This design comes from an exercise in tuning for small area and a short achievable clock period on the open sky130 flow, not from production work. RTL that was checked went through simulation tests only; none was proved equivalent to the original. Some runs may be left out. An edit can pass the tests and still lose a function that they never use. For runs 2 to 7, only the layout was checked, not whether the RTL still works. No activity file was given, so power comes from the tool's default toggle rates.

--- flow/design.v ---
module fpadder( input [15:0] A, input [15:0] B, input clk, input rst, output reg [15:0] C);
reg sign_a, sign_b, sign_a1, sign_b1;
reg sign_c,sign_c1,sign_c2,sign_c3;
reg [4:0] exp_a, exp_b, exp_c, exp_c1,exp_c2,exp_c3;
reg [9:0] man_a, man_b;
reg [10:0] nor_man_a, nor_man_b, nor_man_a1, nor_man_b1;
reg [11:0] sum_c,sum_c1,sum_c2;
reg [11:0] nor_sum_c,nor_sum_c1;
reg [4:0] nor_exp_c,nor_exp_c1;
reg zero_in, zero1, zero2, zero3, zero4;
parameter d0 = 4'b0000,
		    d1 = 4'b0001,
		    d2 = 4'b0010,
		    d3 = 4'b0011,
		    d4 = 4'b0100,
		    d5 = 4'b0101,
		    d6 = 4'b0110,
		    d7 = 4'b0111,
		    d8 = 4'b1000,
		    d9 = 4'b1001;
always @(*)
	begin
	sign_a = A[15];     
	exp_a = A[14:10];
	man_a = A[9:0];
	sign_b = B[15];
	exp_b = B[14:10];
	man_b = B[9:0];
	end
always @(*) begin
	if (exp_a > exp_b) begin   
		exp_c = exp_a;
		nor_man_a = {1'b1, man_a};
		nor_man_b = {1'b1, man_b} >> (exp_a - exp_b);
		end
	else begin
		exp_c = exp_b;
		nor_man_b = {1'b1, man_b};
		nor_man_a = {1'b1, man_a} >> (exp_b - exp_a);
		end
end
always @(*) zero_in = (A==0) && (B==0);
always @(posedge clk) begin   
		zero1 <= zero_in;
		nor_man_a1 <= nor_man_a;
		nor_man_b1 <= nor_man_b;
		exp_c1 <= exp_c;
		sign_a1 <= sign_a;
		sign_b1 <= sign_b;
end
always @(*) begin
	if (sign_a1 == sign_b1) begin   
		sign_c1 = sign_a1;
		sum_c = nor_man_a1 + nor_man_b1;
	end
	else if(nor_man_a1 > nor_man_b1) begin  
			sign_c1 = sign_a1;
			sum_c = nor_man_a1 + ((~nor_man_b1) + 1'b1);
		end
	else begin
			sign_c1 = sign_b1;
			sum_c = nor_man_b1 + ((~nor_man_a1) + 1'b1);
		end
end
always @(posedge clk) begin  
	exp_c2 <= exp_c1;
	sign_c2 <= sign_c1;
	sum_c1 <= sum_c;
	zero2 <= zero1;
end
always @(posedge clk) begin  
	exp_c3 <= exp_c2;
	sign_c3 <= sign_c2;
	sum_c2 <= sum_c1;
	zero3 <= zero2;
end
always @(*) begin
	if (sum_c2[11] == 1'b1) begin      
		nor_sum_c1 = sum_c2 >> 1'b1;
		nor_exp_c1 = (exp_c3  + 'b01);
		end
	else if (sum_c2[10] == 1'b1) begin
		nor_sum_c1 = sum_c2 ;
		nor_exp_c1 = exp_c3 ;
		end
	else if (sum_c2[9] == 1'b1) begin
		nor_sum_c1 = sum_c2 << 2'b01;
		nor_exp_c1 = (exp_c3 - 'b01);
		end
	else if (sum_c2[8] == 1'b1) begin
		nor_sum_c1 = sum_c2 << 3'b10;
		nor_exp_c1 = (exp_c3 - 'b10);
		end
	else if (sum_c2[7] == 1'b1) begin
		nor_sum_c1 = sum_c2 << 2'b11;
		nor_exp_c1 = (exp_c3 - 'b11);
		end
	else if (sum_c2[6] == 1'b1) begin
		nor_sum_c1 = sum_c2 << 3'b100;
		nor_exp_c1 = (exp_c3 - 'b100);
		end
	else if (sum_c2[5] == 1'b1) begin
		nor_sum_c1 = sum_c2 << 3'b101;
		nor_exp_c1 = (exp_c3 - 'b101);
		end
	else if (sum_c2[4] == 1'b1) begin
		nor_sum_c1 = sum_c2 << 3'b110;
		nor_exp_c1 = (exp_c3 - 'b110);
		end
	else if (sum_c2[3] == 1'b1) begin
		nor_sum_c1 = sum_c2 << 3'b111;
		nor_exp_c1 = (exp_c3 - 'b111);
		end
	else if (sum_c2[2] == 1'b1) begin
		nor_sum_c1 = sum_c2 << 4'b1000;
		nor_exp_c1 = (exp_c3 - 'b1000);
		end
	else if (sum_c2[1] == 1'b1) begin
		nor_sum_c1 = sum_c2 << 4'b1001;
		nor_exp_c1 = (exp_c3 - 'b1001);
		end
	else begin
		nor_sum_c1 = sum_c2;
		nor_exp_c1 = exp_c3;
	end
end
always @(posedge clk) begin    
		nor_sum_c <= nor_sum_c1;
		nor_exp_c <= nor_exp_c1;
		sign_c <= sign_c3;
		zero4 <= zero3;
end
always @(*) begin
		if(zero4) begin  
				C = 0; end 
			else begin
		 C = {sign_c,nor_exp_c[4:0], nor_sum_c[9:0]};  
		end
end
endmodule
--- flow/config.mk ---
export PLATFORM = sky130hd
export DESIGN_NAME = fpadder
export DESIGN_NICKNAME = fpadder
export VERILOG_FILES = /design/flow/design.v
export SDC_FILE = /design/flow/constraint.sdc
export NUM_CORES = 4
export LEC_CHECK = 0
export CAP_MARGIN = 20
export CORE_MARGIN = 2
export CORE_UTILIZATION = 40
export SLEW_MARGIN = 20
--- flow/constraint.sdc ---
create_clock -name core_clock -period 4.0 [get_ports {clk}]
set_input_delay 0.8000 -clock core_clock [delete_from_list [all_inputs] [get_ports {clk}]]
set_output_delay 0.8000 -clock core_clock [all_outputs]
set_load 0.01 [all_outputs]
--- flow/run.sh ---
#!/bin/bash
# synth_recipe.tcl (not shown) runs the flow's synth.tcl, then flattens the netlist and writes it again
# the make line also repeats each setting of config.mk as NAME=value (left out here)
make -C /OpenROAD-flow-scripts/flow DESIGN_CONFIG=/design/flow/config.mk WORK_HOME=/design/flow/orfs CLKGATE_MAP_FILE= SYNTH_SCRIPT=/design/flow/synth_recipe.tcl finish
**Run 1: cell classes on the final placement**

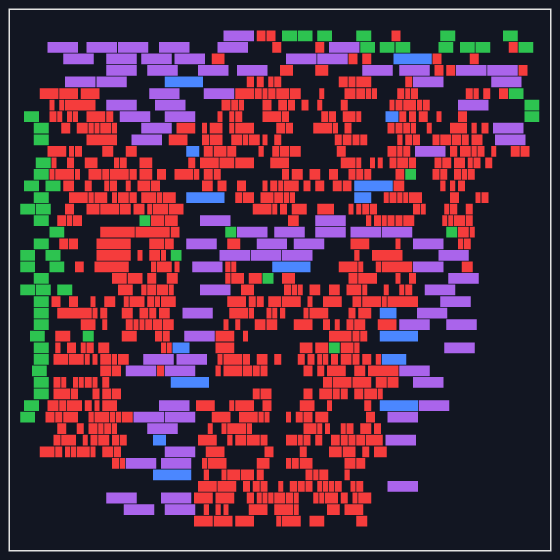
legend:
  remaining logic cells:
    colour: red
    cells: 626
  sequential cells:
    colour: purple
    cells: 85
  remaining buffers and delay cells:
    colour: green
    cells: 56
  clock drivers and dummy loads:
    colour: blue
    cells: 16
core utilization of the finished layout: 47.2%
share of cell area taken by flip-flops and latches: 24.6%
Placeable Area: 14600 um2
number of cell rows: 44
final instance area: 6920 um2

**Run 1: gate families picked out**

Bar = 50 um.
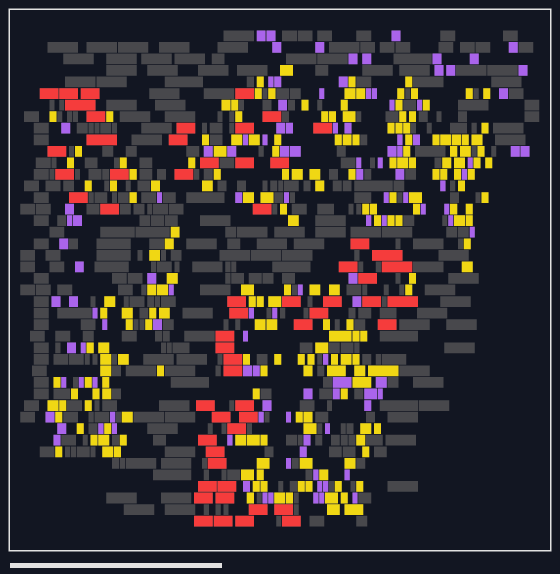
legend:
  nor cells:
    colour: purple
    cells: 115
    most_used: nor2_1
    where: all over the die
  aoi and oai cells:
    colour: yellow
    cells: 195
    most_used: a21oi_1
    where: all over the die
  fa/ha/maj cells:
    colour: red
    cells: 58
    most_used: ha_1
multi-input logic portion of the cell area: 56.9%
number of standard cells in the final layout excluding fillers: 967

==> out/results.tsv, run 1 <==
stage	metric	value	unit
status	status	no timing/DRC/antenna violations	
logic_synthesis	fraction of the mapped netlist area in adder cells	12.6	%
floorplan	IO Count	50	
logic_synthesis	register bit total from synthesis	85	
clock_network	clk buf depth	2	
routing	DRC violations left	0	
logic_synthesis	number of flops mapped to enable cells by yosys	0	
logic_synthesis	Avg Synthesized Cell Area	7.97	um2
logic_synthesis	number of standard cells after synthesis	761	
final_layout	# fillers	1445	
sta	setup-violating endpoint count in the final report	0	
sta	unrepaired setup endpoints after global routing	no	
global_route	number of antenna violations at the first check in global routing	0	
sta	worst path setup slack after routing	0.761	ns
logic_synthesis	largest family of logic cells by synthesized area	compound AO/OA/AOI/OAI gates	
routing	drt via density	5.73	
clock_network	cell chosen for the clock root	clkbuf_16	
logic_synthesis	share of synthesized registers carrying an async set or reset	0	%
floorplan	Die Span X	127	um
clock_network	number of buffers inserted by hold repair at cts	0	
placement	RD Place Congestion	0.906	
sta	Min Hold Slack	0.327	ns
routing	number of DRC violations after detailed-routing iteration 0	468	
logic_synthesis	number of distinct library cells after synthesis	66	
placement	Inst Count DP	951	
power	Power Density	638	nW/um2
logic_synthesis	sequential-to-total area share from yosys stat	28.1	%
final_layout	synthesis-to-finish area growth	14.1	%
routing	Via Count	5543	
placement	count of buffers inserted at the top-level ports	48	
final_layout	Net count, final	870	
sta	final-layout setup total negative slack	0	ns
job	max-cap viol count	0	
floorplan	die footprint	16200	um2
routing	antenna violation net count after detailed routing	0	
clock_network	number of clock sinks seen by CTS	85	
floorplan	initial cell density of the core	41.4	%
global_route	largest net degree at the start of global routing	31	
clock_network	Worst-Skew Late Latency	0.35	ns
clock_network	htree depth	3	
setup_path	Critical Path End Type	register	
power	worst voltage drop across the vdd grid	0.232	mV
sta	final critical-path required period	3.24	ns
sta	headroom to the max-slew limit	34.0	%
clock_network	Setup Buffers After CTS	0	
global_route	first-pass GRT wire length	25500	um
logic_synthesis	library cell with the largest summed area after synthesis	dfxtp_1	
power	P_leak	2.89	nW
logic_synthesis	most instantiated flip-flop cell in the synthesis netlist	dfxtp_1	
global_route	via count of the first global-routing pass	5211	
placement	worst slack, placed	0.380	ns
global_route	GR Layer Usage met3	2.35	%
setup_path	category of the most critical setup path	input port to register	
clock_network	Resize count post-CTS	0	
clock_network	clock-pin slew on the worst setup and hold paths	0.07	ns
final_layout	share of final-layout standard cells stronger than drive strength 1	5.62	%
global_route	remaining global-route overflow	0	
logic_synthesis	fraction of post-synthesis cell area in the top cell type by area	28.1	%
setup_path	WP data arrival	3.48	ns
placement	Detail Placement HPWL	12100	um
sta	Highest Clock Rate	309	MHz
logic_synthesis	net count of the mapped netlist	853	
sta	number of hold violations in the final report	0	
clock_network	number of buffers created by CTS	9	
setup_path	Worst setup SP type	input port	
setup_path	data required time of the worst path	4.24	ns
logic_synthesis	Synthesis Warnings	1	
routing	Routed Wire Length	15700	um
floorplan	vertical die dimension	127	um
worst_hold_path	path type of the worst min-delay path	register to register	
clock_network	TritonCTS clock tree	done	
logic_synthesis	largest cells by area after synthesis	dfxtp_1 (28%), ha_1 (11%), a21oi_1 (5.9%)	
sta	Period Utilization, post-route	81.0	%
setup_path	largest fanout on the critical path	15	
logic_synthesis	XOR/XNOR share of the synthesized area	3.18	%
placement	Post-DP Area	6620	um2
logic_synthesis	portion of netlist area occupied by mux cells	6.73	%
final_layout	antenna fix cells	0	
sta	measured slew at the worst slew-check pin	0.989	ns
routing	total iterations of the first detailed-routing run	5	
logic_synthesis	Synth Cell Area	6060	um2
logic_synthesis	post-synthesis compound-gate area fraction	23.7	%
power	post-layout power	4.41	mW
sta	Final Max Slew Viols	0	
logic_synthesis	share of synthesized cell area in and, or, nand and nor gates	18.7	%
sta	maximum clock skew at final layout	0.0103	ns
**Run 1: track usage over the die**

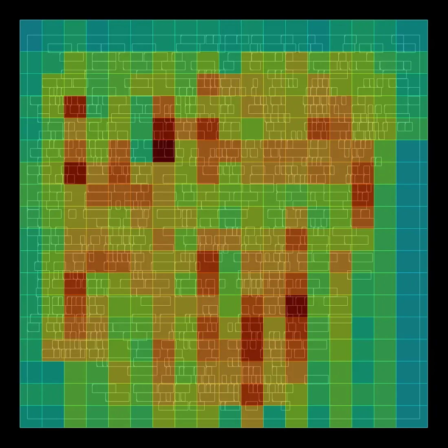
Routed WL per cell: 16.3 um
busiest layer in global routing: met2
GR Util met2: 33.0%
Overall Global Routing Usage: 19.7%
global routing usage on met1: 25.7%

run 1: state kept, by name (all words and copies together) (netlist names):
signal      count
sign_b1         1
nor_man_b1     11
nor_exp_c       5
zero4           1
exp_c2          5
sign_c          1
zero1           1
sign_c2         1
nor_sum_c      10
sign_c3         1
sum_c1         12
zero2           1
nor_man_a1     11
zero3           1
sum_c2         12
sign_a1         1
exp_c1          5
exp_c3          5
run 1: Yosys cell counts (all sizes together), types with 5 or more instances:
master  instances
a211oi         15
a21o           11
a21oi          71
a31oi           8
and3            6
buf            13
clkbuf         37
dfxtp          85
fa              5
ha             53
inv            56
mux2i          25
mux4            6
nand2          65
nand2b          6
nand3          23
nor2           57
nor2b          29
nor3           13
nor4           13
o211ai          7
o21a            5
o21ai          50
o22ai           7
o31ai          15
or3             5
xnor2          16
xor2            6
run 1: where the power goes:
part	leakage (nW)	internal [mW]	switching, mW	total [mW]
Combinational	2.03	0.944	1.16	2.10
Sequential	0.714	1.12	0.367	1.49
Clock	0.149	0.443	0.376	0.819
Total	2.89	2.51	1.90	4.41
run 1: final timing paths:
| check | slack [ns] | endpoint | start | cells past startpoint |
|---|---|---|---|---|
| worst max-delay path | 0.76 | nor_man_a1[0] | A[11] | 9 |
| worst min-delay path | 0.33 | sum_c2[2] | sum_c1[2] | 0 |
| worst max register to register | 0.78 | sum_c1[10] | nor_man_a1[4] | 11 |
| worst min register to register | 0.33 | sum_c2[2] | sum_c1[2] | 0 |
run 1: final cells by class:
class	instances	area (um2)	area share (%)
multi-input combinational	570	3930	56.9
inverter	56	210	3.04
tap	184	230	3.33
clock buffer	9	225	3.26
sequential	85	1700	24.6
timing repair buffer	56	541	7.81
clock inverter	7	76.3	1.10
run 1: layer usage:
layer,routed length [um],vias up
met1,7040,2603
met3,857,25
met2,7480,196
met5,0,-
met4,359,0
li1,-,2719
run 1: cell usage in the layout, fill, tap and decap left out, types with 6 or more instances in the layout:
cell type / instances
dfxtp_1: 85
a21oi_1: 71
nand2_1: 64
nor2_1: 57
inv_1: 56
ha_1: 53
o21ai_0: 48
clkdlybuf4s50_1: 48
nor2b_1: 29
mux2i_1: 25
nand3_1: 23
xnor2_1: 16
o31ai_1: 15
nor3_1: 13
nor4_1: 12
a21o_1: 11
a211oi_1: 11
clkbuf_16: 9
a31oi_1: 8
buf_4: 8
o22ai_1: 7
o211ai_1: 7
xor2_1: 6
nand2b_1: 6
mux4_2: 6
run 1: worst max-delay path, cell delays in order:
cell and delay, ns:
clkdlybuf4s50_1 0.59, inv_1 0.12, fa_1 0.98, mux2i_1 0.19, a21oi_1 0.26, mux2i_1 0.11, nor2_1 0.11, a21oi_1 0.05
o31ai_1 0.27
run 1: cells by family (layout without fill, tap and decap cells):
| family | Yosys count | count (layout) |
|---|---|---|
| AOI/OAI and AO/OA | 224 | 224 |
| xor gates and xnor gates | 22 | 22 |
| adders and majority gates | 58 | 58 |
| and+or+nand+nor | 233 | 233 |
| muxes | 33 | 33 |
| buffers and inverters | 106 | 128 |
| DFF | 85 | 85 |
**Run 1: worst path highlighted**

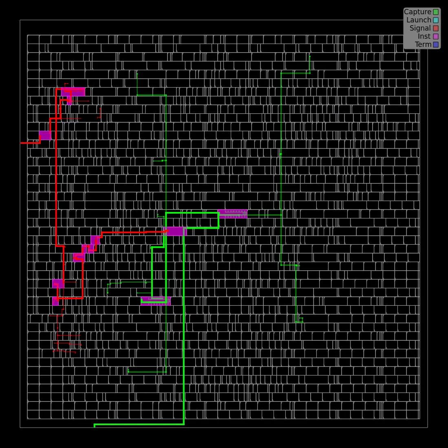

==> run 2: changes to the inputs <==
==> flow/design.v (replaced) <==
module fpadder(input [15:0] A, input [15:0] B, input clk, input rst, output reg [15:0] C);
wire        a_big = A[14:0] > B[14:0];
wire [4:0]  dab = A[14:10] - B[14:10];
wire [4:0]  dba = B[14:10] - A[14:10];
wire [4:0]  d   = a_big ? dab : dba;
reg        sign1, sub1;
reg [4:0]  exp1;
reg [9:0]  xm1, ym1;
reg [3:0]  sh1;
always @(posedge clk) begin
	sign1 <= a_big ? A[15] : B[15];
	sub1  <= A[15] ^ B[15];
	exp1  <= a_big ? A[14:10] : B[14:10];
	xm1   <= a_big ? A[9:0] : B[9:0];
	ym1   <= a_big ? B[9:0] : A[9:0];
	sh1   <= d[4] ? 4'hf : d[3:0];
end
reg        sign2, sub2;
reg [4:0]  exp2;
reg [9:0]  xm2;
reg [10:0] ym2;
always @(posedge clk) begin
	sign2 <= sign1;
	sub2  <= sub1;
	exp2  <= exp1;
	xm2   <= xm1;
	ym2   <= {1'b1, ym1} >> sh1;
end
reg        sign3;
reg [4:0]  exp3;
reg [11:0] s3;
always @(posedge clk) begin
	sign3 <= sign2;
	exp3  <= exp2;
	s3    <= sub2 ? {1'b0, 1'b1, xm2} - {1'b0, ym2} : {1'b0, 1'b1, xm2} + {1'b0, ym2};
end
reg [9:0] m;
reg [4:0] e;
wire zero = ~sign3 && exp3 == 5'd0 && s3 == 12'h800;
always @(*) begin
	casez (s3)
	12'b1???????????: begin m = s3[10:1];         e = exp3 + 5'd1; end
	12'b01??????????: begin m = s3[9:0];          e = exp3;        end
	12'b001?????????: begin m = {s3[8:0], 1'b0};  e = exp3 - 5'd1; end
	12'b0001????????: begin m = {s3[7:0], 2'b0};  e = exp3 - 5'd2; end
	12'b00001???????: begin m = {s3[6:0], 3'b0};  e = exp3 - 5'd3; end
	12'b000001??????: begin m = {s3[5:0], 4'b0};  e = exp3 - 5'd4; end
	12'b0000001?????: begin m = {s3[4:0], 5'b0};  e = exp3 - 5'd5; end
	12'b00000001????: begin m = {s3[3:0], 6'b0};  e = exp3 - 5'd6; end
	12'b000000001???: begin m = {s3[2:0], 7'b0};  e = exp3 - 5'd7; end
	12'b0000000001??: begin m = {s3[1:0], 8'b0};  e = exp3 - 5'd8; end
	12'b00000000001?: begin m = {s3[0], 9'b0};    e = exp3 - 5'd9; end
	default:          begin m = s3[9:0];          e = exp3;        end
	endcase
end
always @(posedge clk)
	C <= {sign3, e[4:1], e[0] & ~zero, m};
endmodule
--- a/flow/config.mk
+++ b/flow/config.mk
@@ -5,7 +5,9 @@
 export SDC_FILE = /design/flow/constraint.sdc
 export NUM_CORES = 4
 export LEC_CHECK = 0
+export ABC_CLOCK_PERIOD_IN_PS = 1700
 export CAP_MARGIN = 20
 export CORE_MARGIN = 2
 export CORE_UTILIZATION = 40
+export SETUP_SLACK_MARGIN = 2.3
 export SLEW_MARGIN = 20
**Run 2: worst path highlighted**

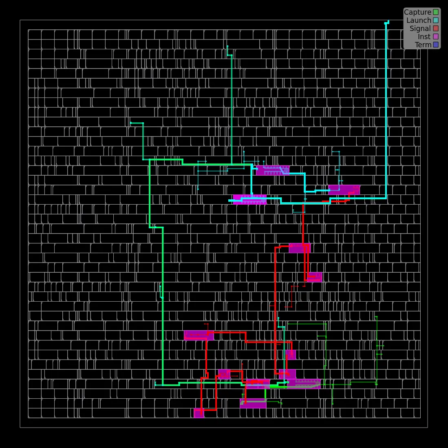
final critical-path required period: 2.61 ns
core utilization of the finished layout: 61.1%
final-layout setup total negative slack: 0 ns
number of standard cells in the final layout excluding fillers: 798

**Run 2: gate families picked out**

Bar = 20 um.
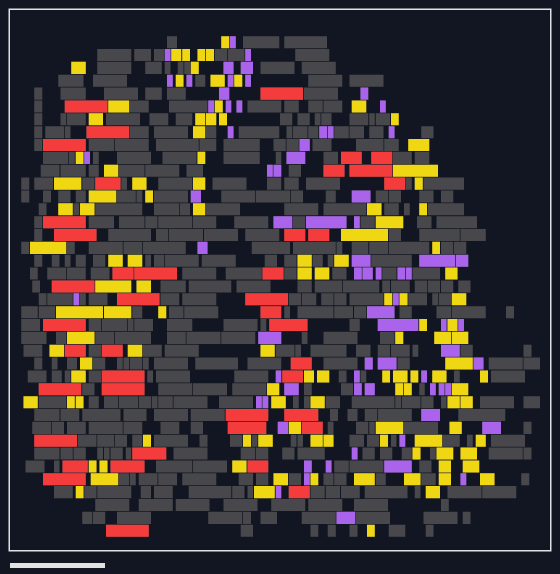
legend:
  aoi and oai cells:
    colour: yellow
    cells: 114
    most_used: a21oi_1
    where: all over the die
  nor cells:
    colour: purple
    cells: 72
    most_used: nor2_1
  fa/ha/maj cells:
    colour: red
    cells: 42
    most_used: ha_4
multi-input logic portion of the cell area: 48.9%
leading cell type in the layout, fill and taps excluded: dfxtp_1

==> run 2 against run 1 <==
  * Critical endpoint is now C[14]
  * Count of clock-buffer cells in the layout rose by 1
  * Utilization rose by 14 points
  * Critical path depth did not move
  * Routed wire length fell by 17%
  * Non-clock buffer count rose by 73
  * Critical path type is now register to register
  * Flip-flop and latch count rose by 8
  * Still clean
  * Combinational power rose by 53%
  * Power rose by 26%
  * Sequential share of layout area rose by 1.4 points
  * Hold slack got worse by 0.00089 ns
  * Global-route usage fell by 0.65 points
  * Clock skew fell by 0.0028 ns
==> out/results.tsv, run 2 <==
stage	metric	value	unit	change
clock_network	cell chosen for the clock root	clkbuf_16		unchanged
placement	Inst Count DP	704		was 951
logic_synthesis	post-synthesis compound-gate area fraction	18.1	%	was 23.7%
logic_synthesis	number of standard cells after synthesis	533		was 761
power	P_leak	3.11	nW	was 2.89 nW
logic_synthesis	sequential-to-total area share from yosys stat	38.3	%	was 28.1%
global_route	number of antenna violations at the first check in global routing	0		unchanged
sta	setup-violating endpoint count in the final report	0		unchanged
clock_network	TritonCTS clock tree	done		unchanged
final_layout	commonest cells after routing, fill and taps aside	dfxtp_1 (77), buf_4 (49), nor2_1 (37)		was dfxtp_1 (85), a21oi_1 (71), nand2_1 (64)
logic_synthesis	fraction of the mapped netlist area in adder cells	11.6	%	was 12.6%
floorplan	IO Count	50		unchanged
sta	Final Max Slew Viols	0		unchanged
logic_synthesis	portion of netlist area occupied by mux cells	5.97	%	was 6.73%
setup_path	largest fanout on the critical path	4		was 15
sta	Period Utilization, post-route	65.2	%	was 81.0%
logic_synthesis	number of flops mapped to enable cells by yosys	0		unchanged
final_layout	Net count, final	723		was 870
floorplan	vertical die dimension	114	um	was 127 um
clock_network	number of clock sinks seen by CTS	93		was 85
logic_synthesis	Synth Cell Area	4860	um2	was 6060 um2
final_layout	registers with the most flip-flops	C: 16 flops, s3: 12 flops, ym2: 11 flops		was sum_c1: 12 flops, sum_c2: 12 flops
logic_synthesis	most repeated cell in the gate-level netlist after synthesis	dfxtp_1		unchanged
routing	DRC violations left	0		unchanged
global_route	remaining global-route overflow	0		unchanged
status	status	no timing/DRC/antenna violations		unchanged
clock_network	number of buffers inserted by hold repair at cts	0		unchanged
power	worst voltage drop across the vdd grid	0.380	mV	was 0.232 mV
routing	met2 wirelength from detailed routing	6540	um	was 7480 um
routing	total iterations of the first detailed-routing run	8		was 5
routing	Routed Wire Length	13000	um	was 15700 um
global_route	largest net degree at the start of global routing	19		was 31
routing	Routed WL per cell	16.3	um	about the same
clock_network	number of buffers created by CTS	9		unchanged
sta	maximum clock skew at final layout	0.00747	ns	was 0.0103 ns
placement	Post-DP Area	5650	um2	was 6620 um2
floorplan	die footprint	13100	um2	was 16200 um2
routing	antenna violation net count after detailed routing	0		unchanged
floorplan	Placeable Area	12000	um2	was 14600 um2
routing	Met3 Routed Length	510	um	was 857 um
sta	unrepaired setup endpoints after global routing	yes		was no
power	Power Density	758	nW/um2	was 638 nW/um2
sta	Highest Clock Rate	384	MHz	was 309 MHz
routing	M1 WL	5480	um	was 7040 um
final_layout	antenna fix cells	0		unchanged
floorplan	number of cell rows	40		was 44
clock_network	htree depth	3		unchanged
clock_network	clock-pin slew on the worst setup and hold paths	0.06	ns	was 0.07 ns
logic_synthesis	register bit total from synthesis	93		was 85
routing	drt via density	5.45		was 5.73
final_layout	synthesis-to-finish area growth	50.3	%	was 14.1%
global_route	via count of the first global-routing pass	4168		was 5211
[run 2: cell types whose count changed in the layout (fill, tap and decap cells not counted), moves of 17 or more]
cell	change
a21oi_1	-49
clkdlybuf4s50_1	-46
nand2_1	-43
buf_4	+41
o21ai_0	-39
ha_1	-37
inv_1	-34
buf_6	+27
nor2b_1	-27
nand3_1	-20
nor2_1	-20
ha_4	+19
buf_2	+18
mux2i_1	-17
[run 2: power by group]
group / switching, mW / internal, mW / leakage, nW / total, mW
logic: 1.51 / 1.71 / 2.19 / 3.22
registers: 0.308 / 1.24 / 0.784 / 1.54
clock network: 0.346 / 0.435 / 0.135 / 0.782
[run 2: layout make-up]
cell class	count	area (um2)	share of cell area, %
timing repair buffer	129	1200	16.5
sequential	93	1900	26.0
inverter	42	176	2.41
clock buffer	10	239	3.27
tap	147	184	2.52
multi-input combinational	372	3570	48.9
clock inverter	5	36.3	0.497
[run 2: worst max-delay path: stages, from the launching register on]
cell	delay, ns
dfxtp_4	0.35
or4_4	0.58
nor3_4	0.23
a211oi_2	0.10
buf_4	0.17
fa_2	0.37
a21o_1	0.20
a21oi_2	0.17
nand4b_1	0.12
a31o_1	0.22
[run 2: cell families after synthesis]
kind of cell / after synthesis
AOI/OAI and AO/OA: 134
DFF: 93
adders and majority gates: 42
and+or+nand+nor: 143
muxes: 26
xor gates and xnor gates: 27
buffers and inverters: 68
[run 2: metal layers]
metal	global-route usage (%)	vias to the layer above
li1	-	2125
met1	22.2	2053
met2	33.6	126
met3	3.34	48
met4	9.76	0
met5	0	-
[run 2: final timing paths]
kind	startpoint	end	depth (start not counted)	slack [ns]
max	s3[9]	C[14]	9	1.39
min reg2reg	exp1[4]	exp2[4]	0	0.33
max reg2reg	s3[9]	C[14]	9	1.39
min	exp1[4]	exp2[4]	0	0.33
[run 2: repair_timing]
action                                  in CTS  in global routing
buffers inserted                            56                 18
pin swaps                                   58                 50
cloned                                       2                  3
resized for setup                          272                103
endpoints found under the setup margin      73                 66
**Run 2: met4 routing**

Supply wires on this layer in grey.
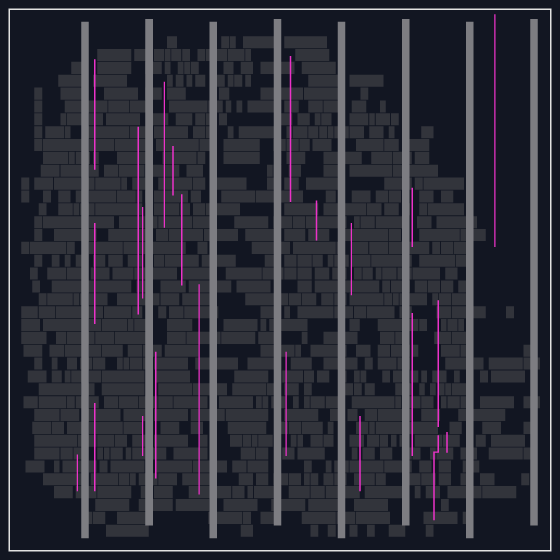

==> run 3: changes to the inputs <==
==> flow/config.mk (replaced) <==
export PLATFORM = sky130hd
export DESIGN_NAME = fpadder
export DESIGN_NICKNAME = fpadder
export VERILOG_FILES = /design/flow/design.v
export SDC_FILE = /design/flow/constraint.sdc
export NUM_CORES = 4
export LEC_CHECK = 0
export CAP_MARGIN = 20
export CORE_MARGIN = 2
export CORE_UTILIZATION = 40
export SLEW_MARGIN = 20
**Run 3: met4 routing**

Supply wires on this layer in grey.
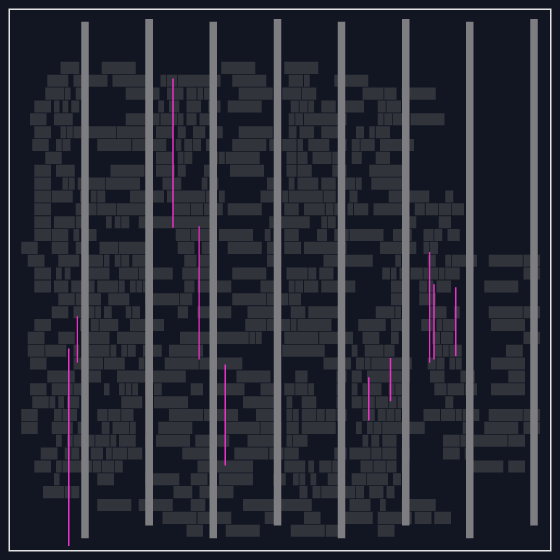
nets with wire on the layer: 7
main direction: vertical
Via Count: 3800
Routed Wire Length: 10000 um

==> run 3 against run 2 <==
  * Still clean on timing, DRC and antenna
  * Sequential power hardly changed
  * Die area stayed put
  * Combinational power fell by 39%
  * Clock power increased by 6.1%
  * Cell area fell by 21%
==> out/results.tsv, run 3 <==
stage	metric	value	unit	change
status	status	no timing/DRC/antenna violations		unchanged
floorplan	Placeable Area	12000	um2	unchanged
floorplan	die footprint	13100	um2	unchanged
routing	total iterations of the first detailed-routing run	6		was 8
logic_synthesis	number of standard cells after synthesis	533		unchanged
final_layout	final instance area	5740	um2	was 7310 um2
sta	headroom to the max-slew limit	54.6	%	was 64.7%
sta	Highest Clock Rate	301	MHz	was 384 MHz
power	P_leak	2.42	nW	was 3.11 nW
logic_synthesis	fraction of post-synthesis cell area in the top cell type by area	38.3	%	unchanged
floorplan	Die Span X	114	um	unchanged
sta	number of hold violations in the final report	0		unchanged
sta	measured slew at the worst slew-check pin	0.676	ns	was 0.530 ns
final_layout	registers with the most flip-flops	C: 16 flops, s3: 12 flops, ym2: 11 flops		unchanged
floorplan	number of cell rows	40		unchanged
logic_synthesis	Synthesis Warnings	1		unchanged
setup_path	Worst setup SP type	register		unchanged
setup_path	flop2flop setup slack	0.68	ns	was 1.39 ns
power	Power Density	752	nW/um2	was 758 nW/um2
clock_network	TritonCTS clock tree	done		unchanged
setup_path	Critical Path End Type	register		unchanged
logic_synthesis	most repeated cell in the gate-level netlist after synthesis	dfxtp_1		unchanged
clock_network	clock-pin slew on the worst setup and hold paths	0.07	ns	was 0.06 ns
final_layout	share of final-layout standard cells stronger than drive strength 1	8.68	%	was 48.1%
routing	drt via density	5.26		was 5.45
clock_network	Worst-Skew Late Latency	0.35	ns	was 0.34 ns
clock_network	Setup Buffers After CTS	0		was 56
logic_synthesis	share of synthesized registers carrying an async set or reset	0	%	unchanged
routing	number of DRC violations after detailed-routing iteration 0	182		was 217
final_layout	Register Area	1860	um2	was 1900 um2
setup_path	source of the worst register-to-register timing path	s3[10]		was s3[9]
logic_synthesis	sequential-to-total area share from yosys stat	38.3	%	unchanged
clock_network	cell chosen for the clock root	clkbuf_16		unchanged
global_route	remaining global-route overflow	0		unchanged
floorplan	vertical die dimension	114	um	unchanged
sta	final-layout setup total negative slack	0	ns	unchanged
logic_synthesis	net count of the mapped netlist	609		unchanged
placement	Detail Placement HPWL	7660	um	was 7990 um
sta	Min Hold Slack	0.320	ns	was 0.326 ns
worst_hold_path	path type of the worst min-delay path	register to register		unchanged
sta	maximum clock skew at final layout	0.00826	ns	was 0.00747 ns
global_route	first-pass GRT wire length	16900	um	was 19600 um
final_layout	area of the multi-input gates	2730	um2	was 3570 um2
global_route	largest net degree at the start of global routing	34		was 19
floorplan	initial cell density of the core	40.6	%	unchanged
setup_path	worst setup path startpoint	s3[10]		was s3[9]
floorplan	IO Count	50		unchanged
logic_synthesis	largest cells by area after synthesis	dfxtp_1 (38%), ha_1 (9.5%), nor2_1 (3.7%)		unchanged
sta	worst path setup slack after routing	0.681	ns	was 1.39 ns
final_layout	core utilization of the finished layout	48.0	%	was 61.1%
global_route	number of antenna violations at the first check in global routing	0		unchanged
logic_synthesis	Synth Cell Area	4860	um2	unchanged
placement	worst slack, placed	0.310	ns	was 0.663 ns
placement	RD Place Congestion	0.855		was 0.888
worst_hold_path	number of instances on the worst hold path	0		unchanged
**Run 3: worst path highlighted**

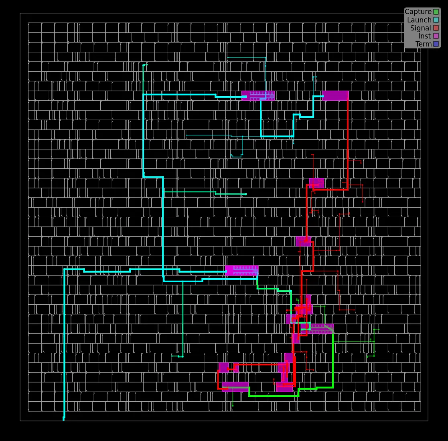
number of standard cells in the final layout excluding fillers: 723
final critical-path required period: 3.32 ns

[run 3: cell type report]
| class | instances | share of cell area [%] |
|---|---|---|
| Multi-Input combinational cell | 372 | 47.5 |
| Inverter | 42 | 2.77 |
| Clock buffer | 9 | 3.92 |
| Clock inverter | 7 | 1.15 |
| Timing Repair Buffer | 53 | 9.02 |
| Sequential cell | 93 | 32.4 |
| Tap cell | 147 | 3.20 |
[run 3: worst max-delay path, cell delays in order (launching register included)]
cell and delay [ns]:
dfxtp_1 0.44, or4_4 0.59, nor2_4 0.21, o21ai_1 0.17, inv_1 0.10, nor3_1 0.05, buf_4 0.15, a211oi_1 0.39
ha_1 0.32, a21o_1 0.18, a21oi_1 0.16, xor2_1 0.19, nand2_1 0.07, a21o_1 0.19
[run 3: routing by layer]
layer | vias up | track usage [%] | part of all wire [%]
met4 | 0 | 6.67 | 2.0
li1 | 1957 | - | -
met2 | 119 | 27.5 | 48
met5 | - | 0 | 0
met1 | 1702 | 20.2 | 45
met3 | 22 | 3.71 | 5.1
[run 3: report_power, final]
part           switching [mW]  internal [mW]  leakage, nW  total, mW
combinational           0.990          0.969         1.50       1.96
clock                   0.393          0.438        0.138      0.830
sequential              0.321           1.21        0.781       1.53
[run 3: worst min path at each step]
stage               startpoint  slack, ns       to
finish                 exp2[0]       0.32  exp3[0]
CTS                    exp2[0]       0.33  exp3[0]
global placement         sign2       0.31    sign3
detailed placement     exp1[1]       0.31  exp2[1]
global route            xm1[0]       0.33   xm2[0]
floorplan              exp1[0]       0.31  exp2[0]
[run 3: cells by family after synthesis]
kind of cell / synth area share [%]
AOI/OAI and AO/OA: 18.1
and+or+nand+nor: 15.4
muxes: 5.97
buffers and inverters: 5.76
DFF: 38.3
xor gates and xnor gates: 4.86
adders and majority gates: 11.6
**Run 3: gate families picked out**

Bar = 20 um.
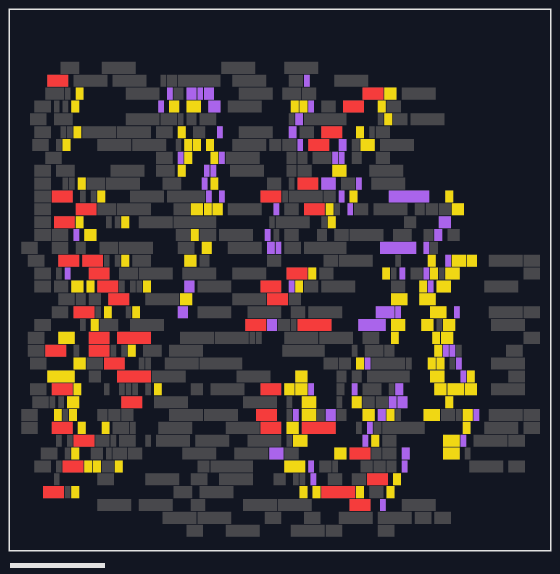

==> run 4: changes to the inputs <==
==> flow/design.v (replaced) <==
module fpadder(input [15:0] A, input [15:0] B, input clk, input rst, output reg [15:0] C);
wire [4:0] ea = A[14:10], eb = B[14:10];
wire       gte = ea > eb;
wire [4:0] dab = ea - eb;
wire [4:0] dba = eb - ea;
reg        sign1, sub1, tie1;
reg [4:0]  exp1, sh1;
reg [9:0]  xm1, ym1;
always @(posedge clk) begin
	sign1 <= (A[14:0] > B[14:0]) ? A[15] : B[15];
	sub1  <= A[15] ^ B[15];
	tie1  <= (ea == eb) && (A[9:0] > B[9:0]);
	exp1  <= gte ? ea : eb;
	sh1   <= gte ? dab : dba;
	xm1   <= gte ? A[9:0] : B[9:0];
	ym1   <= gte ? B[9:0] : A[9:0];
end
wire [10:0] ys = {1'b1, ym1} >> sh1[3:0];
wire [10:0] yv = tie1 ? {1'b1, xm1} : (sh1[4] ? 11'd0 : ys);
reg        sign2, sub2;
reg [4:0]  exp2;    
reg [9:0]  xm2;
reg [10:0] ym2;
always @(posedge clk) begin
	sign2 <= sign1;
	sub2  <= sub1;
	exp2  <= exp1 + 5'd1;
	xm2   <= tie1 ? ym1 : xm1;
	ym2   <= yv ^ {11{sub1}};
end
reg        sign3;
reg [4:0]  exp3;    
reg [11:0] s3;
always @(posedge clk) begin
	sign3 <= sign2;
	exp3  <= exp2;
	s3    <= {2'b01, xm2} + {sub2, ym2} + {11'd0, sub2};
end
reg [3:0] k;
always @(*) begin
	casez (s3[11:1])
	11'b1??????????: k = 4'd0;
	11'b01?????????: k = 4'd1;
	11'b001????????: k = 4'd2;
	11'b0001???????: k = 4'd3;
	11'b00001??????: k = 4'd4;
	11'b000001?????: k = 4'd5;
	11'b0000001????: k = 4'd6;
	11'b00000001???: k = 4'd7;
	11'b000000001??: k = 4'd8;
	11'b0000000001?: k = 4'd9;
	11'b00000000001: k = 4'd10;
	default:         k = 4'd1;
	endcase
end
wire [12:0] w = {s3, 1'b0} << k;
wire [4:0]  e = exp3 - {1'b0, k};
wire zero = ~sign3 && exp3 == 5'd1 && s3 == 12'h800;
always @(posedge clk)
	C <= {sign3, e[4:1], e[0] & ~zero, w[11:2]};
endmodule
--- a/flow/config.mk
+++ b/flow/config.mk
@@ -8,4 +8,5 @@
 export CAP_MARGIN = 20
 export CORE_MARGIN = 2
 export CORE_UTILIZATION = 40
+export SETUP_SLACK_MARGIN = 2.3
 export SLEW_MARGIN = 20
**Run 4: gate families picked out**

Bar = 20 um.
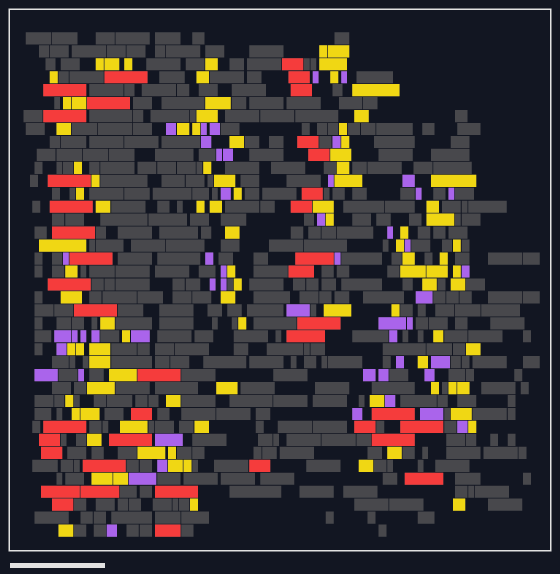
legend:
  aoi and oai cells:
    colour: yellow
    cells: 95
    most_used: a21oi_1
    where: all over the die
  fa/ha/maj cells:
    colour: red
    cells: 39
    most_used: ha_4
  nor cells:
    colour: purple
    cells: 50
    most_used: nor2_1
number of standard cells in the final layout excluding fillers: 752
multi-input logic portion of the cell area: 47.3%

**Run 4: met2 routing**

Bar = 20 um.
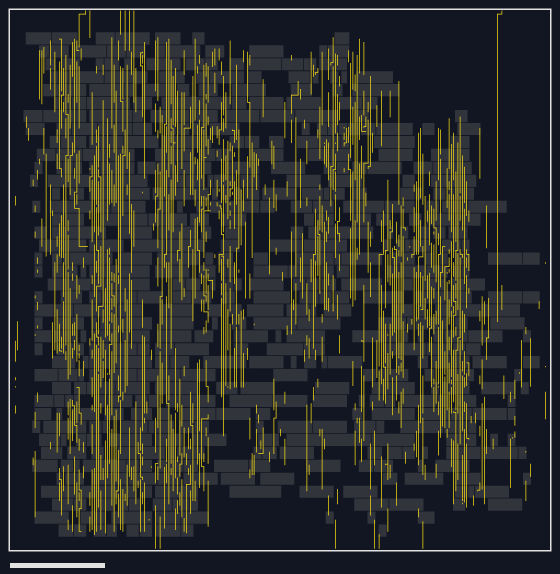
share of all routed wire: 53%
longest straight run: 64.6 um
nets with wire on the layer: 566
wire length on this layer: 6430 um
main direction: vertical
Routed Wire Length: 12000 um
Via Count: 3944

==> run 4 against run 3 <==
  * Clock skew fell by 0.0022 ns
  * Hold slack improved by 0.00098 ns
  * Non-clock buffer count grew 68
  * Fmax grew 53%
  * Critical path type is now input port to register
  * Highest routed layer unchanged
  * Largest power group unchanged
  * Setup slack improved by 1.2 ns
  * Still clean
  * Count of clock-buffer cells in the layout rose by 1
  * First-iteration DRC count up 13%
  * Flip-flop and latch count grew 2
  * Sequential share of layout area down 5.7 points
==> out/results.tsv, run 4 <==
stage	metric	value	unit	change
logic_synthesis	portion of netlist area occupied by mux cells	11.3	%	was 5.97%
final_layout	registers with the most flip-flops	C: 16 flops, s3: 12 flops, ym2: 11 flops		unchanged
clock_network	clk buf depth	2		unchanged
sta	Period Utilization, post-route	54.1	%	was 83.0%
clock_network	cell chosen for the clock root	clkbuf_16		unchanged
logic_synthesis	largest cells by area after synthesis	dfxtp_1 (40%), ha_1 (8.9%), inv_1 (3.3%)		was dfxtp_1 (38%), ha_1 (9.5%), nor2_1 (3.7%)
sta	measured slew at the worst slew-check pin	0.743	ns	was 0.676 ns
logic_synthesis	most instantiated flip-flop cell in the synthesis netlist	dfxtp_1		unchanged
routing	number of DRC violations after detailed-routing iteration 0	206		was 182
logic_synthesis	post-synthesis compound-gate area fraction	15.6	%	was 18.1%
global_route	largest net degree at the start of global routing	26		was 34
logic_synthesis	net count of the mapped netlist	563		was 609
setup_path	WP data arrival	2.39	ns	was 3.56 ns
power	P_leak	3.01	nW	was 2.42 nW
power	worst voltage drop across the vdd grid	0.239	mV	was 0.280 mV
status	status	no timing/DRC/antenna violations		unchanged
logic_synthesis	share of synthesized registers carrying an async set or reset	0	%	unchanged
sta	unrepaired setup endpoints after global routing	yes		was no
setup_path	data required time of the worst path	4.22	ns	was 4.24 ns
setup_path	delay-heaviest family, CP	buffers and inverters		was compound AO/OA/AOI/OAI gates
sta	number of hold violations in the final report	0		unchanged
sta	headroom to the max-slew limit	50.4	%	was 54.6%
floorplan	initial cell density of the core	41.4	%	was 40.6%
logic_synthesis	number of flops mapped to enable cells by yosys	0		unchanged
logic_synthesis	register bit total from synthesis	95		was 93
floorplan	vertical die dimension	113	um	was 114 um
sta	Min Hold Slack	0.321	ns	was 0.320 ns
final_layout	leading cell type in the layout, fill and taps excluded	dfxtp_1		unchanged
setup_path	Critical Path End Type	register		unchanged
setup_path	largest fanout on the critical path	6		was 9
final_layout	synthesis-to-finish area growth	51.5	%	was 18.1%
setup_path	Worst setup SP type	input port		was register
sta	maximum clock skew at final layout	0.00605	ns	was 0.00826 ns
final_layout	# fillers	891		was 1165
sta	final-layout setup total negative slack	0	ns	unchanged
logic_synthesis	Avg Synthesized Cell Area	9.77	um2	was 9.12 um2
floorplan	number of cell rows	39		was 40
floorplan	die footprint	12900	um2	was 13100 um2
global_route	via count of the first global-routing pass	3970		was 3652
placement	Detail Placement HPWL	7100	um	was 7660 um
clock_network	htree depth	3		unchanged
final_layout	commonest cells after routing, fill and taps aside	dfxtp_1 (79), buf_4 (46), buf_6 (29)		was dfxtp_1 (93), nor2_1 (48), clkdlybuf4s50_1 (48)
global_route	first-pass GRT wire length	18300	um	was 16900 um
logic_synthesis	cell types with the highest counts after synthesis	dfxtp_1 (95), inv_1 (42), ha_1 (34), nand2_1 (27), a21oi_1 (26)		was dfxtp_1 (93), nor2_1 (48), inv_1 (41), nand2_1 (38), ha_1 (37)
power	Power Density	659	nW/um2	was 752 nW/um2
global_route	remaining global-route overflow	0		unchanged
global_route	Overall Global Routing Usage	17.8	%	was 16.3%
sta	Highest Clock Rate	462	MHz	was 301 MHz
logic_synthesis	number of distinct library cells after synthesis	57		was 69
setup_path	most used cell, CP	buf_8		was a21o_1
setup_path	buffer and inverter count on the worst path	5		was 2
worst_hold_path	path type of the worst min-delay path	register to register		unchanged
routing	antenna violation net count after detailed routing	0		unchanged
sta	Final Max Slew Viols	0		unchanged
logic_synthesis	Synthesis Warnings	1		unchanged
worst_hold_path	Worst Hold Path EP	exp3[3]		was exp3[0]
setup_path	depth of the most critical reg-to-reg path	10		was 13
logic_synthesis	XOR/XNOR share of the synthesized area	5.67	%	was 4.86%
routing	drt via density	5.24		was 5.26
floorplan	IO Count	50		unchanged
setup_path	endpoint of the worst register-to-register path	s3[10]		was C[13]
final_layout	Net count, final	677		was 647
setup_path	Crit path depth	12		was 13
clock_network	clock-pin slew on the worst setup and hold paths	0.06	ns	was 0.07 ns
logic_synthesis	most repeated cell in the gate-level netlist after synthesis	dfxtp_1		unchanged
placement	count of buffers inserted at the top-level ports	48		unchanged
placement	Inst Count DP	663		was 707
clock_network	Worst-Skew Late Latency	0.34	ns	was 0.35 ns
logic_synthesis	fraction of post-synthesis cell area in the top cell type by area	39.7	%	was 38.3%
sta	final critical-path required period	2.17	ns	was 3.32 ns
logic_synthesis	largest family of logic cells by synthesized area	compound AO/OA/AOI/OAI gates		unchanged
global_route	number of antenna violations at the first check in global routing	0		unchanged
clock_network	TritonCTS clock tree	done		unchanged
job	max-cap viol count	0		unchanged
floorplan	Die Span X	113	um	was 114 um
routing	Routed WL per cell	16.0	um	was 13.8 um
clock_network	number of clock sinks seen by CTS	95		was 93
floorplan	Placeable Area	11600	um2	was 12000 um2
final_layout	share of final-layout standard cells stronger than drive strength 1	51.6	%	was 8.68%
logic_synthesis	Synth Cell Area	4790	um2	was 4860 um2
logic_synthesis	number of standard cells after synthesis	490		was 533
setup_path	flop2flop setup slack	1.88	ns	was 0.68 ns
worst_hold_path	beginning of the worst hold path	exp2[3]		was exp2[0]
routing	total iterations of the first detailed-routing run	4		was 6
logic_synthesis	sequential-to-total area share from yosys stat	39.7	%	was 38.3%
final_layout	flip-flop count of the largest register after layout	16		unchanged
setup_path	cell with the largest stage delay on the worst path	ha_4		was or4_4
worst_hold_path	number of instances on the worst hold path	0		unchanged
setup_path	source of the worst register-to-register timing path	sub2		was s3[10]
## run 4: cell types whose count changed after synthesis, sizes merged, moves of 5 or more
cell,delta
mux4,+6
nand3,+5
nand2,-12
a21o,-6
a21oi,-11
o21a,+6
mux2,+11
xor2,+7
nor2,-27
clkbuf,-9
a222oi,-7
## run 4: area by class of cell
type,instances,area [um2],share of cell area (%)
flip-flops and latches,95,1940,26.7
clock buffers,10,239,3.29
well taps,143,179,2.47
repair buffers,121,1180,16.2
inverters,45,226,3.12
clock inverters,6,58.8,0.811
multi-input cells,332,3430,47.3
## run 4: what timing repair did
action,in CTS,in global routing
pin swaps,64,46
setup endpoints to repair,77,72
resized for setup,277,100
hold buffers,0,0
setup buffers,49,19
cloned,3,2
## run 4: per-layer routing
layer	GRT usage, %	wire (um)	up-vias
li1	-	-	1976
met1	19.2	4870	1840
met2	32.3	6430	108
met3	3.61	454	20
met4	10.3	296	0
met5	0	0	-
## run 4: kinds of logic (layout without fill, tap and decap cells)
| group | Yosys count | after routing |
|---|---|---|
| simple gates | 105 | 105 |
| fa+ha+maj | 39 | 39 |
| flops | 95 | 95 |
| xor+xnor | 31 | 31 |
| buf+inv | 64 | 182 |
| mux | 42 | 42 |
| compound gates | 114 | 115 |
## run 4: worst max-delay path by stage
stage | startpoint | end
floorplan | A[12] | xm1[1]
global placement | A[11] | xm1[9]
detailed placement | A[11] | xm1[9]
CTS | A[12] | sh1[2]
global route | sub2 | s3[10]
finish | A[11] | sh1[4]
## run 4: through the flow
stage / power [mW] / setup slack (ns) / cell area (um2) / utilization [%]
6_report: 4.78 / 1.83 / 7250 / 62.7
5_1_grt: 5.07 / 1.73 / 7250 / 62.7
4_1_cts: 4.58 / 1.87 / 6870 / 59.4
3_5_place_dp: 3.15 / 0.684 / 5610 / 48.5
3_3_place_gp: 3.12 / 0.717 / 5610 / 48.5
2_1_floorplan: 2.71 / 1.70 / 5060 / -
## run 4: power breakdown
part           leakage, nW  switching [mW]  internal [mW]
logic                 2.06            1.12           1.30
clock network        0.149           0.357          0.499
registers            0.804           0.245           1.27
**Run 4: track usage over the die**

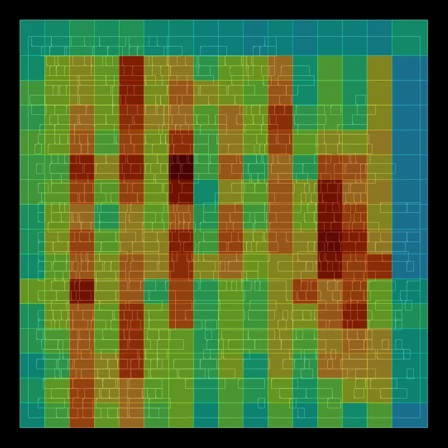

==> run 5: changes to the inputs <==
--- a/flow/config.mk
+++ b/flow/config.mk
@@ -8,5 +8,5 @@
 export CAP_MARGIN = 20
 export CORE_MARGIN = 2
 export CORE_UTILIZATION = 40
-export SETUP_SLACK_MARGIN = 2.3
+export SETUP_SLACK_MARGIN = 2.1
 export SLEW_MARGIN = 20
**Run 5: track usage over the die**

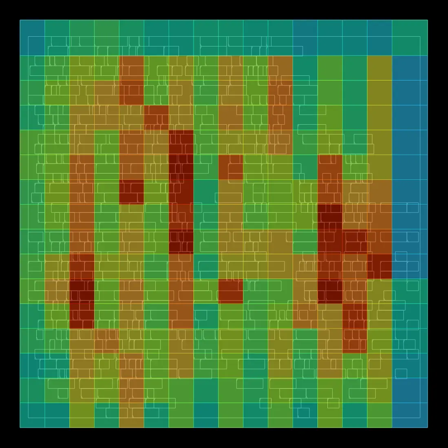
global routing usage on met1: 18.7%
Overall Global Routing Usage: 17.2%
GR Util met2: 31.1%
Routed WL per cell: 15.2 um

**Run 5: gate families picked out**

Bar = 20 um.
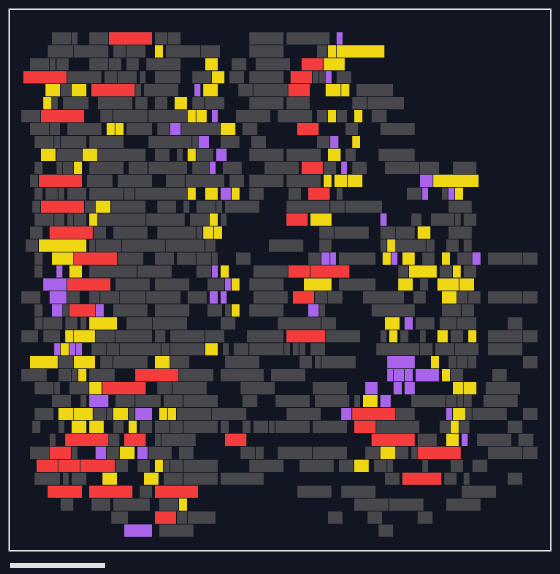
legend:
  aoi and oai cells:
    colour: yellow
    cells: 95
    most_used: a21oi_1
    where: all over the die
  fa/ha/maj cells:
    colour: red
    cells: 39
    most_used: ha_4
  nor cells:
    colour: purple
    cells: 50
    most_used: nor2_1
multi-input logic portion of the cell area: 47.2%
number of standard cells in the final layout excluding fillers: 730

==> run 5 against run 4 <==
  * Still clean
  * Non-clock buffer count is 21 lower
  * Synthesized cell count stayed put
  * Flip-flop and latch count stayed put
  * Register-to-register slack hardly changed
  * Critical path type is now register to register
==> out/results.tsv, run 5 <==
stage	metric	value	unit	change
logic_synthesis	Synthesis Warnings	1		unchanged
final_layout	leading cell type in the layout, fill and taps excluded	dfxtp_1		unchanged
power	power share of the combinational group	44.8	%	was 50.5%
setup_path	flop2flop setup slack	1.87	ns	was 1.88 ns
routing	total iterations of the first detailed-routing run	4		unchanged
logic_synthesis	most instantiated flip-flop cell in the synthesis netlist	dfxtp_1		unchanged
final_layout	Top reg by flops	C		unchanged
global_route	first-pass GRT wire length	17700	um	was 18300 um
final_layout	Net count, final	656		was 677
status	status	no timing/DRC/antenna violations		unchanged
logic_synthesis	share of synthesized registers carrying an async set or reset	0	%	unchanged
worst_hold_path	path type of the worst min-delay path	register to register		unchanged
final_layout	synthesis-to-finish area growth	42.1	%	was 51.5%
sta	unrepaired setup endpoints after global routing	yes		unchanged
sta	Highest Clock Rate	469	MHz	was 462 MHz
logic_synthesis	Avg Synthesized Cell Area	9.77	um2	unchanged
final_layout	antenna fix cells	0		unchanged
logic_synthesis	net count of the mapped netlist	563		unchanged
clock_network	number of clock sinks seen by CTS	95		unchanged
clock_network	htree depth	3		unchanged
global_route	via count of the first global-routing pass	3882		was 3970
logic_synthesis	sequential-to-total area share from yosys stat	39.7	%	unchanged
routing	drt via density	5.26		was 5.24
logic_synthesis	most repeated cell in the gate-level netlist after synthesis	dfxtp_1		unchanged
sta	headroom to the max-slew limit	52.1	%	was 50.4%
clock_network	clock-pin slew on the worst setup and hold paths	0.06	ns	about the same
power	P_leak	2.86	nW	was 3.01 nW
logic_synthesis	fraction of post-synthesis cell area in the top cell type by area	39.7	%	unchanged
setup_path	delay-heaviest family, CP	compound AO/OA/AOI/OAI gates		was buffers and inverters
logic_synthesis	number of standard cells after synthesis	490		unchanged
setup_path	source of the worst register-to-register timing path	sub2		unchanged
routing	Routed Wire Length	11100	um	was 12000 um
setup_path	data required time of the worst path	4.28	ns	was 4.22 ns
floorplan	die footprint	12900	um2	unchanged
placement	RD Place Congestion	0.872		was 0.897
clock_network	cell chosen for the clock root	clkbuf_16		unchanged
power	net switching power	1.55	mW	was 1.72 mW
final_layout	commonest cells after routing, fill and taps aside	dfxtp_1 (84), buf_4 (39), inv_1 (23)		was dfxtp_1 (79), buf_4 (46), buf_6 (29)
setup_path	category of the most critical setup path	register to register		was input port to register
final_layout	flip-flop count of the largest register after layout	16		unchanged
sta	maximum clock skew at final layout	0.00352	ns	was 0.00605 ns
worst_hold_path	number of instances on the worst hold path	0		unchanged
power	Power Density	638	nW/um2	was 659 nW/um2
sta	measured slew at the worst slew-check pin	0.717	ns	was 0.743 ns
placement	Inst Count DP	663		unchanged
sta	final critical-path required period	2.13	ns	was 2.17 ns
routing	DRC violations left	0		unchanged
logic_synthesis	number of distinct library cells after synthesis	57		unchanged
logic_synthesis	largest cells by area after synthesis	dfxtp_1 (40%), ha_1 (8.9%), inv_1 (3.3%)		unchanged
power	share of total power consumed by net switching	35.7	%	was 36.0%
worst_hold_path	Worst Hold Path EP	exp3[2]		was exp3[3]
sta	number of hold violations in the final report	0		unchanged
setup_path	largest fanout on the critical path	2		was 6
floorplan	Die Span X	113	um	unchanged
routing	antenna violation net count after detailed routing	0		unchanged
power	clock network fraction of design power	20.5	%	was 17.9%
setup_path	Worst setup SP type	register		was input port
setup_path	cell with the largest stage delay on the worst path	fa_2		was ha_4
sta	setup-violating endpoint count in the final report	0		unchanged
logic_synthesis	number of flops mapped to enable cells by yosys	0		unchanged
power	Power Internal	2.79	mW	was 3.06 mW
global_route	remaining global-route overflow	0		unchanged
setup_path	endpoint of the worst register-to-register path	s3[10]		unchanged
setup_path	largest stage delay on the critical path	0.38	ns	was 0.26 ns
floorplan	vertical die dimension	113	um	unchanged
sta	Period Utilization, post-route	53.3	%	was 54.1%
clock_network	number of buffers created by CTS	9		unchanged
job	max-cap viol count	0		unchanged
clock_network	clk buf depth	2		unchanged
floorplan	Placeable Area	11600	um2	unchanged
logic_synthesis	Synth Cell Area	4790	um2	unchanged
final_layout	# fillers	920		was 891
logic_synthesis	register bit total from synthesis	95		unchanged
final_layout	share of final-layout standard cells stronger than drive strength 1	42.1	%	was 51.6%
global_route	number of antenna violations at the first check in global routing	0		unchanged
clock_network	TritonCTS clock tree	done		unchanged
sta	Final Max Slew Viols	0		unchanged
power	sequential share of power	34.8	%	was 31.6%
clock_network	Worst-Skew Late Latency	0.35	ns	was 0.34 ns
power	worst voltage drop across the vdd grid	0.232	mV	was 0.239 mV
sta	Min Hold Slack	0.323	ns	was 0.321 ns
setup_path	buffer and inverter count on the worst path	2		was 5
setup_path	Critical Path End Type	register		unchanged
routing	number of DRC violations after detailed-routing iteration 0	138		was 206
floorplan	number of cell rows	39		unchanged
routing	Via Count	3843		was 3944
setup_path	cells along the critical path	inv_2 -> fa_2 -> inv_2 -> fa_2 -> a21oi_4 -> o21ai_2 -> a2111oi_4 -> o31ai_2 -> a21oi_1 -> xor2_1		was buf_8 -> inv_8 -> ha_4 -> nand4_1 -> buf_4 -> nor2_4 -> o21ai_4 -> buf_12 -> buf_8 -> nor3_4 -> a21oi_2 -> xor2_1
worst_hold_path	beginning of the worst hold path	exp2[2]		was exp2[3]
setup_path	WP data arrival	2.41	ns	was 2.39 ns
global_route	largest net degree at the start of global routing	26		unchanged
final_layout	registers with the most flip-flops	C: 16 flops, s3: 12 flops, ym2: 11 flops		unchanged
floorplan	initial cell density of the core	41.4	%	unchanged
## run 5: cell counts after synthesis
No cell type changed its count.
## run 5: area by class of cell
cell class                      count  area [um2]  share of cell area [%]
Multi-Input combinational cell    332        3210                    47.2
Tap cell                          143         179                    2.63
Timing Repair Buffer              100         977                    14.4
Sequential cell                    95        1920                    28.2
Inverter                           45         201                    2.96
Clock buffer                       11         264                    3.88
Clock inverter                      4        51.3                   0.754
## run 5: metrics by stage
step | power (mW) | worst slack, ns | utilization, % | instance area [um2]
floorplan | 2.69 | 1.70 | - | 5030
global placement | 3.11 | 0.847 | 48.2 | 5580
detailed placement | 3.14 | 0.796 | 48.2 | 5580
CTS | 4.29 | 1.88 | 57.0 | 6590
global route | 4.61 | 1.74 | 58.8 | 6800
finish | 4.34 | 1.87 | 58.8 | 6800
## run 5: cells by family (layout without fill, tap and decap cells)
group	Yosys count	count (layout)	synth area share, %
XOR/XNOR	31	31	5.67
AO/OA/AOI/OAI	114	115	15.6
multiplexers	42	42	11.3
adder cells (fa/ha/maj)	39	39	11.0
flip-flops	95	95	39.7
AND/OR/NAND/NOR	105	105	11.2
buffers and inverters	64	160	5.59
## run 5: how the worst max path moves through the flow
stage / end / depth (start not counted) / slack, ns / start
floorplan: xm1[1] / 8 / 1.70 / A[12]
global placement: xm1[9] / 8 / 0.85 / A[11]
detailed placement: xm1[9] / 8 / 0.80 / A[11]
CTS: s3[10] / 10 / 1.88 / sub2
global route: s3[10] / 10 / 1.74 / sub2
finish: s3[10] / 10 / 1.87 / sub2
## run 5: repair_timing
| item | CTS | global route |
|---|---|---|
| gates resized for setup | 217 | 68 |
| hold buffers | 0 | 0 |
| setup endpoints to repair | 70 | 51 |
| gates cloned | 4 | 0 |
| setup buffers | 40 | 8 |
| pin swaps | 42 | 26 |
| hold endpoints to repair | 0 | 0 |
## run 5: power groups by stage
stage | Clock, mW | Sequential, mW | Combinational (mW)
after floorplan | 0 | 1.46 | 1.22
after global placement | 0 | 1.51 | 1.60
after detailed placement | 0 | 1.52 | 1.62
after CTS | 0.912 | 1.51 | 1.87
after global routing | 0.947 | 1.54 | 2.12
final | 0.890 | 1.51 | 1.94
## run 5: routing by layer
| metal | GRT usage (%) | routed length (um) | up-vias |
|---|---|---|---|
| met1 | 18.7 | 4590 | 1794 |
| met5 | 0 | 0 | - |
| met2 | 31.1 | 5790 | 91 |
| li1 | - | - | 1924 |
| met3 | 2.92 | 396 | 34 |
| met4 | 10.6 | 359 | 0 |
**Run 5: worst path highlighted**

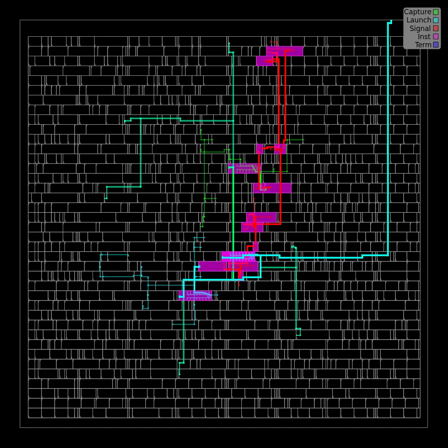

==> run 6: changes to the inputs <==
--- a/flow/design.v
+++ b/flow/design.v
@@ -1,22 +1,22 @@
 module fpadder(input [15:0] A, input [15:0] B, input clk, input rst, output reg [15:0] C);
 wire [4:0] ea = A[14:10], eb = B[14:10];
-wire       gte = ea > eb;
+wire       gte  = ea > eb;
+wire       abig = A[14:0] > B[14:0];
 wire [4:0] dab = ea - eb;
 wire [4:0] dba = eb - ea;
-reg        sign1, sub1, tie1;
+reg        sign1, sub1;
 reg [4:0]  exp1, sh1;
 reg [9:0]  xm1, ym1;
 always @(posedge clk) begin
-	sign1 <= (A[14:0] > B[14:0]) ? A[15] : B[15];
+	sign1 <= abig ? A[15] : B[15];
 	sub1  <= A[15] ^ B[15];
-	tie1  <= (ea == eb) && (A[9:0] > B[9:0]);
 	exp1  <= gte ? ea : eb;
 	sh1   <= gte ? dab : dba;
-	xm1   <= gte ? A[9:0] : B[9:0];
-	ym1   <= gte ? B[9:0] : A[9:0];
+	xm1   <= abig ? A[9:0] : B[9:0];
+	ym1   <= abig ? B[9:0] : A[9:0];
 end
 wire [10:0] ys = {1'b1, ym1} >> sh1[3:0];
-wire [10:0] yv = tie1 ? {1'b1, xm1} : (sh1[4] ? 11'd0 : ys);
+wire [10:0] yv = sh1[4] ? 11'd0 : ys;
 reg        sign2, sub2;
 reg [4:0]  exp2;    
 reg [9:0]  xm2;
@@ -25,7 +25,7 @@
 	sign2 <= sign1;
 	sub2  <= sub1;
 	exp2  <= exp1 + 5'd1;
-	xm2   <= tie1 ? ym1 : xm1;
+	xm2   <= xm1;
 	ym2   <= yv ^ {11{sub1}};
 end
 reg        sign3;
--- a/flow/config.mk
+++ b/flow/config.mk
@@ -8,5 +8,5 @@
 export CAP_MARGIN = 20
 export CORE_MARGIN = 2
 export CORE_UTILIZATION = 40
-export SETUP_SLACK_MARGIN = 2.1
+export SETUP_SLACK_MARGIN = 1.8
 export SLEW_MARGIN = 20
**Run 6: worst path highlighted**

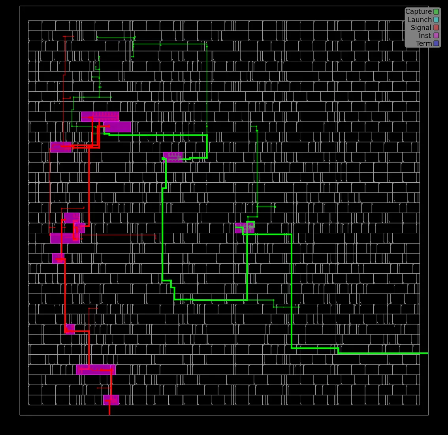
worst path setup slack after routing: 1.55 ns
core utilization of the finished layout: 54.2%
number of standard cells in the final layout excluding fillers: 686

==> run 6 against run 5 <==
  * Synthesized cell count fell by 3.7%
  * Power fell by 14%
  * Register-to-register slack improved by 0.05 ns
  * Routed wire length fell by 19%
==> out/results.tsv, run 6 <==
stage	metric	value	unit	change
final_layout	commonest cells after routing, fill and taps aside	dfxtp_1 (87), nand2_1 (32), inv_1 (29)		was dfxtp_1 (84), buf_4 (39), inv_1 (23)
floorplan	die footprint	12100	um2	was 12900 um2
logic_synthesis	cell types with the highest counts after synthesis	dfxtp_1 (94), inv_1 (43), ha_1 (35), nand2_1 (33), nor2_1 (33)		was dfxtp_1 (95), inv_1 (42), ha_1 (34), nand2_1 (27), a21oi_1 (26)
worst_hold_path	path type of the worst min-delay path	register to register		unchanged
routing	Routed Wire Length	8970	um	was 11100 um
floorplan	Placeable Area	10900	um2	was 11600 um2
logic_synthesis	register bit total from synthesis	94		was 95
worst_hold_path	beginning of the worst hold path	exp2[4]		was exp2[2]
global_route	number of antenna violations at the first check in global routing	1		was 0
logic_synthesis	fraction of post-synthesis cell area in the top cell type by area	41.9	%	was 39.7%
placement	Detail Placement HPWL	6510	um	was 7160 um
setup_path	Critical Path End Type	register		unchanged
power	net switching power	1.32	mW	was 1.55 mW
routing	drt via density	4.89		was 5.26
floorplan	IO Count	50		unchanged
power	power share of the combinational group	42.4	%	was 44.8%
global_route	Overall Global Routing Usage	15.4	%	was 17.2%
routing	Via Count	3353		was 3843
clock_network	clk buf depth	2		unchanged
logic_synthesis	Synth Cell Area	4500	um2	was 4790 um2
worst_hold_path	Worst Hold Path EP	exp3[4]		was exp3[2]
logic_synthesis	library cell with the largest summed area after synthesis	dfxtp_1		unchanged
clock_network	number of clock sinks seen by CTS	94		was 95
global_route	largest net degree at the start of global routing	17		was 26
logic_synthesis	number of distinct library cells after synthesis	58		was 57
global_route	via count of the first global-routing pass	3260		was 3882
floorplan	initial cell density of the core	41.3	%	was 41.4%
status	status	no timing/DRC/antenna violations		unchanged
setup_path	Worst setup SP type	input port		was register
logic_synthesis	net count of the mapped netlist	546		was 563
clock_network	TritonCTS clock tree	done		unchanged
routing	Routed WL per cell	13.1	um	was 15.2 um
setup_path	data required time of the worst path	4.25	ns	was 4.28 ns
global_route	busiest layer in global routing	met2		unchanged
placement	count of buffers inserted at the top-level ports	48		unchanged
final_layout	flip-flop count of the largest register after layout	16		unchanged
floorplan	vertical die dimension	110	um	was 113 um
sta	maximum clock skew at final layout	0.0180	ns	was 0.00352 ns
logic_synthesis	most repeated cell in the gate-level netlist after synthesis	dfxtp_1		unchanged
global_route	remaining global-route overflow	0		unchanged
setup_path	category of the most critical setup path	input port to register		was register to register
final_layout	synthesis-to-finish area growth	31.3	%	was 42.1%
clock_network	number of buffers created by CTS	9		unchanged
sta	setup-violating endpoint count in the final report	0		unchanged
power	worst voltage drop across the vdd grid	0.291	mV	was 0.232 mV
sta	Final Max Slew Viols	0		unchanged
setup_path	largest stage delay on the critical path	0.43	ns	was 0.38 ns
sta	unrepaired setup endpoints after global routing	yes		unchanged
placement	RD Place Congestion	0.854		was 0.872
setup_path	cell with the largest stage delay on the worst path	or4_4		was fa_2
logic_synthesis	Avg Synthesized Cell Area	9.52	um2	was 9.77 um2
sta	Highest Clock Rate	408	MHz	was 469 MHz
setup_path	largest fanout on the critical path	7		was 2
routing	total iterations of the first detailed-routing run	4		unchanged
global_route	GR Layer Usage met3	2.82	%	was 2.92%
final_layout	Top reg by flops	C		unchanged
final_layout	registers with the most flip-flops	C: 16 flops, s3: 12 flops, ym2: 11 flops		unchanged
setup_path	depth of the most critical reg-to-reg path	9		was 10
setup_path	WP data arrival	2.70	ns	was 2.41 ns
routing	DRC violations left	0		unchanged
final_layout	Net count, final	615		was 656
power	P_leak	2.56	nW	was 2.86 nW
logic_synthesis	most instantiated flip-flop cell in the synthesis netlist	dfxtp_1		unchanged
final_layout	leading cell type in the layout, fill and taps excluded	dfxtp_1		unchanged
final_layout	share of final-layout standard cells stronger than drive strength 1	26.9	%	was 42.1%
power	share of total power consumed by net switching	35.4	%	was 35.7%
sta	number of hold violations in the final report	0		unchanged
sta	Period Utilization, post-route	61.3	%	was 53.3%
logic_synthesis	number of standard cells after synthesis	472		was 490
clock_network	htree depth	3		unchanged
sta	final critical-path required period	2.45	ns	was 2.13 ns
logic_synthesis	number of flops mapped to enable cells by yosys	0		unchanged
logic_synthesis	largest cells by area after synthesis	dfxtp_1 (42%), ha_1 (9.7%), inv_1 (3.6%)		was dfxtp_1 (40%), ha_1 (8.9%), inv_1 (3.3%)
clock_network	cell chosen for the clock root	clkbuf_8		was clkbuf_16
final_layout	Register Area	1890	um2	was 1920 um2
floorplan	number of cell rows	38		was 39
setup_path	endpoint of the worst register-to-register path	s3[11]		was s3[10]
clock_network	Worst-Skew Late Latency	0.35	ns	about the same
setup_path	flop2flop setup slack	1.92	ns	was 1.87 ns
floorplan	Die Span X	110	um	was 113 um
sta	measured slew at the worst slew-check pin	0.604	ns	was 0.717 ns
routing	number of DRC violations after detailed-routing iteration 0	118		was 138
clock_network	clock-pin slew on the worst setup and hold paths	0.10	ns	was 0.06 ns
final_layout	# fillers	957		was 920
power	sequential share of power	38.8	%	was 34.8%
job	max-cap viol count	0		unchanged
power	Power Internal	2.41	mW	was 2.79 mW
**Run 6: gate families picked out**

Bar = 20 um.
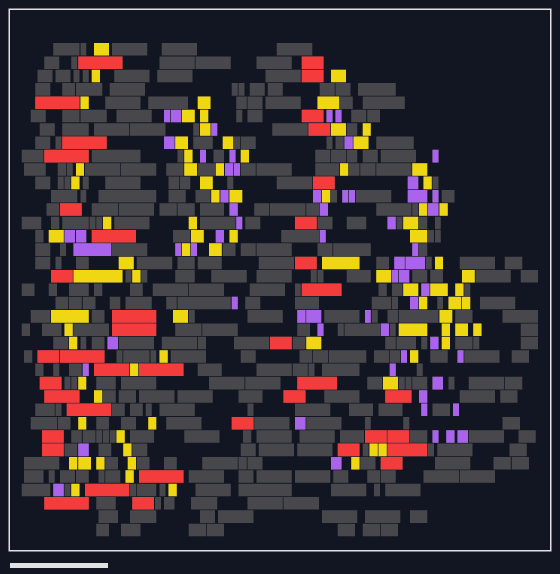
legend:
  fa/ha/maj cells:
    colour: red
    cells: 40
    most_used: ha_1
  nor cells:
    colour: purple
    cells: 61
    most_used: nor2_1
  aoi and oai cells:
    colour: yellow
    cells: 82
    most_used: a21oi_1
multi-input logic portion of the cell area: 45.7%

[run 6: cell families after synthesis]
logic type	share of synthesized area [%]
and+or+nand+nor	12.8
buffers and inverters	5.57
xor gates and xnor gates	5.65
muxes	7.68
AOI/OAI and AO/OA	14.5
DFF	41.9
adders and majority gates	12.0
[run 6: per-stage QoR]
step | hold WS [ns] | total power, mW | setup WS [ns] | instances | area [um2]
6_report | 0.323 | 3.73 | 1.55 | 686 | 5900
3_5_place_dp | 0.312 | 2.86 | 0.527 | 648 | 5190
4_1_cts | 0.327 | 3.69 | 1.49 | 678 | 5790
2_1_floorplan | 0.310 | 2.43 | 1.31 | 472 | 4590
5_1_grt | 0.331 | 4.01 | 1.48 | 686 | 5900
3_3_place_gp | 0.311 | 2.84 | 0.546 | 648 | 5190
[run 6: cell type report]
cell class                      instances  area share, %
Multi-Input combinational cell        319           45.7
Sequential cell                        94           32.1
Timing Repair Buffer                   73           12.2
Inverter                               44           3.18
Tap cell                              140           2.97
Clock buffer                           10           2.33
Clock inverter                          6           1.59
[run 6: power groups by stage]
| stage | Sequential, mW | Clock (mW) | Combinational, mW |
|---|---|---|---|
| 3_3_place_gp | 1.45 | 0 | 1.39 |
| 6_report | 1.45 | 0.701 | 1.58 |
| 3_5_place_dp | 1.45 | 0 | 1.41 |
| 4_1_cts | 1.44 | 0.720 | 1.53 |
| 2_1_floorplan | 1.40 | 0 | 1.03 |
| 5_1_grt | 1.48 | 0.764 | 1.76 |
[run 6: timing repair]
action                     CTS  global route
pin swaps                   25            20
gates cloned                 2             0
setup endpoints to repair   44            31
hold buffers                 0             0
buffers inserted            12             8
gates resized for setup    143            35
[run 6: how the worst max path moves through the flow]
stage	from	to	cells after the start
2_1_floorplan	A[12]	sign1	9
3_3_place_gp	A[12]	xm1[9]	9
3_5_place_dp	A[12]	xm1[9]	9
4_1_cts	A[12]	xm1[3]	10
5_1_grt	B[3]	xm1[0]	13
6_report	B[14]	xm1[5]	10
[run 6: per-layer routing]
layer / part of all wire (%) / wire length (um)
met1: 44 / 3910
met2: 51 / 4560
met3: 3.8 / 343
met4: 1.7 / 155
met5: 0 / 0
**Run 6: track usage over the die**

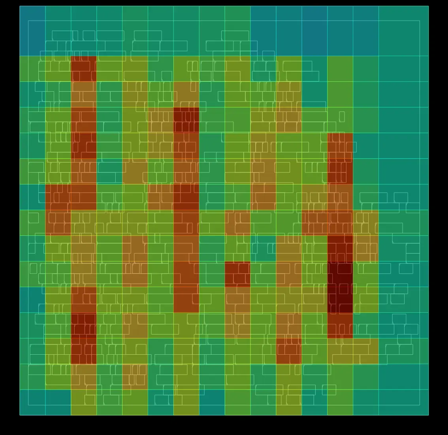

==> run 7: changes to the inputs <==
--- a/flow/config.mk
+++ b/flow/config.mk
@@ -8,5 +8,5 @@
 export CAP_MARGIN = 20
 export CORE_MARGIN = 2
 export CORE_UTILIZATION = 40
-export SETUP_SLACK_MARGIN = 1.8
+export SETUP_SLACK_MARGIN = 2.0
 export SLEW_MARGIN = 20
**Run 7: track usage over the die**

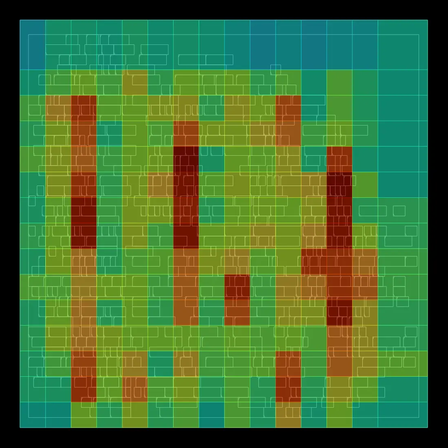
core utilization of the finished layout: 57.4%
Routed WL per cell: 13.2 um
GR Layer Usage met3: 3.35%

**Run 7: gate families picked out**

Bar = 20 um.
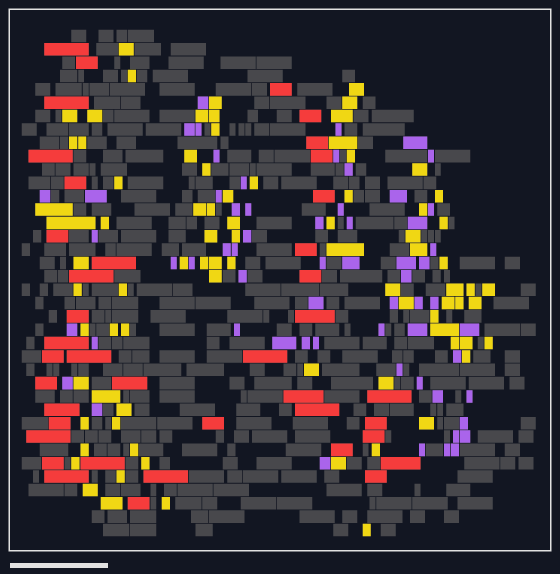
legend:
  fa/ha/maj cells:
    colour: red
    cells: 40
    most_used: ha_1
  nor cells:
    colour: purple
    cells: 61
    most_used: nor2_1
  aoi and oai cells:
    colour: yellow
    cells: 82
    most_used: a21oi_1
    where: all over the die
number of standard cells in the final layout excluding fillers: 718
multi-input logic portion of the cell area: 45.0%

==> run 7 against run 6 <==
  * Clock skew shrank 0.0094 ns
  * Clock power down 15%
  * Combinational power increased by 15%
  * Cell count grew 4.7%
  * Critical endpoint is now xm1[3]
  * Area after synthesis unchanged
  * Highest routed layer unchanged
  * Via count up 6.2%
  * Global-route usage increased by 0.83 points
  * Critical path depth grew 1
  * First-iteration DRC count is 14% lower
==> out/results.tsv, run 7 <==
stage	metric	value	unit	change
routing	number of DRC violations after detailed-routing iteration 0	102		was 118
logic_synthesis	sequential-to-total area share from yosys stat	41.9	%	unchanged
setup_path	cells along the critical path	buf_12 -> inv_12 -> ha_4 -> nand4_1 -> or2_4 -> buf_6 -> a2111oi_4 -> o31ai_4 -> buf_6 -> buf_8 -> mux2_4		was buf_6 -> inv_2 -> ha_4 -> nand4_1 -> or2_4 -> or4_4 -> o31ai_4 -> buf_4 -> buf_16 -> mux2_4
placement	worst slack, placed	0.196	ns	was 0.527 ns
logic_synthesis	cell types with the highest counts after synthesis	dfxtp_1 (94), inv_1 (43), ha_1 (35), nand2_1 (33), nor2_1 (33)		unchanged
logic_synthesis	most instantiated flip-flop cell in the synthesis netlist	dfxtp_1		unchanged
sta	Highest Clock Rate	393	MHz	was 408 MHz
global_route	largest net degree at the start of global routing	19		was 17
routing	DRC violations left	0		unchanged
sta	Min Hold Slack	0.334	ns	was 0.323 ns
floorplan	number of cell rows	38		unchanged
logic_synthesis	number of distinct library cells after synthesis	58		unchanged
logic_synthesis	Synthesis Warnings	1		unchanged
sta	Period Utilization, post-route	63.6	%	was 61.3%
setup_path	most used cell, CP	buf_6		
routing	drt via density	4.96		was 4.89
global_route	remaining global-route overflow	0		unchanged
sta	Final Max Slew Viols	0		unchanged
sta	unrepaired setup endpoints after global routing	yes		unchanged
power	Power Density	618	nW/um2	was 632 nW/um2
power	worst voltage drop across the vdd grid	0.334	mV	was 0.291 mV
logic_synthesis	register bit total from synthesis	94		unchanged
routing	Routed Wire Length	9500	um	was 8970 um
setup_path	Critical Path End Type	register		unchanged
floorplan	die footprint	12100	um2	unchanged
logic_synthesis	Avg Synthesized Cell Area	9.52	um2	unchanged
final_layout	Net count, final	647		was 615
logic_synthesis	number of standard cells after synthesis	472		unchanged
setup_path	largest fanout on the critical path	7		unchanged
worst_hold_path	path type of the worst min-delay path	register to register		unchanged
logic_synthesis	share of synthesized registers carrying an async set or reset	0	%	unchanged
sta	worst path setup slack after routing	1.46	ns	was 1.55 ns
setup_path	cell with the largest stage delay on the worst path	or2_4		was or4_4
global_route	first-pass GRT wire length	15400	um	was 14600 um
clock_network	clk buf depth	2		unchanged
logic_synthesis	number of flops mapped to enable cells by yosys	0		unchanged
power	P_leak	2.77	nW	was 2.56 nW
clock_network	TritonCTS clock tree	done		unchanged
routing	Via Count	3561		was 3353
setup_path	category of the most critical setup path	input port to register		unchanged
floorplan	IO Count	50		unchanged
floorplan	vertical die dimension	110	um	unchanged
clock_network	clock-pin slew on the worst setup and hold paths	0.09	ns	was 0.10 ns
logic_synthesis	net count of the mapped netlist	546		unchanged
sta	maximum clock skew at final layout	0.00861	ns	was 0.0180 ns
setup_path	buffer and inverter count on the worst path	5		was 4
sta	headroom to the max-slew limit	59.4	%	was 59.7%
global_route	via count of the first global-routing pass	3513		was 3260
final_layout	leading cell type in the layout, fill and taps excluded	dfxtp_1		unchanged
final_layout	registers with the most flip-flops	C: 16 flops, s3: 12 flops, ym2: 11 flops		unchanged
floorplan	Placeable Area	10900	um2	unchanged
setup_path	data required time of the worst path	4.25	ns	about the same
setup_path	largest stage delay on the critical path	0.32	ns	was 0.43 ns
status	status	no timing/DRC/antenna violations		unchanged
logic_synthesis	most repeated cell in the gate-level netlist after synthesis	dfxtp_1		unchanged
final_layout	synthesis-to-finish area growth	39.0	%	was 31.3%
final_layout	# fillers	903		was 957
clock_network	cell chosen for the clock root	clkbuf_8		unchanged
setup_path	WP data arrival	2.79	ns	was 2.70 ns
final_layout	Register Area	1910	um2	was 1890 um2
logic_synthesis	Synth Cell Area	4500	um2	unchanged
placement	count of buffers inserted at the top-level ports	48		unchanged
final_layout	commonest cells after routing, fill and taps aside	dfxtp_1 (82), buf_4 (36), nor2_1 (27)		was dfxtp_1 (87), nand2_1 (32), inv_1 (29)
routing	antenna violation net count after detailed routing	0		unchanged
sta	final critical-path required period	2.54	ns	was 2.45 ns
sta	number of hold violations in the final report	0		unchanged
global_route	Overall Global Routing Usage	16.2	%	was 15.4%
run 7: cell counts after synthesis:
No cell type changed its count.
run 7: logic make-up after synthesis:
logic type / count (synthesis) / synth area share [%]
compound gates: 99 / 14.5
simple gates: 121 / 12.8
buf+inv: 59 / 5.57
flops: 94 / 41.9
fa+ha+maj: 40 / 12.0
mux: 30 / 7.68
xor+xnor: 29 / 5.65
run 7: worst paths after layout:
path / start / endpoint / slack [ns] / cells after the start
setup reg to reg: sub2 / s3[10] / 1.94 / 11
hold / removal: xm1[3] / xm2[3] / 0.33 / 0
hold reg to reg: xm1[3] / xm2[3] / 0.33 / 0
setup / recovery: A[12] / xm1[3] / 1.46 / 11
run 7: what timing repair did:
action | 4_1_cts | 5_1_grt
gates resized for setup | 171 | 63
gates cloned | 1 | 0
pin swaps | 37 | 26
hold buffers | 0 | 0
setup endpoints to repair | 64 | 42
setup buffers | 36 | 16
run 7: area by class of cell:
| type | instances | area share (%) |
|---|---|---|
| clock buffer | 9 | 1.98 |
| clock inverter | 7 | 1.08 |
| inverter | 44 | 3.00 |
| sequential | 94 | 30.6 |
| multi-input combinational | 319 | 45.0 |
| tap | 140 | 2.80 |
| timing repair buffer | 105 | 15.5 |
run 7: power breakdown:
part | total [mW] | internal, mW | switching, mW
Sequential | 1.46 | 1.24 | 0.222
Combinational | 1.81 | 0.935 | 0.871
Clock | 0.593 | 0.241 | 0.353
run 7: stage by stage:
| step | cells | total power [mW] |
|---|---|---|
| after floorplan | 472 | 2.49 |
| after global placement | 649 | 2.88 |
| after detailed placement | 649 | 2.90 |
| after CTS | 702 | 3.68 |
| after global routing | 718 | 4.14 |
| final | 718 | 3.86 |
run 7: layer usage:
metal / GRT usage [%] / share of wire (%)
met5: 0 / 0
met4: 7.14 / 2.9
met3: 3.35 / 3.0
met2: 29.8 / 52
met1: 17.8 / 43
**Run 7: cell classes on the final placement**

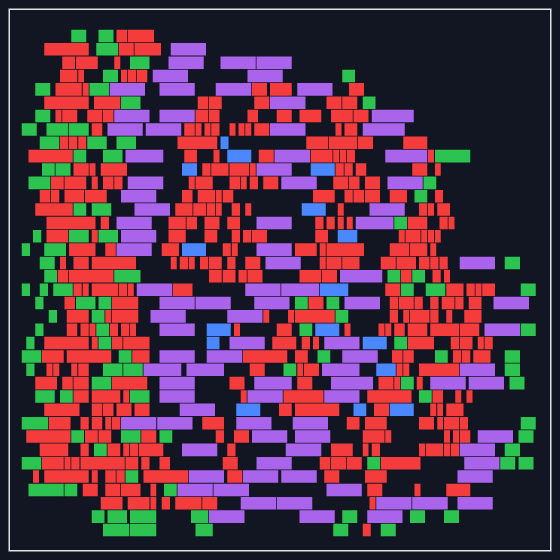

==> run 8: changes to the inputs <==
--- a/flow/design.v
+++ b/flow/design.v
@@ -4,17 +4,20 @@
 wire       abig = A[14:0] > B[14:0];
 wire [4:0] dab = ea - eb;
 wire [4:0] dba = eb - ea;
-reg        sign1, sub1;
+reg        sign1, sub1, abig1;
 reg [4:0]  exp1, sh1;
-reg [9:0]  xm1, ym1;
+reg [9:0]  ma1, mb1;
 always @(posedge clk) begin
 	sign1 <= abig ? A[15] : B[15];
 	sub1  <= A[15] ^ B[15];
+	abig1 <= abig;
 	exp1  <= gte ? ea : eb;
 	sh1   <= gte ? dab : dba;
-	xm1   <= abig ? A[9:0] : B[9:0];
-	ym1   <= abig ? B[9:0] : A[9:0];
+	ma1   <= A[9:0];
+	mb1   <= B[9:0];
 end
+wire [9:0]  xm1 = abig1 ? ma1 : mb1;
+wire [9:0]  ym1 = abig1 ? mb1 : ma1;
 wire [10:0] ys = {1'b1, ym1} >> sh1[3:0];
 wire [10:0] yv = sh1[4] ? 11'd0 : ys;
 reg        sign2, sub2;
**Run 8: cell classes on the final placement**

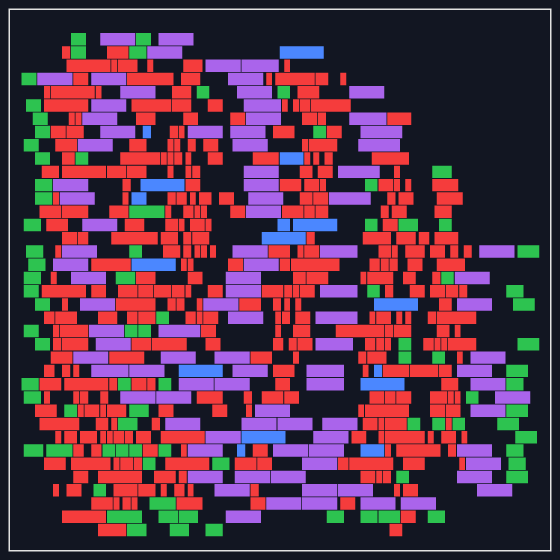
legend:
  clock drivers and dummy loads:
    colour: blue
    cells: 16
  remaining buffers and delay cells:
    colour: green
    cells: 84
  remaining logic cells:
    colour: red
    cells: 348
  sequential cells:
    colour: purple
    cells: 95
number of cell rows: 38
final instance area: 6280 um2
core utilization of the finished layout: 57.2%
Placeable Area: 11000 um2

**Run 8: gate families picked out**

Bar = 20 um.
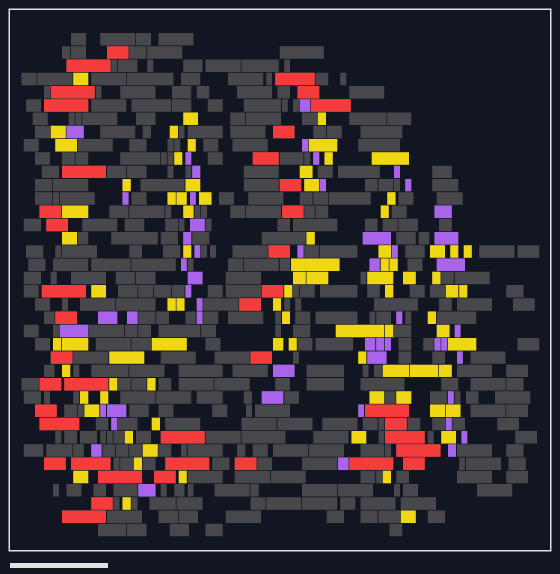
legend:
  fa/ha/maj cells:
    colour: red
    cells: 40
    most_used: ha_1
    where: all over the die
  aoi and oai cells:
    colour: yellow
    cells: 82
    most_used: a21oi_1
  nor cells:
    colour: purple
    cells: 51
    most_used: nor2_1
number of standard cells in the final layout excluding fillers: 683
multi-input logic portion of the cell area: 45.8%

==> run 8 against run 7 <==
  * Via count fell by 0.73%
  * Critical path depth fell by 3
  * Critical endpoint is now sign1
  * First-iteration DRC count rose by 23%
  * Register-to-register slack got worse by 0.10 ns
  * Cell count fell by 4.9%
  * Critical path type unchanged
  * Sequential power barely moved
  * Sequential share of layout area rose by 0.25 points
  * Flip-flop and latch count rose by 1
==> out/results.tsv, run 8 <==
stage	metric	value	unit	change
routing	Via Count	3535		was 3561
setup_path	largest stage delay on the critical path	0.33	ns	was 0.32 ns
logic_synthesis	portion of netlist area occupied by mux cells	9.75	%	was 7.68%
logic_synthesis	largest cells by area after synthesis	dfxtp_1 (42%), ha_1 (9.6%), mux2_2 (4.2%)		was dfxtp_1 (42%), ha_1 (9.7%), inv_1 (3.6%)
routing	number of DRC violations after detailed-routing iteration 0	125		was 102
setup_path	WP data arrival	2.43	ns	was 2.79 ns
logic_synthesis	share of synthesized cell area in and, or, nand and nor gates	10.2	%	was 12.8%
power	Power Density	656	nW/um2	was 618 nW/um2
power	Power Internal	2.65	mW	was 2.42 mW
logic_synthesis	fraction of post-synthesis cell area in the top cell type by area	41.8	%	was 41.9%
logic_synthesis	Synthesis Warnings	1		unchanged
global_route	via count of the first global-routing pass	3484		was 3513
sta	number of hold violations in the final report	0		unchanged
worst_hold_path	beginning of the worst hold path	exp2[4]		was xm1[3]
sta	Highest Clock Rate	454	MHz	was 393 MHz
sta	headroom to the max-slew limit	60.3	%	was 59.4%
setup_path	cell with the largest stage delay on the worst path	nor3_4		was or2_4
logic_synthesis	number of flops mapped to enable cells by yosys	0		unchanged
global_route	remaining global-route overflow	0		unchanged
clock_network	number of clock sinks seen by CTS	95		was 94
logic_synthesis	most instantiated flip-flop cell in the synthesis netlist	dfxtp_1		unchanged
status	status	no timing/DRC/antenna violations		unchanged
sta	measured slew at the worst slew-check pin	0.594	ns	was 0.609 ns
logic_synthesis	sequential-to-total area share from yosys stat	41.8	%	was 41.9%
setup_path	cells along the critical path	buf_12 -> inv_12 -> ha_4 -> nand4_1 -> nor3_4 -> o2111ai_2 -> a21oi_2 -> mux2_4		was buf_12 -> inv_12 -> ha_4 -> nand4_1 -> or2_4 -> buf_6 -> a2111oi_4 -> o31ai_4 -> buf_6 -> buf_8 -> mux2_4
job	max-cap viol count	0		unchanged
placement	Detail Placement HPWL	6840	um	was 6560 um
final_layout	synthesis-to-finish area growth	37.9	%	was 39.0%
final_layout	Net count, final	612		was 647
setup_path	endpoint of the worst register-to-register path	C[14]		was s3[10]
logic_synthesis	register bit total from synthesis	95		was 94
logic_synthesis	number of standard cells after synthesis	456		was 472
sta	final critical-path required period	2.20	ns	was 2.54 ns
routing	Routed Wire Length	9740	um	was 9500 um
floorplan	initial cell density of the core	41.5	%	was 41.3%
sta	Min Hold Slack	0.324	ns	was 0.334 ns
routing	drt via density	5.18		was 4.96
routing	DRC violations left	0		unchanged
setup_path	depth of the most critical reg-to-reg path	10		was 11
logic_synthesis	largest family of logic cells by synthesized area	compound AO/OA/AOI/OAI gates		unchanged
power	power share of the combinational group	44.7	%	was 46.8%
clock_network	htree depth	3		unchanged
global_route	first-pass GRT wire length	15800	um	was 15400 um
final_layout	# fillers	944		was 903
setup_path	Critical Path End Type	register		unchanged
floorplan	IO Count	50		unchanged
logic_synthesis	XOR/XNOR share of the synthesized area	5.77	%	was 5.65%
sta	Period Utilization, post-route	55.0	%	was 63.6%
global_route	largest net degree at the start of global routing	18		was 19
floorplan	die footprint	12300	um2	was 12100 um2
placement	RD Place Congestion	0.850		was 0.902
placement	worst slack, placed	0.760	ns	was 0.196 ns
power	P_leak	2.69	nW	was 2.77 nW
clock_network	clk buf depth	2		unchanged
power	net switching power	1.47	mW	was 1.45 mW
setup_path	data required time of the worst path	4.23	ns	was 4.25 ns
logic_synthesis	Synth Cell Area	4550	um2	was 4500 um2
logic_synthesis	net count of the mapped netlist	530		was 546
clock_network	cell chosen for the clock root	clkbuf_16		was clkbuf_8
logic_synthesis	Avg Synthesized Cell Area	9.99	um2	was 9.52 um2
logic_synthesis	library cell with the largest summed area after synthesis	dfxtp_1		unchanged
setup_path	Worst setup SP type	input port		unchanged
final_layout	leading cell type in the layout, fill and taps excluded	dfxtp_1		unchanged
power	share of total power consumed by net switching	35.6	%	was 37.4%
logic_synthesis	cell types with the highest counts after synthesis	dfxtp_1 (95), inv_1 (44), ha_1 (35), a21oi_1 (33), nor2_1 (32)		was dfxtp_1 (94), inv_1 (43), ha_1 (35), nand2_1 (33), nor2_1 (33)
clock_network	number of buffers created by CTS	9		unchanged
logic_synthesis	most repeated cell in the gate-level netlist after synthesis	dfxtp_1		unchanged
worst_hold_path	path type of the worst min-delay path	register to register		unchanged
final_layout	antenna fix cells	0		unchanged
setup_path	flop2flop setup slack	1.84	ns	was 1.94 ns
worst_hold_path	number of instances on the worst hold path	0		unchanged
sta	worst path setup slack after routing	1.80	ns	was 1.46 ns
setup_path	source of the worst register-to-register timing path	s3[4]		was sub2
sta	unrepaired setup endpoints after global routing	yes		unchanged
routing	Routed WL per cell	14.3	um	was 13.2 um
sta	maximum clock skew at final layout	0.00462	ns	was 0.00861 ns
power	worst voltage drop across the vdd grid	0.351	mV	was 0.334 mV
logic_synthesis	fraction of the mapped netlist area in adder cells	11.8	%	was 12.0%
setup_path	delay-heaviest family, CP	simple AND/OR/NAND/NOR gates		was buffers and inverters
floorplan	Die Span X	111	um	was 110 um
sta	final-layout setup total negative slack	0	ns	unchanged
sta	Final Max Slew Viols	0		unchanged
routing	total iterations of the first detailed-routing run	4		unchanged
clock_network	clock-pin slew on the worst setup and hold paths	0.06	ns	was 0.09 ns
final_layout	Top reg by flops	C		unchanged
sta	setup-violating endpoint count in the final report	0		unchanged
clock_network	TritonCTS clock tree	done		unchanged
power	clock network fraction of design power	19.6	%	was 15.4%
setup_path	buffer and inverter count on the worst path	2		was 5
setup_path	largest fanout on the critical path	3		was 7
floorplan	vertical die dimension	111	um	was 110 um
logic_synthesis	post-synthesis compound-gate area fraction	15.2	%	was 14.5%
final_layout	registers with the most flip-flops	C: 16 flops, s3: 12 flops, ym2: 11 flops		unchanged
logic_synthesis	number of distinct library cells after synthesis	63		was 58
global_route	number of antenna violations at the first check in global routing	0		unchanged
logic_synthesis	share of synthesized registers carrying an async set or reset	0	%	unchanged
worst_hold_path	Worst Hold Path EP	exp3[4]		was xm2[3]
final_layout	share of final-layout standard cells stronger than drive strength 1	34.3	%	was 36.3%
final_layout	commonest cells after routing, fill and taps aside	dfxtp_1 (80), buf_4 (30), inv_1 (29)		was dfxtp_1 (82), buf_4 (36), nor2_1 (27)
placement	count of buffers inserted at the top-level ports	48		unchanged
setup_path	category of the most critical setup path	input port to register		unchanged
==> run 8: cell types whose count changed after synthesis, sizes merged, moves of 5 or more <==
cell    before  now
nand3        9    4
a211oi       8    2
o21ai       29   18
mux4         1    6
nand2       33   28
nor3        15   10
nor2b        9    4
==> run 8: metrics by stage <==
step	power [mW]	instance area, um2	cells
final	4.12	6280	683
after floorplan	2.52	4680	456
after detailed placement	2.95	5250	631
after global placement	2.93	5250	631
after CTS	3.90	5940	669
after global routing	4.38	6280	683
==> run 8: layout make-up <==
cell class | count | area, um2 | share of cell area [%]
clock buffer | 11 | 253 | 4.02
timing repair buffer | 84 | 815 | 13.0
inverter | 46 | 195 | 3.11
clock inverter | 5 | 31.3 | 0.498
tap | 140 | 175 | 2.79
multi-input combinational | 302 | 2880 | 45.8
sequential | 95 | 1940 | 30.8
==> run 8: power by group through the flow <==
stage	Clock (mW)	Sequential, mW	Combinational, mW
floorplan	0	1.42	1.10
global placement	0	1.48	1.45
detailed placement	0	1.48	1.47
CTS	0.824	1.46	1.61
global route	0.863	1.51	2.01
finish	0.806	1.47	1.84
==> run 8: what timing repair did <==
item                       CTS  global route
setup buffers               21            14
setup endpoints to repair   36            31
hold buffers                 0             0
gates resized for setup    121            61
pin swaps                   28            24
gates cloned                 1             0
==> run 8: cells by family (layout without fill, tap and decap cells) <==
logic type,after synthesis,in the layout
xor+xnor,30,30
simple gates,95,95
buf+inv,60,146
compound gates,102,103
fa+ha+maj,40,40
mux,34,34
flops,95,95
==> run 8: how the worst max path moves through the flow <==
| stage | endpoint | slack [ns] | cells after the start | startpoint |
|---|---|---|---|---|
| 2_1_floorplan | sign1 | 1.74 | 8 | A[12] |
| 3_3_place_gp | sign1 | 0.77 | 8 | A[12] |
| 3_5_place_dp | sign1 | 0.76 | 8 | A[11] |
| 4_1_cts | sign1 | 1.81 | 8 | A[12] |
| 5_1_grt | s3[10] | 1.72 | 10 | sub2 |
| 6_report | sign1 | 1.80 | 8 | A[12] |
==> run 8: metal layers <==
metal	vias to the layer above	GRT usage (%)	routed length (um)
met4	0	7.25	235
met5	-	0	0
li1	1774	-	-
met2	68	29.0	5250
met1	1670	17.1	3980
met3	23	2.52	266
**Run 8: met2 routing**

Bar = 20 um.
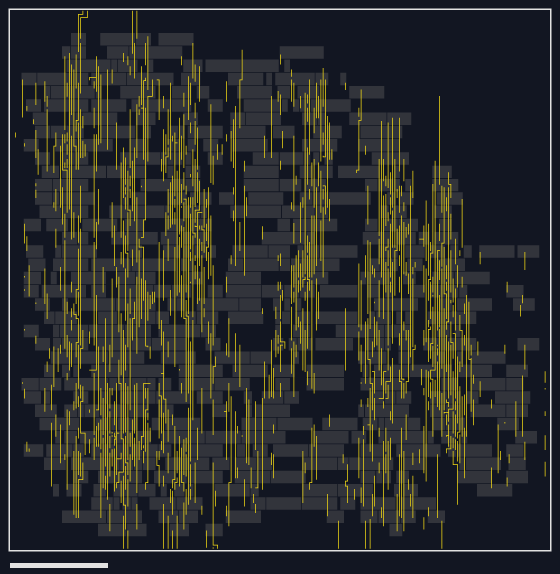

==> run 9: changes to the inputs <==
--- a/flow/config.mk
+++ b/flow/config.mk
@@ -10,3 +10,4 @@
 export CORE_UTILIZATION = 40
 export SETUP_SLACK_MARGIN = 2.0
 export SLEW_MARGIN = 20
+export TNS_END_PERCENT = 0
**Run 9: met2 routing**

Bar = 20 um.
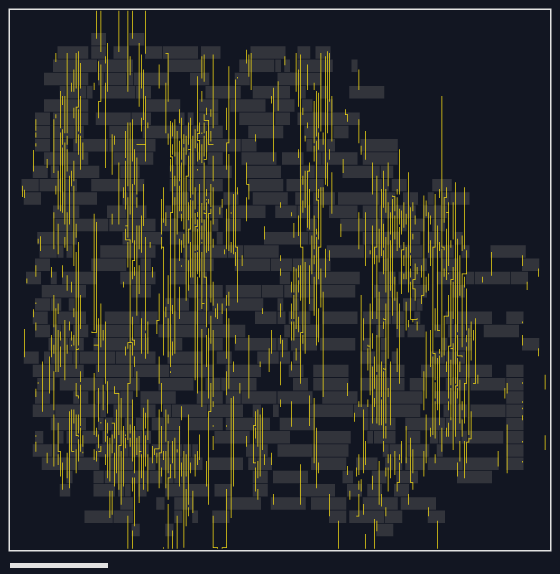
wire length on this layer: 4630 um
main direction: vertical
GR Util met2: 26.9%
Routed Wire Length: 8990 um

==> run 9 against run 8 <==
  * Flip-flop and latch count is the same
  * First-iteration DRC count shrank 30%
  * Hold slack improved by 0.0016 ns
  * Combinational power down 14%
  * Count of clock-buffer cells in the layout is 2 lower
  * Utilization decreased by 4.2 points
  * Critical path type unchanged
  * Critical endpoint unchanged
==> out/results.tsv, run 9 <==
stage	metric	value	unit	change
final_layout	commonest cells after routing, fill and taps aside	dfxtp_1 (88), inv_1 (33), nor2_1 (30), a21oi_1 (30), nand2_1 (26)		was dfxtp_1 (80), buf_4 (30), inv_1 (29)
clock_network	Worst-Skew Late Latency	0.34	ns	about the same
global_route	first-pass GRT wire length	15600	um	was 15800 um
setup_path	data required time of the worst path	4.22	ns	was 4.23 ns
global_route	largest net degree at the start of global routing	19		was 18
logic_synthesis	number of standard cells after synthesis	456		unchanged
logic_synthesis	most repeated cell in the gate-level netlist after synthesis	dfxtp_1		unchanged
logic_synthesis	number of flops mapped to enable cells by yosys	0		unchanged
logic_synthesis	share of synthesized registers carrying an async set or reset	0	%	unchanged
status	status	no timing/DRC/antenna violations		unchanged
floorplan	die footprint	12300	um2	unchanged
final_layout	flip-flop count of the largest register after layout	16		unchanged
final_layout	share of final-layout standard cells stronger than drive strength 1	24.4	%	was 34.3%
setup_path	Worst setup SP type	input port		unchanged
final_layout	Top reg by flops	C		unchanged
placement	Detail Placement HPWL	6760	um	was 6840 um
logic_synthesis	library cell with the largest summed area after synthesis	dfxtp_1		unchanged
setup_path	cell with the largest stage delay on the worst path	clkdlybuf4s50_1		was nor3_4
job	max-cap viol count	0		unchanged
worst_hold_path	path type of the worst min-delay path	register to register		unchanged
sta	Highest Clock Rate	455	MHz	was 454 MHz
final_layout	leading cell type in the layout, fill and taps excluded	dfxtp_1		unchanged
sta	measured slew at the worst slew-check pin	0.619	ns	was 0.594 ns
logic_synthesis	fraction of post-synthesis cell area in the top cell type by area	41.8	%	unchanged
final_layout	antenna fix cells	0		unchanged
logic_synthesis	Synthesis Warnings	1		unchanged
logic_synthesis	Avg Synthesized Cell Area	9.99	um2	unchanged
final_layout	Net count, final	593		was 612
placement	count of buffers inserted at the top-level ports	48		unchanged
sta	Period Utilization, post-route	54.9	%	was 55.0%
setup_path	WP data arrival	2.42	ns	was 2.43 ns
clock_network	number of buffers created by CTS	9		unchanged
setup_path	largest stage delay on the critical path	0.43	ns	was 0.33 ns
clock_network	htree depth	3		unchanged
logic_synthesis	sequential-to-total area share from yosys stat	41.8	%	unchanged
sta	unrepaired setup endpoints after global routing	yes		unchanged
logic_synthesis	largest cells by area after synthesis	dfxtp_1 (42%), ha_1 (9.6%), mux2_2 (4.2%)		unchanged
final_layout	registers with the most flip-flops	C: 16 flops, s3: 12 flops, ym2: 11 flops		unchanged
logic_synthesis	net count of the mapped netlist	530		unchanged
clock_network	cell chosen for the clock root	clkbuf_16		unchanged
routing	DRC violations left	0		unchanged
setup_path	flop2flop setup slack	1.80	ns	was 1.84 ns
power	worst voltage drop across the vdd grid	0.317	mV	was 0.351 mV
setup_path	cells along the critical path	clkdlybuf4s50_1 -> ha_1 -> inv_1 -> a21oi_1 -> o21ai_2 -> o2111ai_2 -> a21oi_2 -> mux2_4		was buf_12 -> inv_12 -> ha_4 -> nand4_1 -> nor3_4 -> o2111ai_2 -> a21oi_2 -> mux2_4
clock_network	TritonCTS clock tree	done		unchanged
routing	total iterations of the first detailed-routing run	7		was 4
final_layout	# fillers	998		was 944
clock_network	number of buffers inserted by hold repair at cts	0		unchanged
floorplan	number of cell rows	38		unchanged
sta	final critical-path required period	2.20	ns	about the same
logic_synthesis	cell types with the highest counts after synthesis	dfxtp_1 (95), inv_1 (44), ha_1 (35), a21oi_1 (33), nor2_1 (32)		unchanged
global_route	via count of the first global-routing pass	3456		was 3484
logic_synthesis	register bit total from synthesis	95		unchanged
placement	RD Place Congestion	0.870		was 0.850
floorplan	initial cell density of the core	41.5	%	unchanged
global_route	Overall Global Routing Usage	15.3	%	was 15.6%
clock_network	clk buf depth	2		unchanged
routing	drt via density	5.13		was 5.18
sta	Min Hold Slack	0.325	ns	was 0.324 ns
logic_synthesis	Synth Cell Area	4550	um2	unchanged
global_route	number of antenna violations at the first check in global routing	0		unchanged
floorplan	Placeable Area	11000	um2	unchanged
logic_synthesis	most instantiated flip-flop cell in the synthesis netlist	dfxtp_1		unchanged
sta	headroom to the max-slew limit	58.7	%	was 60.3%
floorplan	vertical die dimension	111	um	unchanged
floorplan	IO Count	50		unchanged
power	P_leak	2.46	nW	was 2.69 nW
sta	maximum clock skew at final layout	0.00821	ns	was 0.00462 ns
sta	setup-violating endpoint count in the final report	0		unchanged
setup_path	largest fanout on the critical path	2		was 3
power	Power Density	662	nW/um2	was 656 nW/um2
sta	number of hold violations in the final report	0		unchanged
floorplan	Die Span X	111	um	unchanged
routing	antenna violation net count after detailed routing	0		unchanged
**Run 9: met4 routing**

Supply wires on this layer in grey.
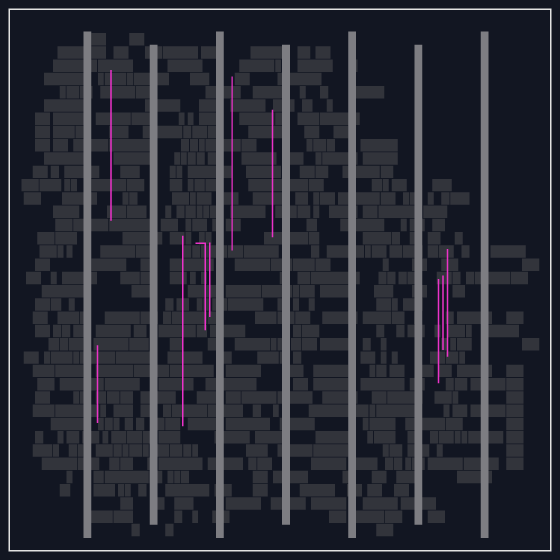
share of all routed wire: 2.7%
nets with wire on the layer: 9
wire length on this layer: 239 um
main direction: vertical
Via Count: 3409

-- run 9: cell counts after synthesis --
Identical to the previous run, type by type.
-- run 9: final timing paths --
| path | start | to | cells after the start |
|---|---|---|---|
| worst max-delay path | B[0] | sign1 | 8 |
| worst min-delay path | exp2[1] | exp3[1] | 0 |
| worst max register to register | s3[5] | C[14] | 11 |
| worst min register to register | exp2[1] | exp3[1] | 0 |
-- run 9: cell type report --
cell class / count / area (um2) / area share [%]
multi-input cells: 301 / 2680 / 46.0
flip-flops and latches: 95 / 1910 / 32.9
repair buffers: 66 / 572 / 9.82
clock buffers: 9 / 225 / 3.87
inverters: 46 / 193 / 3.31
well taps: 140 / 175 / 3.01
clock inverters: 7 / 63.8 / 1.10
-- run 9: kinds of logic after synthesis --
logic type                 count (synthesis)  share of synthesized area, %
and+or+nand+nor                           95                          10.2
muxes                                     34                          9.75
xor gates and xnor gates                  30                          5.77
adders and majority gates                 40                          11.8
DFF                                       95                          41.8
AOI/OAI and AO/OA                        102                          15.2
buffers and inverters                     60                          5.47
-- run 9: through the flow --
stage	area [um2]	std cells	utilization (%)	worst slack [ns]	power, mW
after global placement	5200	632	47.3	0.793	2.87
after floorplan	4610	456	-	1.74	2.46
after global routing	5820	664	53.0	1.70	4.13
final	5820	664	53.0	1.80	3.85
after CTS	5790	664	52.7	1.81	3.86
after detailed placement	5200	632	47.3	0.773	2.89
-- run 9: metal layers --
layer / routed length, um / up-vias / GRT usage, % / part of all wire (%)
met2: 4630 / 84 / 26.9 / 51
li1: - / 1724 / - / -
met4: 238 / 0 / 6.92 / 2.6
met5: 0 / - / 0 / 0
met1: 3770 / 1576 / 17.9 / 42
met3: 351 / 25 / 3.34 / 3.9
-- run 9: where the power goes --
| part | leakage (nW) | switching [mW] | internal, mW |
|---|---|---|---|
| clock | 0.140 | 0.379 | 0.434 |
| sequential | 0.802 | 0.228 | 1.23 |
| combinational | 1.52 | 0.777 | 0.808 |
| total | 2.46 | 1.38 | 2.47 |
-- run 9: repair_timing --
item                                    CTS  global route
pin swaps                                23             1
buffers inserted                         16             0
hold endpoints to repair                  0             0
endpoints found under the setup margin   37            47
gates resized for setup                 107             9
-- run 9: critical path, delay by kind of cell --
family	cells	cell delay (ns)
buffers and inverters	2	0.49
multiplexers	1	0.32
AO/OA/AOI/OAI	4	0.62
adder cells (fa/ha/maj)	1	0.20
**Run 9: track usage over the die**

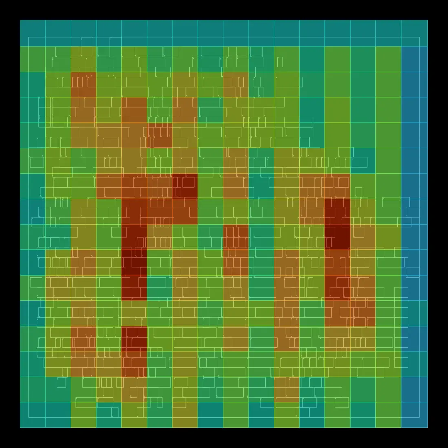

==> run 10: changes to the inputs <==
==> flow/flow/run.sh (new file) <==
#!/bin/bash
# Standard layout, with plain buffers (not delay cells) on the ports.
set -euo pipefail
export BUFFER_PORTS_ARGS="-buffer_cell sky130_fd_sc_hd__buf_2"
bash standard.sh > standard.log 2>&1
==> flow/standard.sh (new file) <==
#!/bin/bash
# synth_recipe.tcl (not shown) runs the flow's synth.tcl, then flattens the netlist and writes it again
# the make line also repeats each setting of config.mk as NAME=value (left out here)
make -C /OpenROAD-flow-scripts/flow DESIGN_CONFIG=/design/flow/config.mk WORK_HOME=/design/flow/orfs CLKGATE_MAP_FILE= SYNTH_SCRIPT=/design/flow/synth_recipe.tcl "${@:-finish}"
--- a/flow/config.mk
+++ b/flow/config.mk
@@ -10,4 +10,3 @@
 export CORE_UTILIZATION = 40
 export SETUP_SLACK_MARGIN = 2.0
 export SLEW_MARGIN = 20
-export TNS_END_PERCENT = 0
removed: flow/run.sh
**Run 10: track usage over the die**

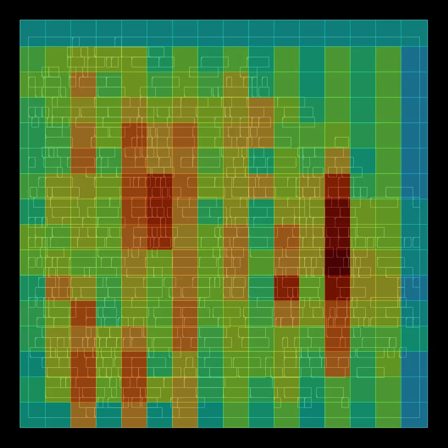
GR Util met2: 27.5%
GR Layer Usage met3: 3.50%

**Run 10: gate families picked out**

Bar = 20 um.
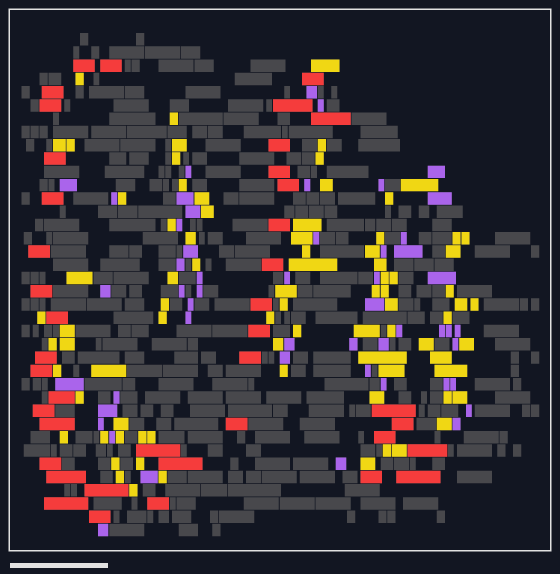
legend:
  nor cells:
    colour: purple
    cells: 51
    most_used: nor2_1
  fa/ha/maj cells:
    colour: red
    cells: 40
    most_used: ha_1
    where: all over the die
  aoi and oai cells:
    colour: yellow
    cells: 81
    most_used: a21oi_1
multi-input logic portion of the cell area: 45.5%
number of standard cells in the final layout excluding fillers: 682

==> run 10 against run 9 <==
  * Still clean on timing, DRC and antenna
  * Fmax up 1.0%
  * Setup slack better by 0.023 ns
  * Combinational power up 8%
  * Synthesized cell count unchanged
  * Critical path type is now register to register
  * Largest power group unchanged
  * Highest routed layer unchanged
==> out/results.tsv, run 10 <==
stage	metric	value	unit	change
status	status	no timing/DRC/antenna violations		unchanged
final_layout	registers with the most flip-flops	C: 16 flops, s3: 12 flops, ym2: 11 flops		unchanged
setup_path	worst setup path endpoint	C[14]		was sign1
global_route	largest net degree at the start of global routing	17		was 19
job	max-cap viol count	0		unchanged
sta	setup-violating endpoint count in the final report	0		unchanged
logic_synthesis	register bit total from synthesis	95		unchanged
final_layout	antenna fix cells	0		unchanged
global_route	first-pass GRT wire length	15400	um	was 15600 um
floorplan	number of cell rows	38		unchanged
sta	Period Utilization, post-route	54.3	%	was 54.9%
placement	RD Place Congestion	0.847		was 0.870
logic_synthesis	most repeated cell in the gate-level netlist after synthesis	dfxtp_1		unchanged
final_layout	flip-flop count of the largest register after layout	16		unchanged
final_layout	commonest cells after routing, fill and taps aside	dfxtp_1 (80), buf_2 (40), inv_1 (34)		was dfxtp_1 (88), inv_1 (33), nor2_1 (30), a21oi_1 (30), nand2_1 (26)
clock_network	TritonCTS clock tree	done		unchanged
logic_synthesis	Synth Cell Area	4550	um2	unchanged
final_layout	Top reg by flops	C		unchanged
logic_synthesis	post-synthesis compound-gate area fraction	15.2	%	unchanged
setup_path	largest fanout on the critical path	7		was 2
logic_synthesis	share of synthesized registers carrying an async set or reset	0	%	unchanged
setup_path	endpoint of the worst register-to-register path	C[14]		unchanged
setup_path	Worst setup SP type	register		was input port
global_route	Overall Global Routing Usage	15.3	%	about the same
clock_network	number of buffers created by CTS	9		unchanged
logic_synthesis	Avg Synthesized Cell Area	9.99	um2	unchanged
logic_synthesis	portion of netlist area occupied by mux cells	9.75	%	unchanged
floorplan	IO Count	50		unchanged
logic_synthesis	net count of the mapped netlist	530		unchanged
logic_synthesis	library cell with the largest summed area after synthesis	dfxtp_1		unchanged
logic_synthesis	largest cells by area after synthesis	dfxtp_1 (42%), ha_1 (9.6%), mux2_2 (4.2%)		unchanged
logic_synthesis	number of standard cells after synthesis	456		unchanged
final_layout	# fillers	936		was 998
final_layout	synthesis-to-finish area growth	29.5	%	was 27.8%
power	power share of the combinational group	42.1	%	was 41.1%
power	clock network fraction of design power	21.5	%	was 21.1%
clock_network	clk buf depth	2		unchanged
sta	headroom to the max-slew limit	59.7	%	was 58.7%
routing	antenna violation net count after detailed routing	0		unchanged
global_route	number of antenna violations at the first check in global routing	0		unchanged
logic_synthesis	fraction of post-synthesis cell area in the top cell type by area	41.8	%	unchanged
power	share of total power consumed by net switching	35.7	%	was 35.9%
clock_network	clock-pin slew on the worst setup and hold paths	0.07	ns	about the same
floorplan	vertical die dimension	111	um	unchanged
final_layout	area of the multi-input gates	2680	um2	about the same
logic_synthesis	XOR/XNOR share of the synthesized area	5.77	%	unchanged
sta	final-layout setup total negative slack	0	ns	unchanged
logic_synthesis	share of synthesized cell area in and, or, nand and nor gates	10.2	%	unchanged
sta	measured slew at the worst slew-check pin	0.603	ns	was 0.619 ns
clock_network	number of clock sinks seen by CTS	95		unchanged
floorplan	die footprint	12300	um2	unchanged
floorplan	Die Span X	111	um	unchanged
sta	unrepaired setup endpoints after global routing	yes		unchanged
setup_path	Critical Path End Type	register		unchanged
setup_path	flop2flop setup slack	1.83	ns	was 1.80 ns
setup_path	source of the worst register-to-register timing path	s3[7]		was s3[5]
global_route	via count of the first global-routing pass	3407		was 3456
## run 10: cell counts after synthesis
Identical to the previous run, type by type.
## run 10: layout make-up
| cell class | count | area share (%) |
|---|---|---|
| well taps | 140 | 2.97 |
| clock inverters | 5 | 1.08 |
| flip-flops and latches | 95 | 32.7 |
| inverters | 46 | 3.40 |
| repair buffers | 84 | 10.2 |
| clock buffers | 11 | 4.12 |
| multi-input cells | 301 | 45.5 |
## run 10: cell families (layout without fill, tap and decap cells)
| kind of cell | Yosys count | after routing |
|---|---|---|
| muxes | 34 | 34 |
| adders and majority gates | 40 | 40 |
| and+or+nand+nor | 95 | 95 |
| xor gates and xnor gates | 30 | 30 |
| AOI/OAI and AO/OA | 102 | 102 |
| DFF | 95 | 95 |
| buffers and inverters | 60 | 146 |
## run 10: critical path, stage by stage, from the launching register on
cell and delay, ns:
dfxtp_4 0.37, or4_4 0.57, nor2b_4 0.19, o41ai_4 0.09
inv_2 0.10, ha_4 0.14, fa_2 0.21, inv_2 0.03
a21o_1 0.15, a21oi_2 0.13, xor2_1 0.14
## run 10: power by group through the flow
stage               combinational, mW  sequential (mW)  clock (mW)
floorplan                        1.10             1.42           0
global placement                 1.35             1.47           0
detailed placement               1.37             1.47           0
CTS                              1.49             1.46       0.890
global route                     1.88             1.51       0.928
finish                           1.70             1.47       0.870
## run 10: worst min-delay path by stage
stage	start	to	slack [ns]	cells past startpoint
2_1_floorplan	exp2[0]	exp3[0]	0.31	0
3_3_place_gp	sign1	sign2	0.31	0
3_5_place_dp	sign2	sign3	0.31	0
4_1_cts	sign2	sign3	0.32	0
5_1_grt	exp2[3]	exp3[3]	0.32	0
6_report	exp2[3]	exp3[3]	0.32	0
## run 10: routing by layer
layer	GRT usage, %	vias up	wire [um]
met5	0	-	0
met4	6.50	0	180
met3	3.50	13	352
met2	27.5	78	4980
met1	17.3	1608	3870
li1	-	1761	-
## run 10: stage by stage
stage	hold slack (ns)	area [um2]	setup slack [ns]	instances
3_3_place_gp	0.313	5010	1.16	631
4_1_cts	0.320	5620	1.81	662
5_1_grt	0.324	5900	1.75	682
3_5_place_dp	0.312	5010	1.17	631
2_1_floorplan	0.310	4680	1.74	456
6_report	0.320	5900	1.83	682
## run 10: repair_timing
item | 4_1_cts | 5_1_grt
pin swaps | 16 | 28
hold buffers | 0 | 0
endpoints found under the setup margin | 31 | 17
buffers inserted | 15 | 20
resized for setup | 47 | 38
**Run 10: met4 routing**

Supply wires on this layer in grey.
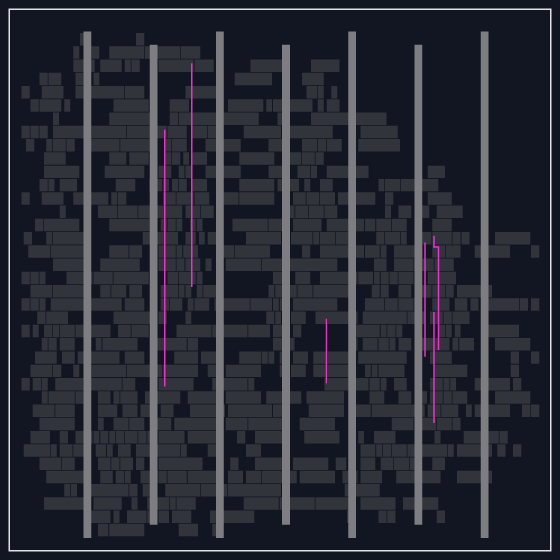

==> run 11: changes to the inputs <==
--- a/flow/config.mk
+++ b/flow/config.mk
@@ -7,6 +7,7 @@
 export LEC_CHECK = 0
 export CAP_MARGIN = 20
 export CORE_MARGIN = 2
-export CORE_UTILIZATION = 40
+export CORE_UTILIZATION = 60
+export CTS_BUF_LIST = sky130_fd_sc_hd__clkbuf_4 sky130_fd_sc_hd__clkbuf_8
 export SETUP_SLACK_MARGIN = 2.0
 export SLEW_MARGIN = 20
**Run 11: met4 routing**

Supply wires on this layer in grey.
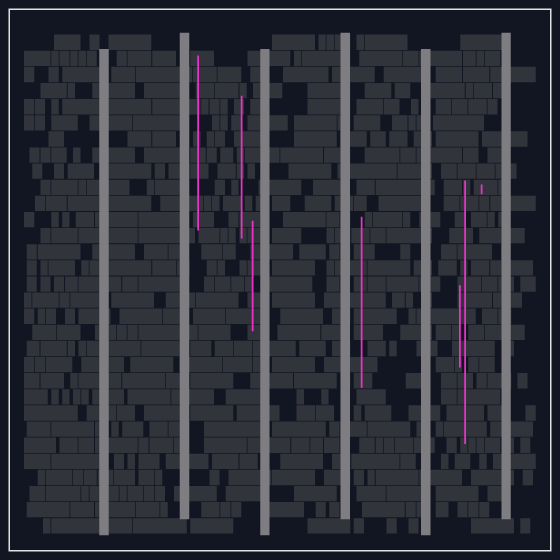
main direction: vertical
share of all routed wire: 1.7%
Routed Wire Length: 9600 um
Via Count: 3565

**Run 11: met2 routing**

Bar = 20 um.
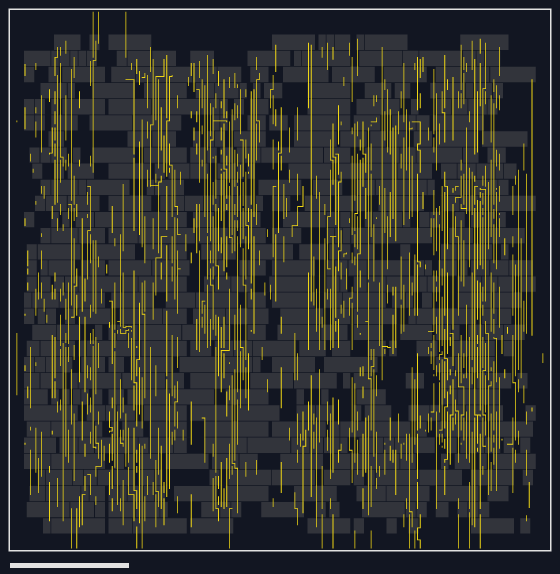
nets with wire on the layer: 525
share of all routed wire: 52%
wire length on this layer: 4980 um
main direction: vertical
GR Util met2: 40.0%

==> run 11 against run 10 <==
  * Still clean
  * Area after synthesis stayed put
  * Routed wire length is 2.3% higher
  * Die area is 32% lower
  * Critical path type unchanged
  * Largest power group unchanged
==> out/results.tsv, run 11 <==
stage	metric	value	unit	change
sta	Highest Clock Rate	458	MHz	was 460 MHz
power	net switching power	1.45	mW	was 1.44 mW
power	P_leak	2.52	nW	was 2.58 nW
logic_synthesis	most repeated cell in the gate-level netlist after synthesis	dfxtp_1		unchanged
sta	final critical-path required period	2.18	ns	was 2.17 ns
logic_synthesis	share of synthesized registers carrying an async set or reset	0	%	unchanged
logic_synthesis	register bit total from synthesis	95		unchanged
routing	number of DRC violations after detailed-routing iteration 0	90		was 111
global_route	Overall Global Routing Usage	22.5	%	was 15.3%
logic_synthesis	cell types with the highest counts after synthesis	dfxtp_1 (95), inv_1 (44), ha_1 (35), a21oi_1 (33), nor2_1 (32)		unchanged
setup_path	WP data arrival	2.47	ns	was 2.45 ns
final_layout	share of final-layout standard cells stronger than drive strength 1	35.3	%	was 35.6%
power	clock network fraction of design power	17.1	%	was 21.5%
sta	number of hold violations in the final report	0		unchanged
global_route	largest net degree at the start of global routing	24		was 17
sta	measured slew at the worst slew-check pin	0.575	ns	was 0.603 ns
floorplan	Placeable Area	7290	um2	was 11000 um2
logic_synthesis	number of standard cells after synthesis	456		unchanged
floorplan	vertical die dimension	91.1	um	was 111 um
setup_path	largest stage delay on the critical path	0.57	ns	about the same
placement	count of buffers inserted at the top-level ports	48		unchanged
final_layout	Net count, final	608		was 611
setup_path	Critical Path End Type	register		unchanged
final_layout	registers with the most flip-flops	C: 16 flops, s3: 12 flops, ym2: 11 flops		unchanged
clock_network	number of buffers inserted by hold repair at cts	0		unchanged
sta	setup-violating endpoint count in the final report	0		unchanged
setup_path	largest fanout on the critical path	5		was 7
routing	total iterations of the first detailed-routing run	4		unchanged
sta	final-layout setup total negative slack	0	ns	unchanged
floorplan	Die Span X	91.1	um	was 111 um
final_layout	# fillers	510		was 936
logic_synthesis	Synth Cell Area	4550	um2	unchanged
global_route	remaining global-route overflow	0		unchanged
final_layout	commonest cells after routing, fill and taps aside	dfxtp_1 (85), buf_2 (40), inv_1 (33)		was dfxtp_1 (80), buf_2 (40), inv_1 (34)
clock_network	htree depth	3		unchanged
floorplan	IO Count	50		unchanged
floorplan	number of cell rows	31		was 38
placement	RD Place Congestion	0.896		was 0.847
floorplan	initial cell density of the core	62.5	%	was 41.5%
job	max-cap viol count	0		unchanged
final_layout	antenna fix cells	0		unchanged
sta	Period Utilization, post-route	54.6	%	was 54.3%
clock_network	clock-pin slew on the worst setup and hold paths	0.09	ns	was 0.07 ns
setup_path	category of the most critical setup path	register to register		unchanged
final_layout	Top reg by flops	C		unchanged
placement	Inst Count DP	590		was 631
clock_network	clk buf depth	2		unchanged
setup_path	flop2flop setup slack	1.82	ns	was 1.83 ns
clock_network	Worst-Skew Late Latency	0.35	ns	was 0.34 ns
setup_path	delay-heaviest family, CP	simple AND/OR/NAND/NOR gates		unchanged
sta	maximum clock skew at final layout	0.00867	ns	was 0.00875 ns
placement	Post-DP Area	4960	um2	was 5010 um2
clock_network	cell chosen for the clock root	clkbuf_8		was clkbuf_16
logic_synthesis	library cell with the largest summed area after synthesis	dfxtp_1		unchanged
global_route	via count of the first global-routing pass	3419		was 3407
floorplan	die footprint	8300	um2	was 12300 um2
setup_path	Worst setup SP type	register		unchanged
power	worst voltage drop across the vdd grid	0.265	mV	was 0.383 mV
power	Power Density	669	nW/um2	was 686 nW/um2
clock_network	number of clock sinks seen by CTS	95		unchanged
final_layout	number of standard cells in the final layout excluding fillers	638		was 682
setup_path	buffer and inverter count on the worst path	2		unchanged
global_route	number of antenna violations at the first check in global routing	0		unchanged
setup_path	data required time of the worst path	4.28	ns	was 4.27 ns
final_layout	final instance area	5720	um2	was 5900 um2
logic_synthesis	most instantiated flip-flop cell in the synthesis netlist	dfxtp_1		unchanged
worst_hold_path	path type of the worst min-delay path	register to register		unchanged
sta	Final Max Slew Viols	0		unchanged
power	share of total power consumed by net switching	37.8	%	was 35.7%
setup_path	cells along the critical path	or4_4 -> nor2b_4 -> o41ai_4 -> inv_2 -> ha_4 -> fa_2 -> inv_2 -> a21o_1 -> a21oi_2 -> xor2_1		unchanged
routing	drt via density	5.59		was 5.07
sta	headroom to the max-slew limit	61.6	%	was 59.7%
global_route	first-pass GRT wire length	15100	um	was 15400 um
clock_network	number of buffers created by CTS	9		unchanged
setup_path	most used cell, CP	inv_2		unchanged
logic_synthesis	net count of the mapped netlist	530		unchanged
routing	DRC violations left	0		unchanged
logic_synthesis	Synthesis Warnings	1		unchanged
power	power share of the combinational group	44.7	%	was 42.1%
power	sequential share of power	38.2	%	was 36.5%
final_layout	flip-flop count of the largest register after layout	16		unchanged
placement	Detail Placement HPWL	6750	um	was 6760 um
logic_synthesis	largest cells by area after synthesis	dfxtp_1 (42%), ha_1 (9.6%), mux2_2 (4.2%)		unchanged
routing	antenna violation net count after detailed routing	0		unchanged
setup_path	cell with the largest stage delay on the worst path	or4_4		unchanged
status	status	no timing/DRC/antenna violations		unchanged
logic_synthesis	Avg Synthesized Cell Area	9.99	um2	unchanged
final_layout	leading cell type in the layout, fill and taps excluded	dfxtp_1		unchanged
clock_network	TritonCTS clock tree	done		unchanged
logic_synthesis	number of flops mapped to enable cells by yosys	0		unchanged
final_layout	core utilization of the finished layout	78.5	%	was 53.7%
logic_synthesis	fraction of post-synthesis cell area in the top cell type by area	41.8	%	unchanged
logic_synthesis	number of distinct library cells after synthesis	63		unchanged
routing	Routed WL per cell	15.0	um	was 13.8 um
power	Power Internal	2.38	mW	was 2.60 mW
sta	unrepaired setup endpoints after global routing	yes		unchanged
final_layout	synthesis-to-finish area growth	25.6	%	was 29.5%
logic_synthesis	sequential-to-total area share from yosys stat	41.8	%	unchanged
[run 11: cell counts after synthesis]
No cell type changed its count.
[run 11: final timing paths]
kind	endpoint	depth (start not counted)	start
worst max-delay path	C[14]	10	s3[7]
worst max register to register	C[14]	10	s3[7]
worst min-delay path	exp3[2]	0	exp2[2]
worst min register to register	exp3[2]	0	exp2[2]
[run 11: metal layers]
layer  routed length [um]  GRT usage, %
met5                    0             0
met4                  159          7.70
met3                  427          4.40
met2                 4980          40.0
met1                 4030          27.1
[run 11: final cells by class]
type | instances | area, um2 | area share (%)
Clock buffer | 11 | 145 | 2.54
Clock inverter | 5 | 62.6 | 1.09
Inverter | 46 | 193 | 3.37
Multi-Input combinational cell | 302 | 2720 | 47.5
Sequential cell | 95 | 1920 | 33.5
Tap cell | 99 | 124 | 2.16
Timing Repair Buffer | 80 | 558 | 9.75
[run 11: power groups by stage]
stage | logic (mW) | clock network, mW | registers [mW]
after floorplan | 1.10 | 0 | 1.42
after global placement | 1.36 | 0 | 1.46
after detailed placement | 1.39 | 0 | 1.48
after CTS | 1.50 | 0.666 | 1.46
after global routing | 1.88 | 0.707 | 1.50
final | 1.71 | 0.656 | 1.46
[run 11: cell families after synthesis]
group	Yosys count	synth area share [%]
muxes	34	9.75
and+or+nand+nor	95	10.2
buffers and inverters	60	5.47
DFF	95	41.8
xor gates and xnor gates	30	5.77
adders and majority gates	40	11.8
AOI/OAI and AO/OA	102	15.2
[run 11: what timing repair did]
action	4_1_cts	5_1_grt
endpoints found under the setup margin	22	20
gates resized for setup	39	37
gates cloned	0	1
buffers inserted	14	17
pin swaps	19	26
[run 11: stage by stage]
stage | setup slack, ns | power [mW] | hold slack, ns
2_1_floorplan | 1.74 | 2.52 | 0.310
3_3_place_gp | 1.32 | 2.82 | 0.310
3_5_place_dp | 1.26 | 2.86 | 0.312
4_1_cts | 1.76 | 3.62 | 0.326
5_1_grt | 1.74 | 4.09 | 0.332
6_report | 1.82 | 3.83 | 0.323

re-timing with driven ports:
No port has a modelled driver above. Below, the same layouts with a new extraction and two added sets of constraints.
Step 1 assumes that a clkbuf_16 drives the clock port and a buf_2 every other input.
Step 2 also shifts input and output timing later by t, the mid clock arrival at the registers, as if the neighbouring blocks saw the same clock.
Three values: no drivers, after step 1, after step 2; two values: the first two.
| run | shift t [ns] | slack for setup (ns) | worst hold slack (ns) | latest minus earliest clock arrival (ns) | pins driven straight from the clock port |
|---|---|---|---|---|---|
| run 1 | 0.385 | 0.761 / 0.774 / 0.389 | 0.327 / 0.327 / 0.327 | 0.012 / 0.012 | 1 |
| run 2 | 0.377 | 1.393 / 1.393 / 1.167 | 0.326 / 0.326 / 0.326 | 0.009 / 0.008 | 1 |
| run 3 | 0.381 | 0.681 / 0.681 / 0.318 | 0.320 / 0.320 / 0.320 | 0.009 / 0.008 | 1 |
| run 4 | 0.371 | 1.835 / 1.822 / 1.451 | 0.321 / 0.321 / 0.321 | 0.008 / 0.008 | 1 |
| run 5 | 0.381 | 1.867 / 1.867 / 1.518 | 0.323 / 0.323 / 0.323 | 0.003 / 0.004 | 1 |
| run 6 | 0.375 | 1.548 / 1.520 / 1.145 | 0.323 / 0.323 / 0.323 | 0.018 / 0.018 | 1 |
| run 7 | 0.384 | 1.455 / 1.423 / 1.039 | 0.334 / 0.334 / 0.334 | 0.009 / 0.008 | 1 |
| run 8 | 0.376 | 1.799 / 1.773 / 1.397 | 0.324 / 0.324 / 0.324 | 0.006 / 0.006 | 1 |
| run 9 | 0.371 | 1.804 / 1.804 / 1.447 | 0.325 / 0.325 / 0.325 | 0.010 / 0.010 | 1 |
| run 10 | 0.377 | 1.827 / 1.815 / 1.438 | 0.320 / 0.320 / 0.320 | 0.009 / 0.009 | 1 |
| run 11 | 0.378 | 1.816 / 1.816 / 1.482 | 0.323 / 0.323 / 0.323 | 0.009 / 0.010 | 1 |
After both steps setup and hold are still met in every run listed. For run 7, which loses most, drivers alone change the setup slack by -0.032 ns; drivers and shift together by -0.416 ns.
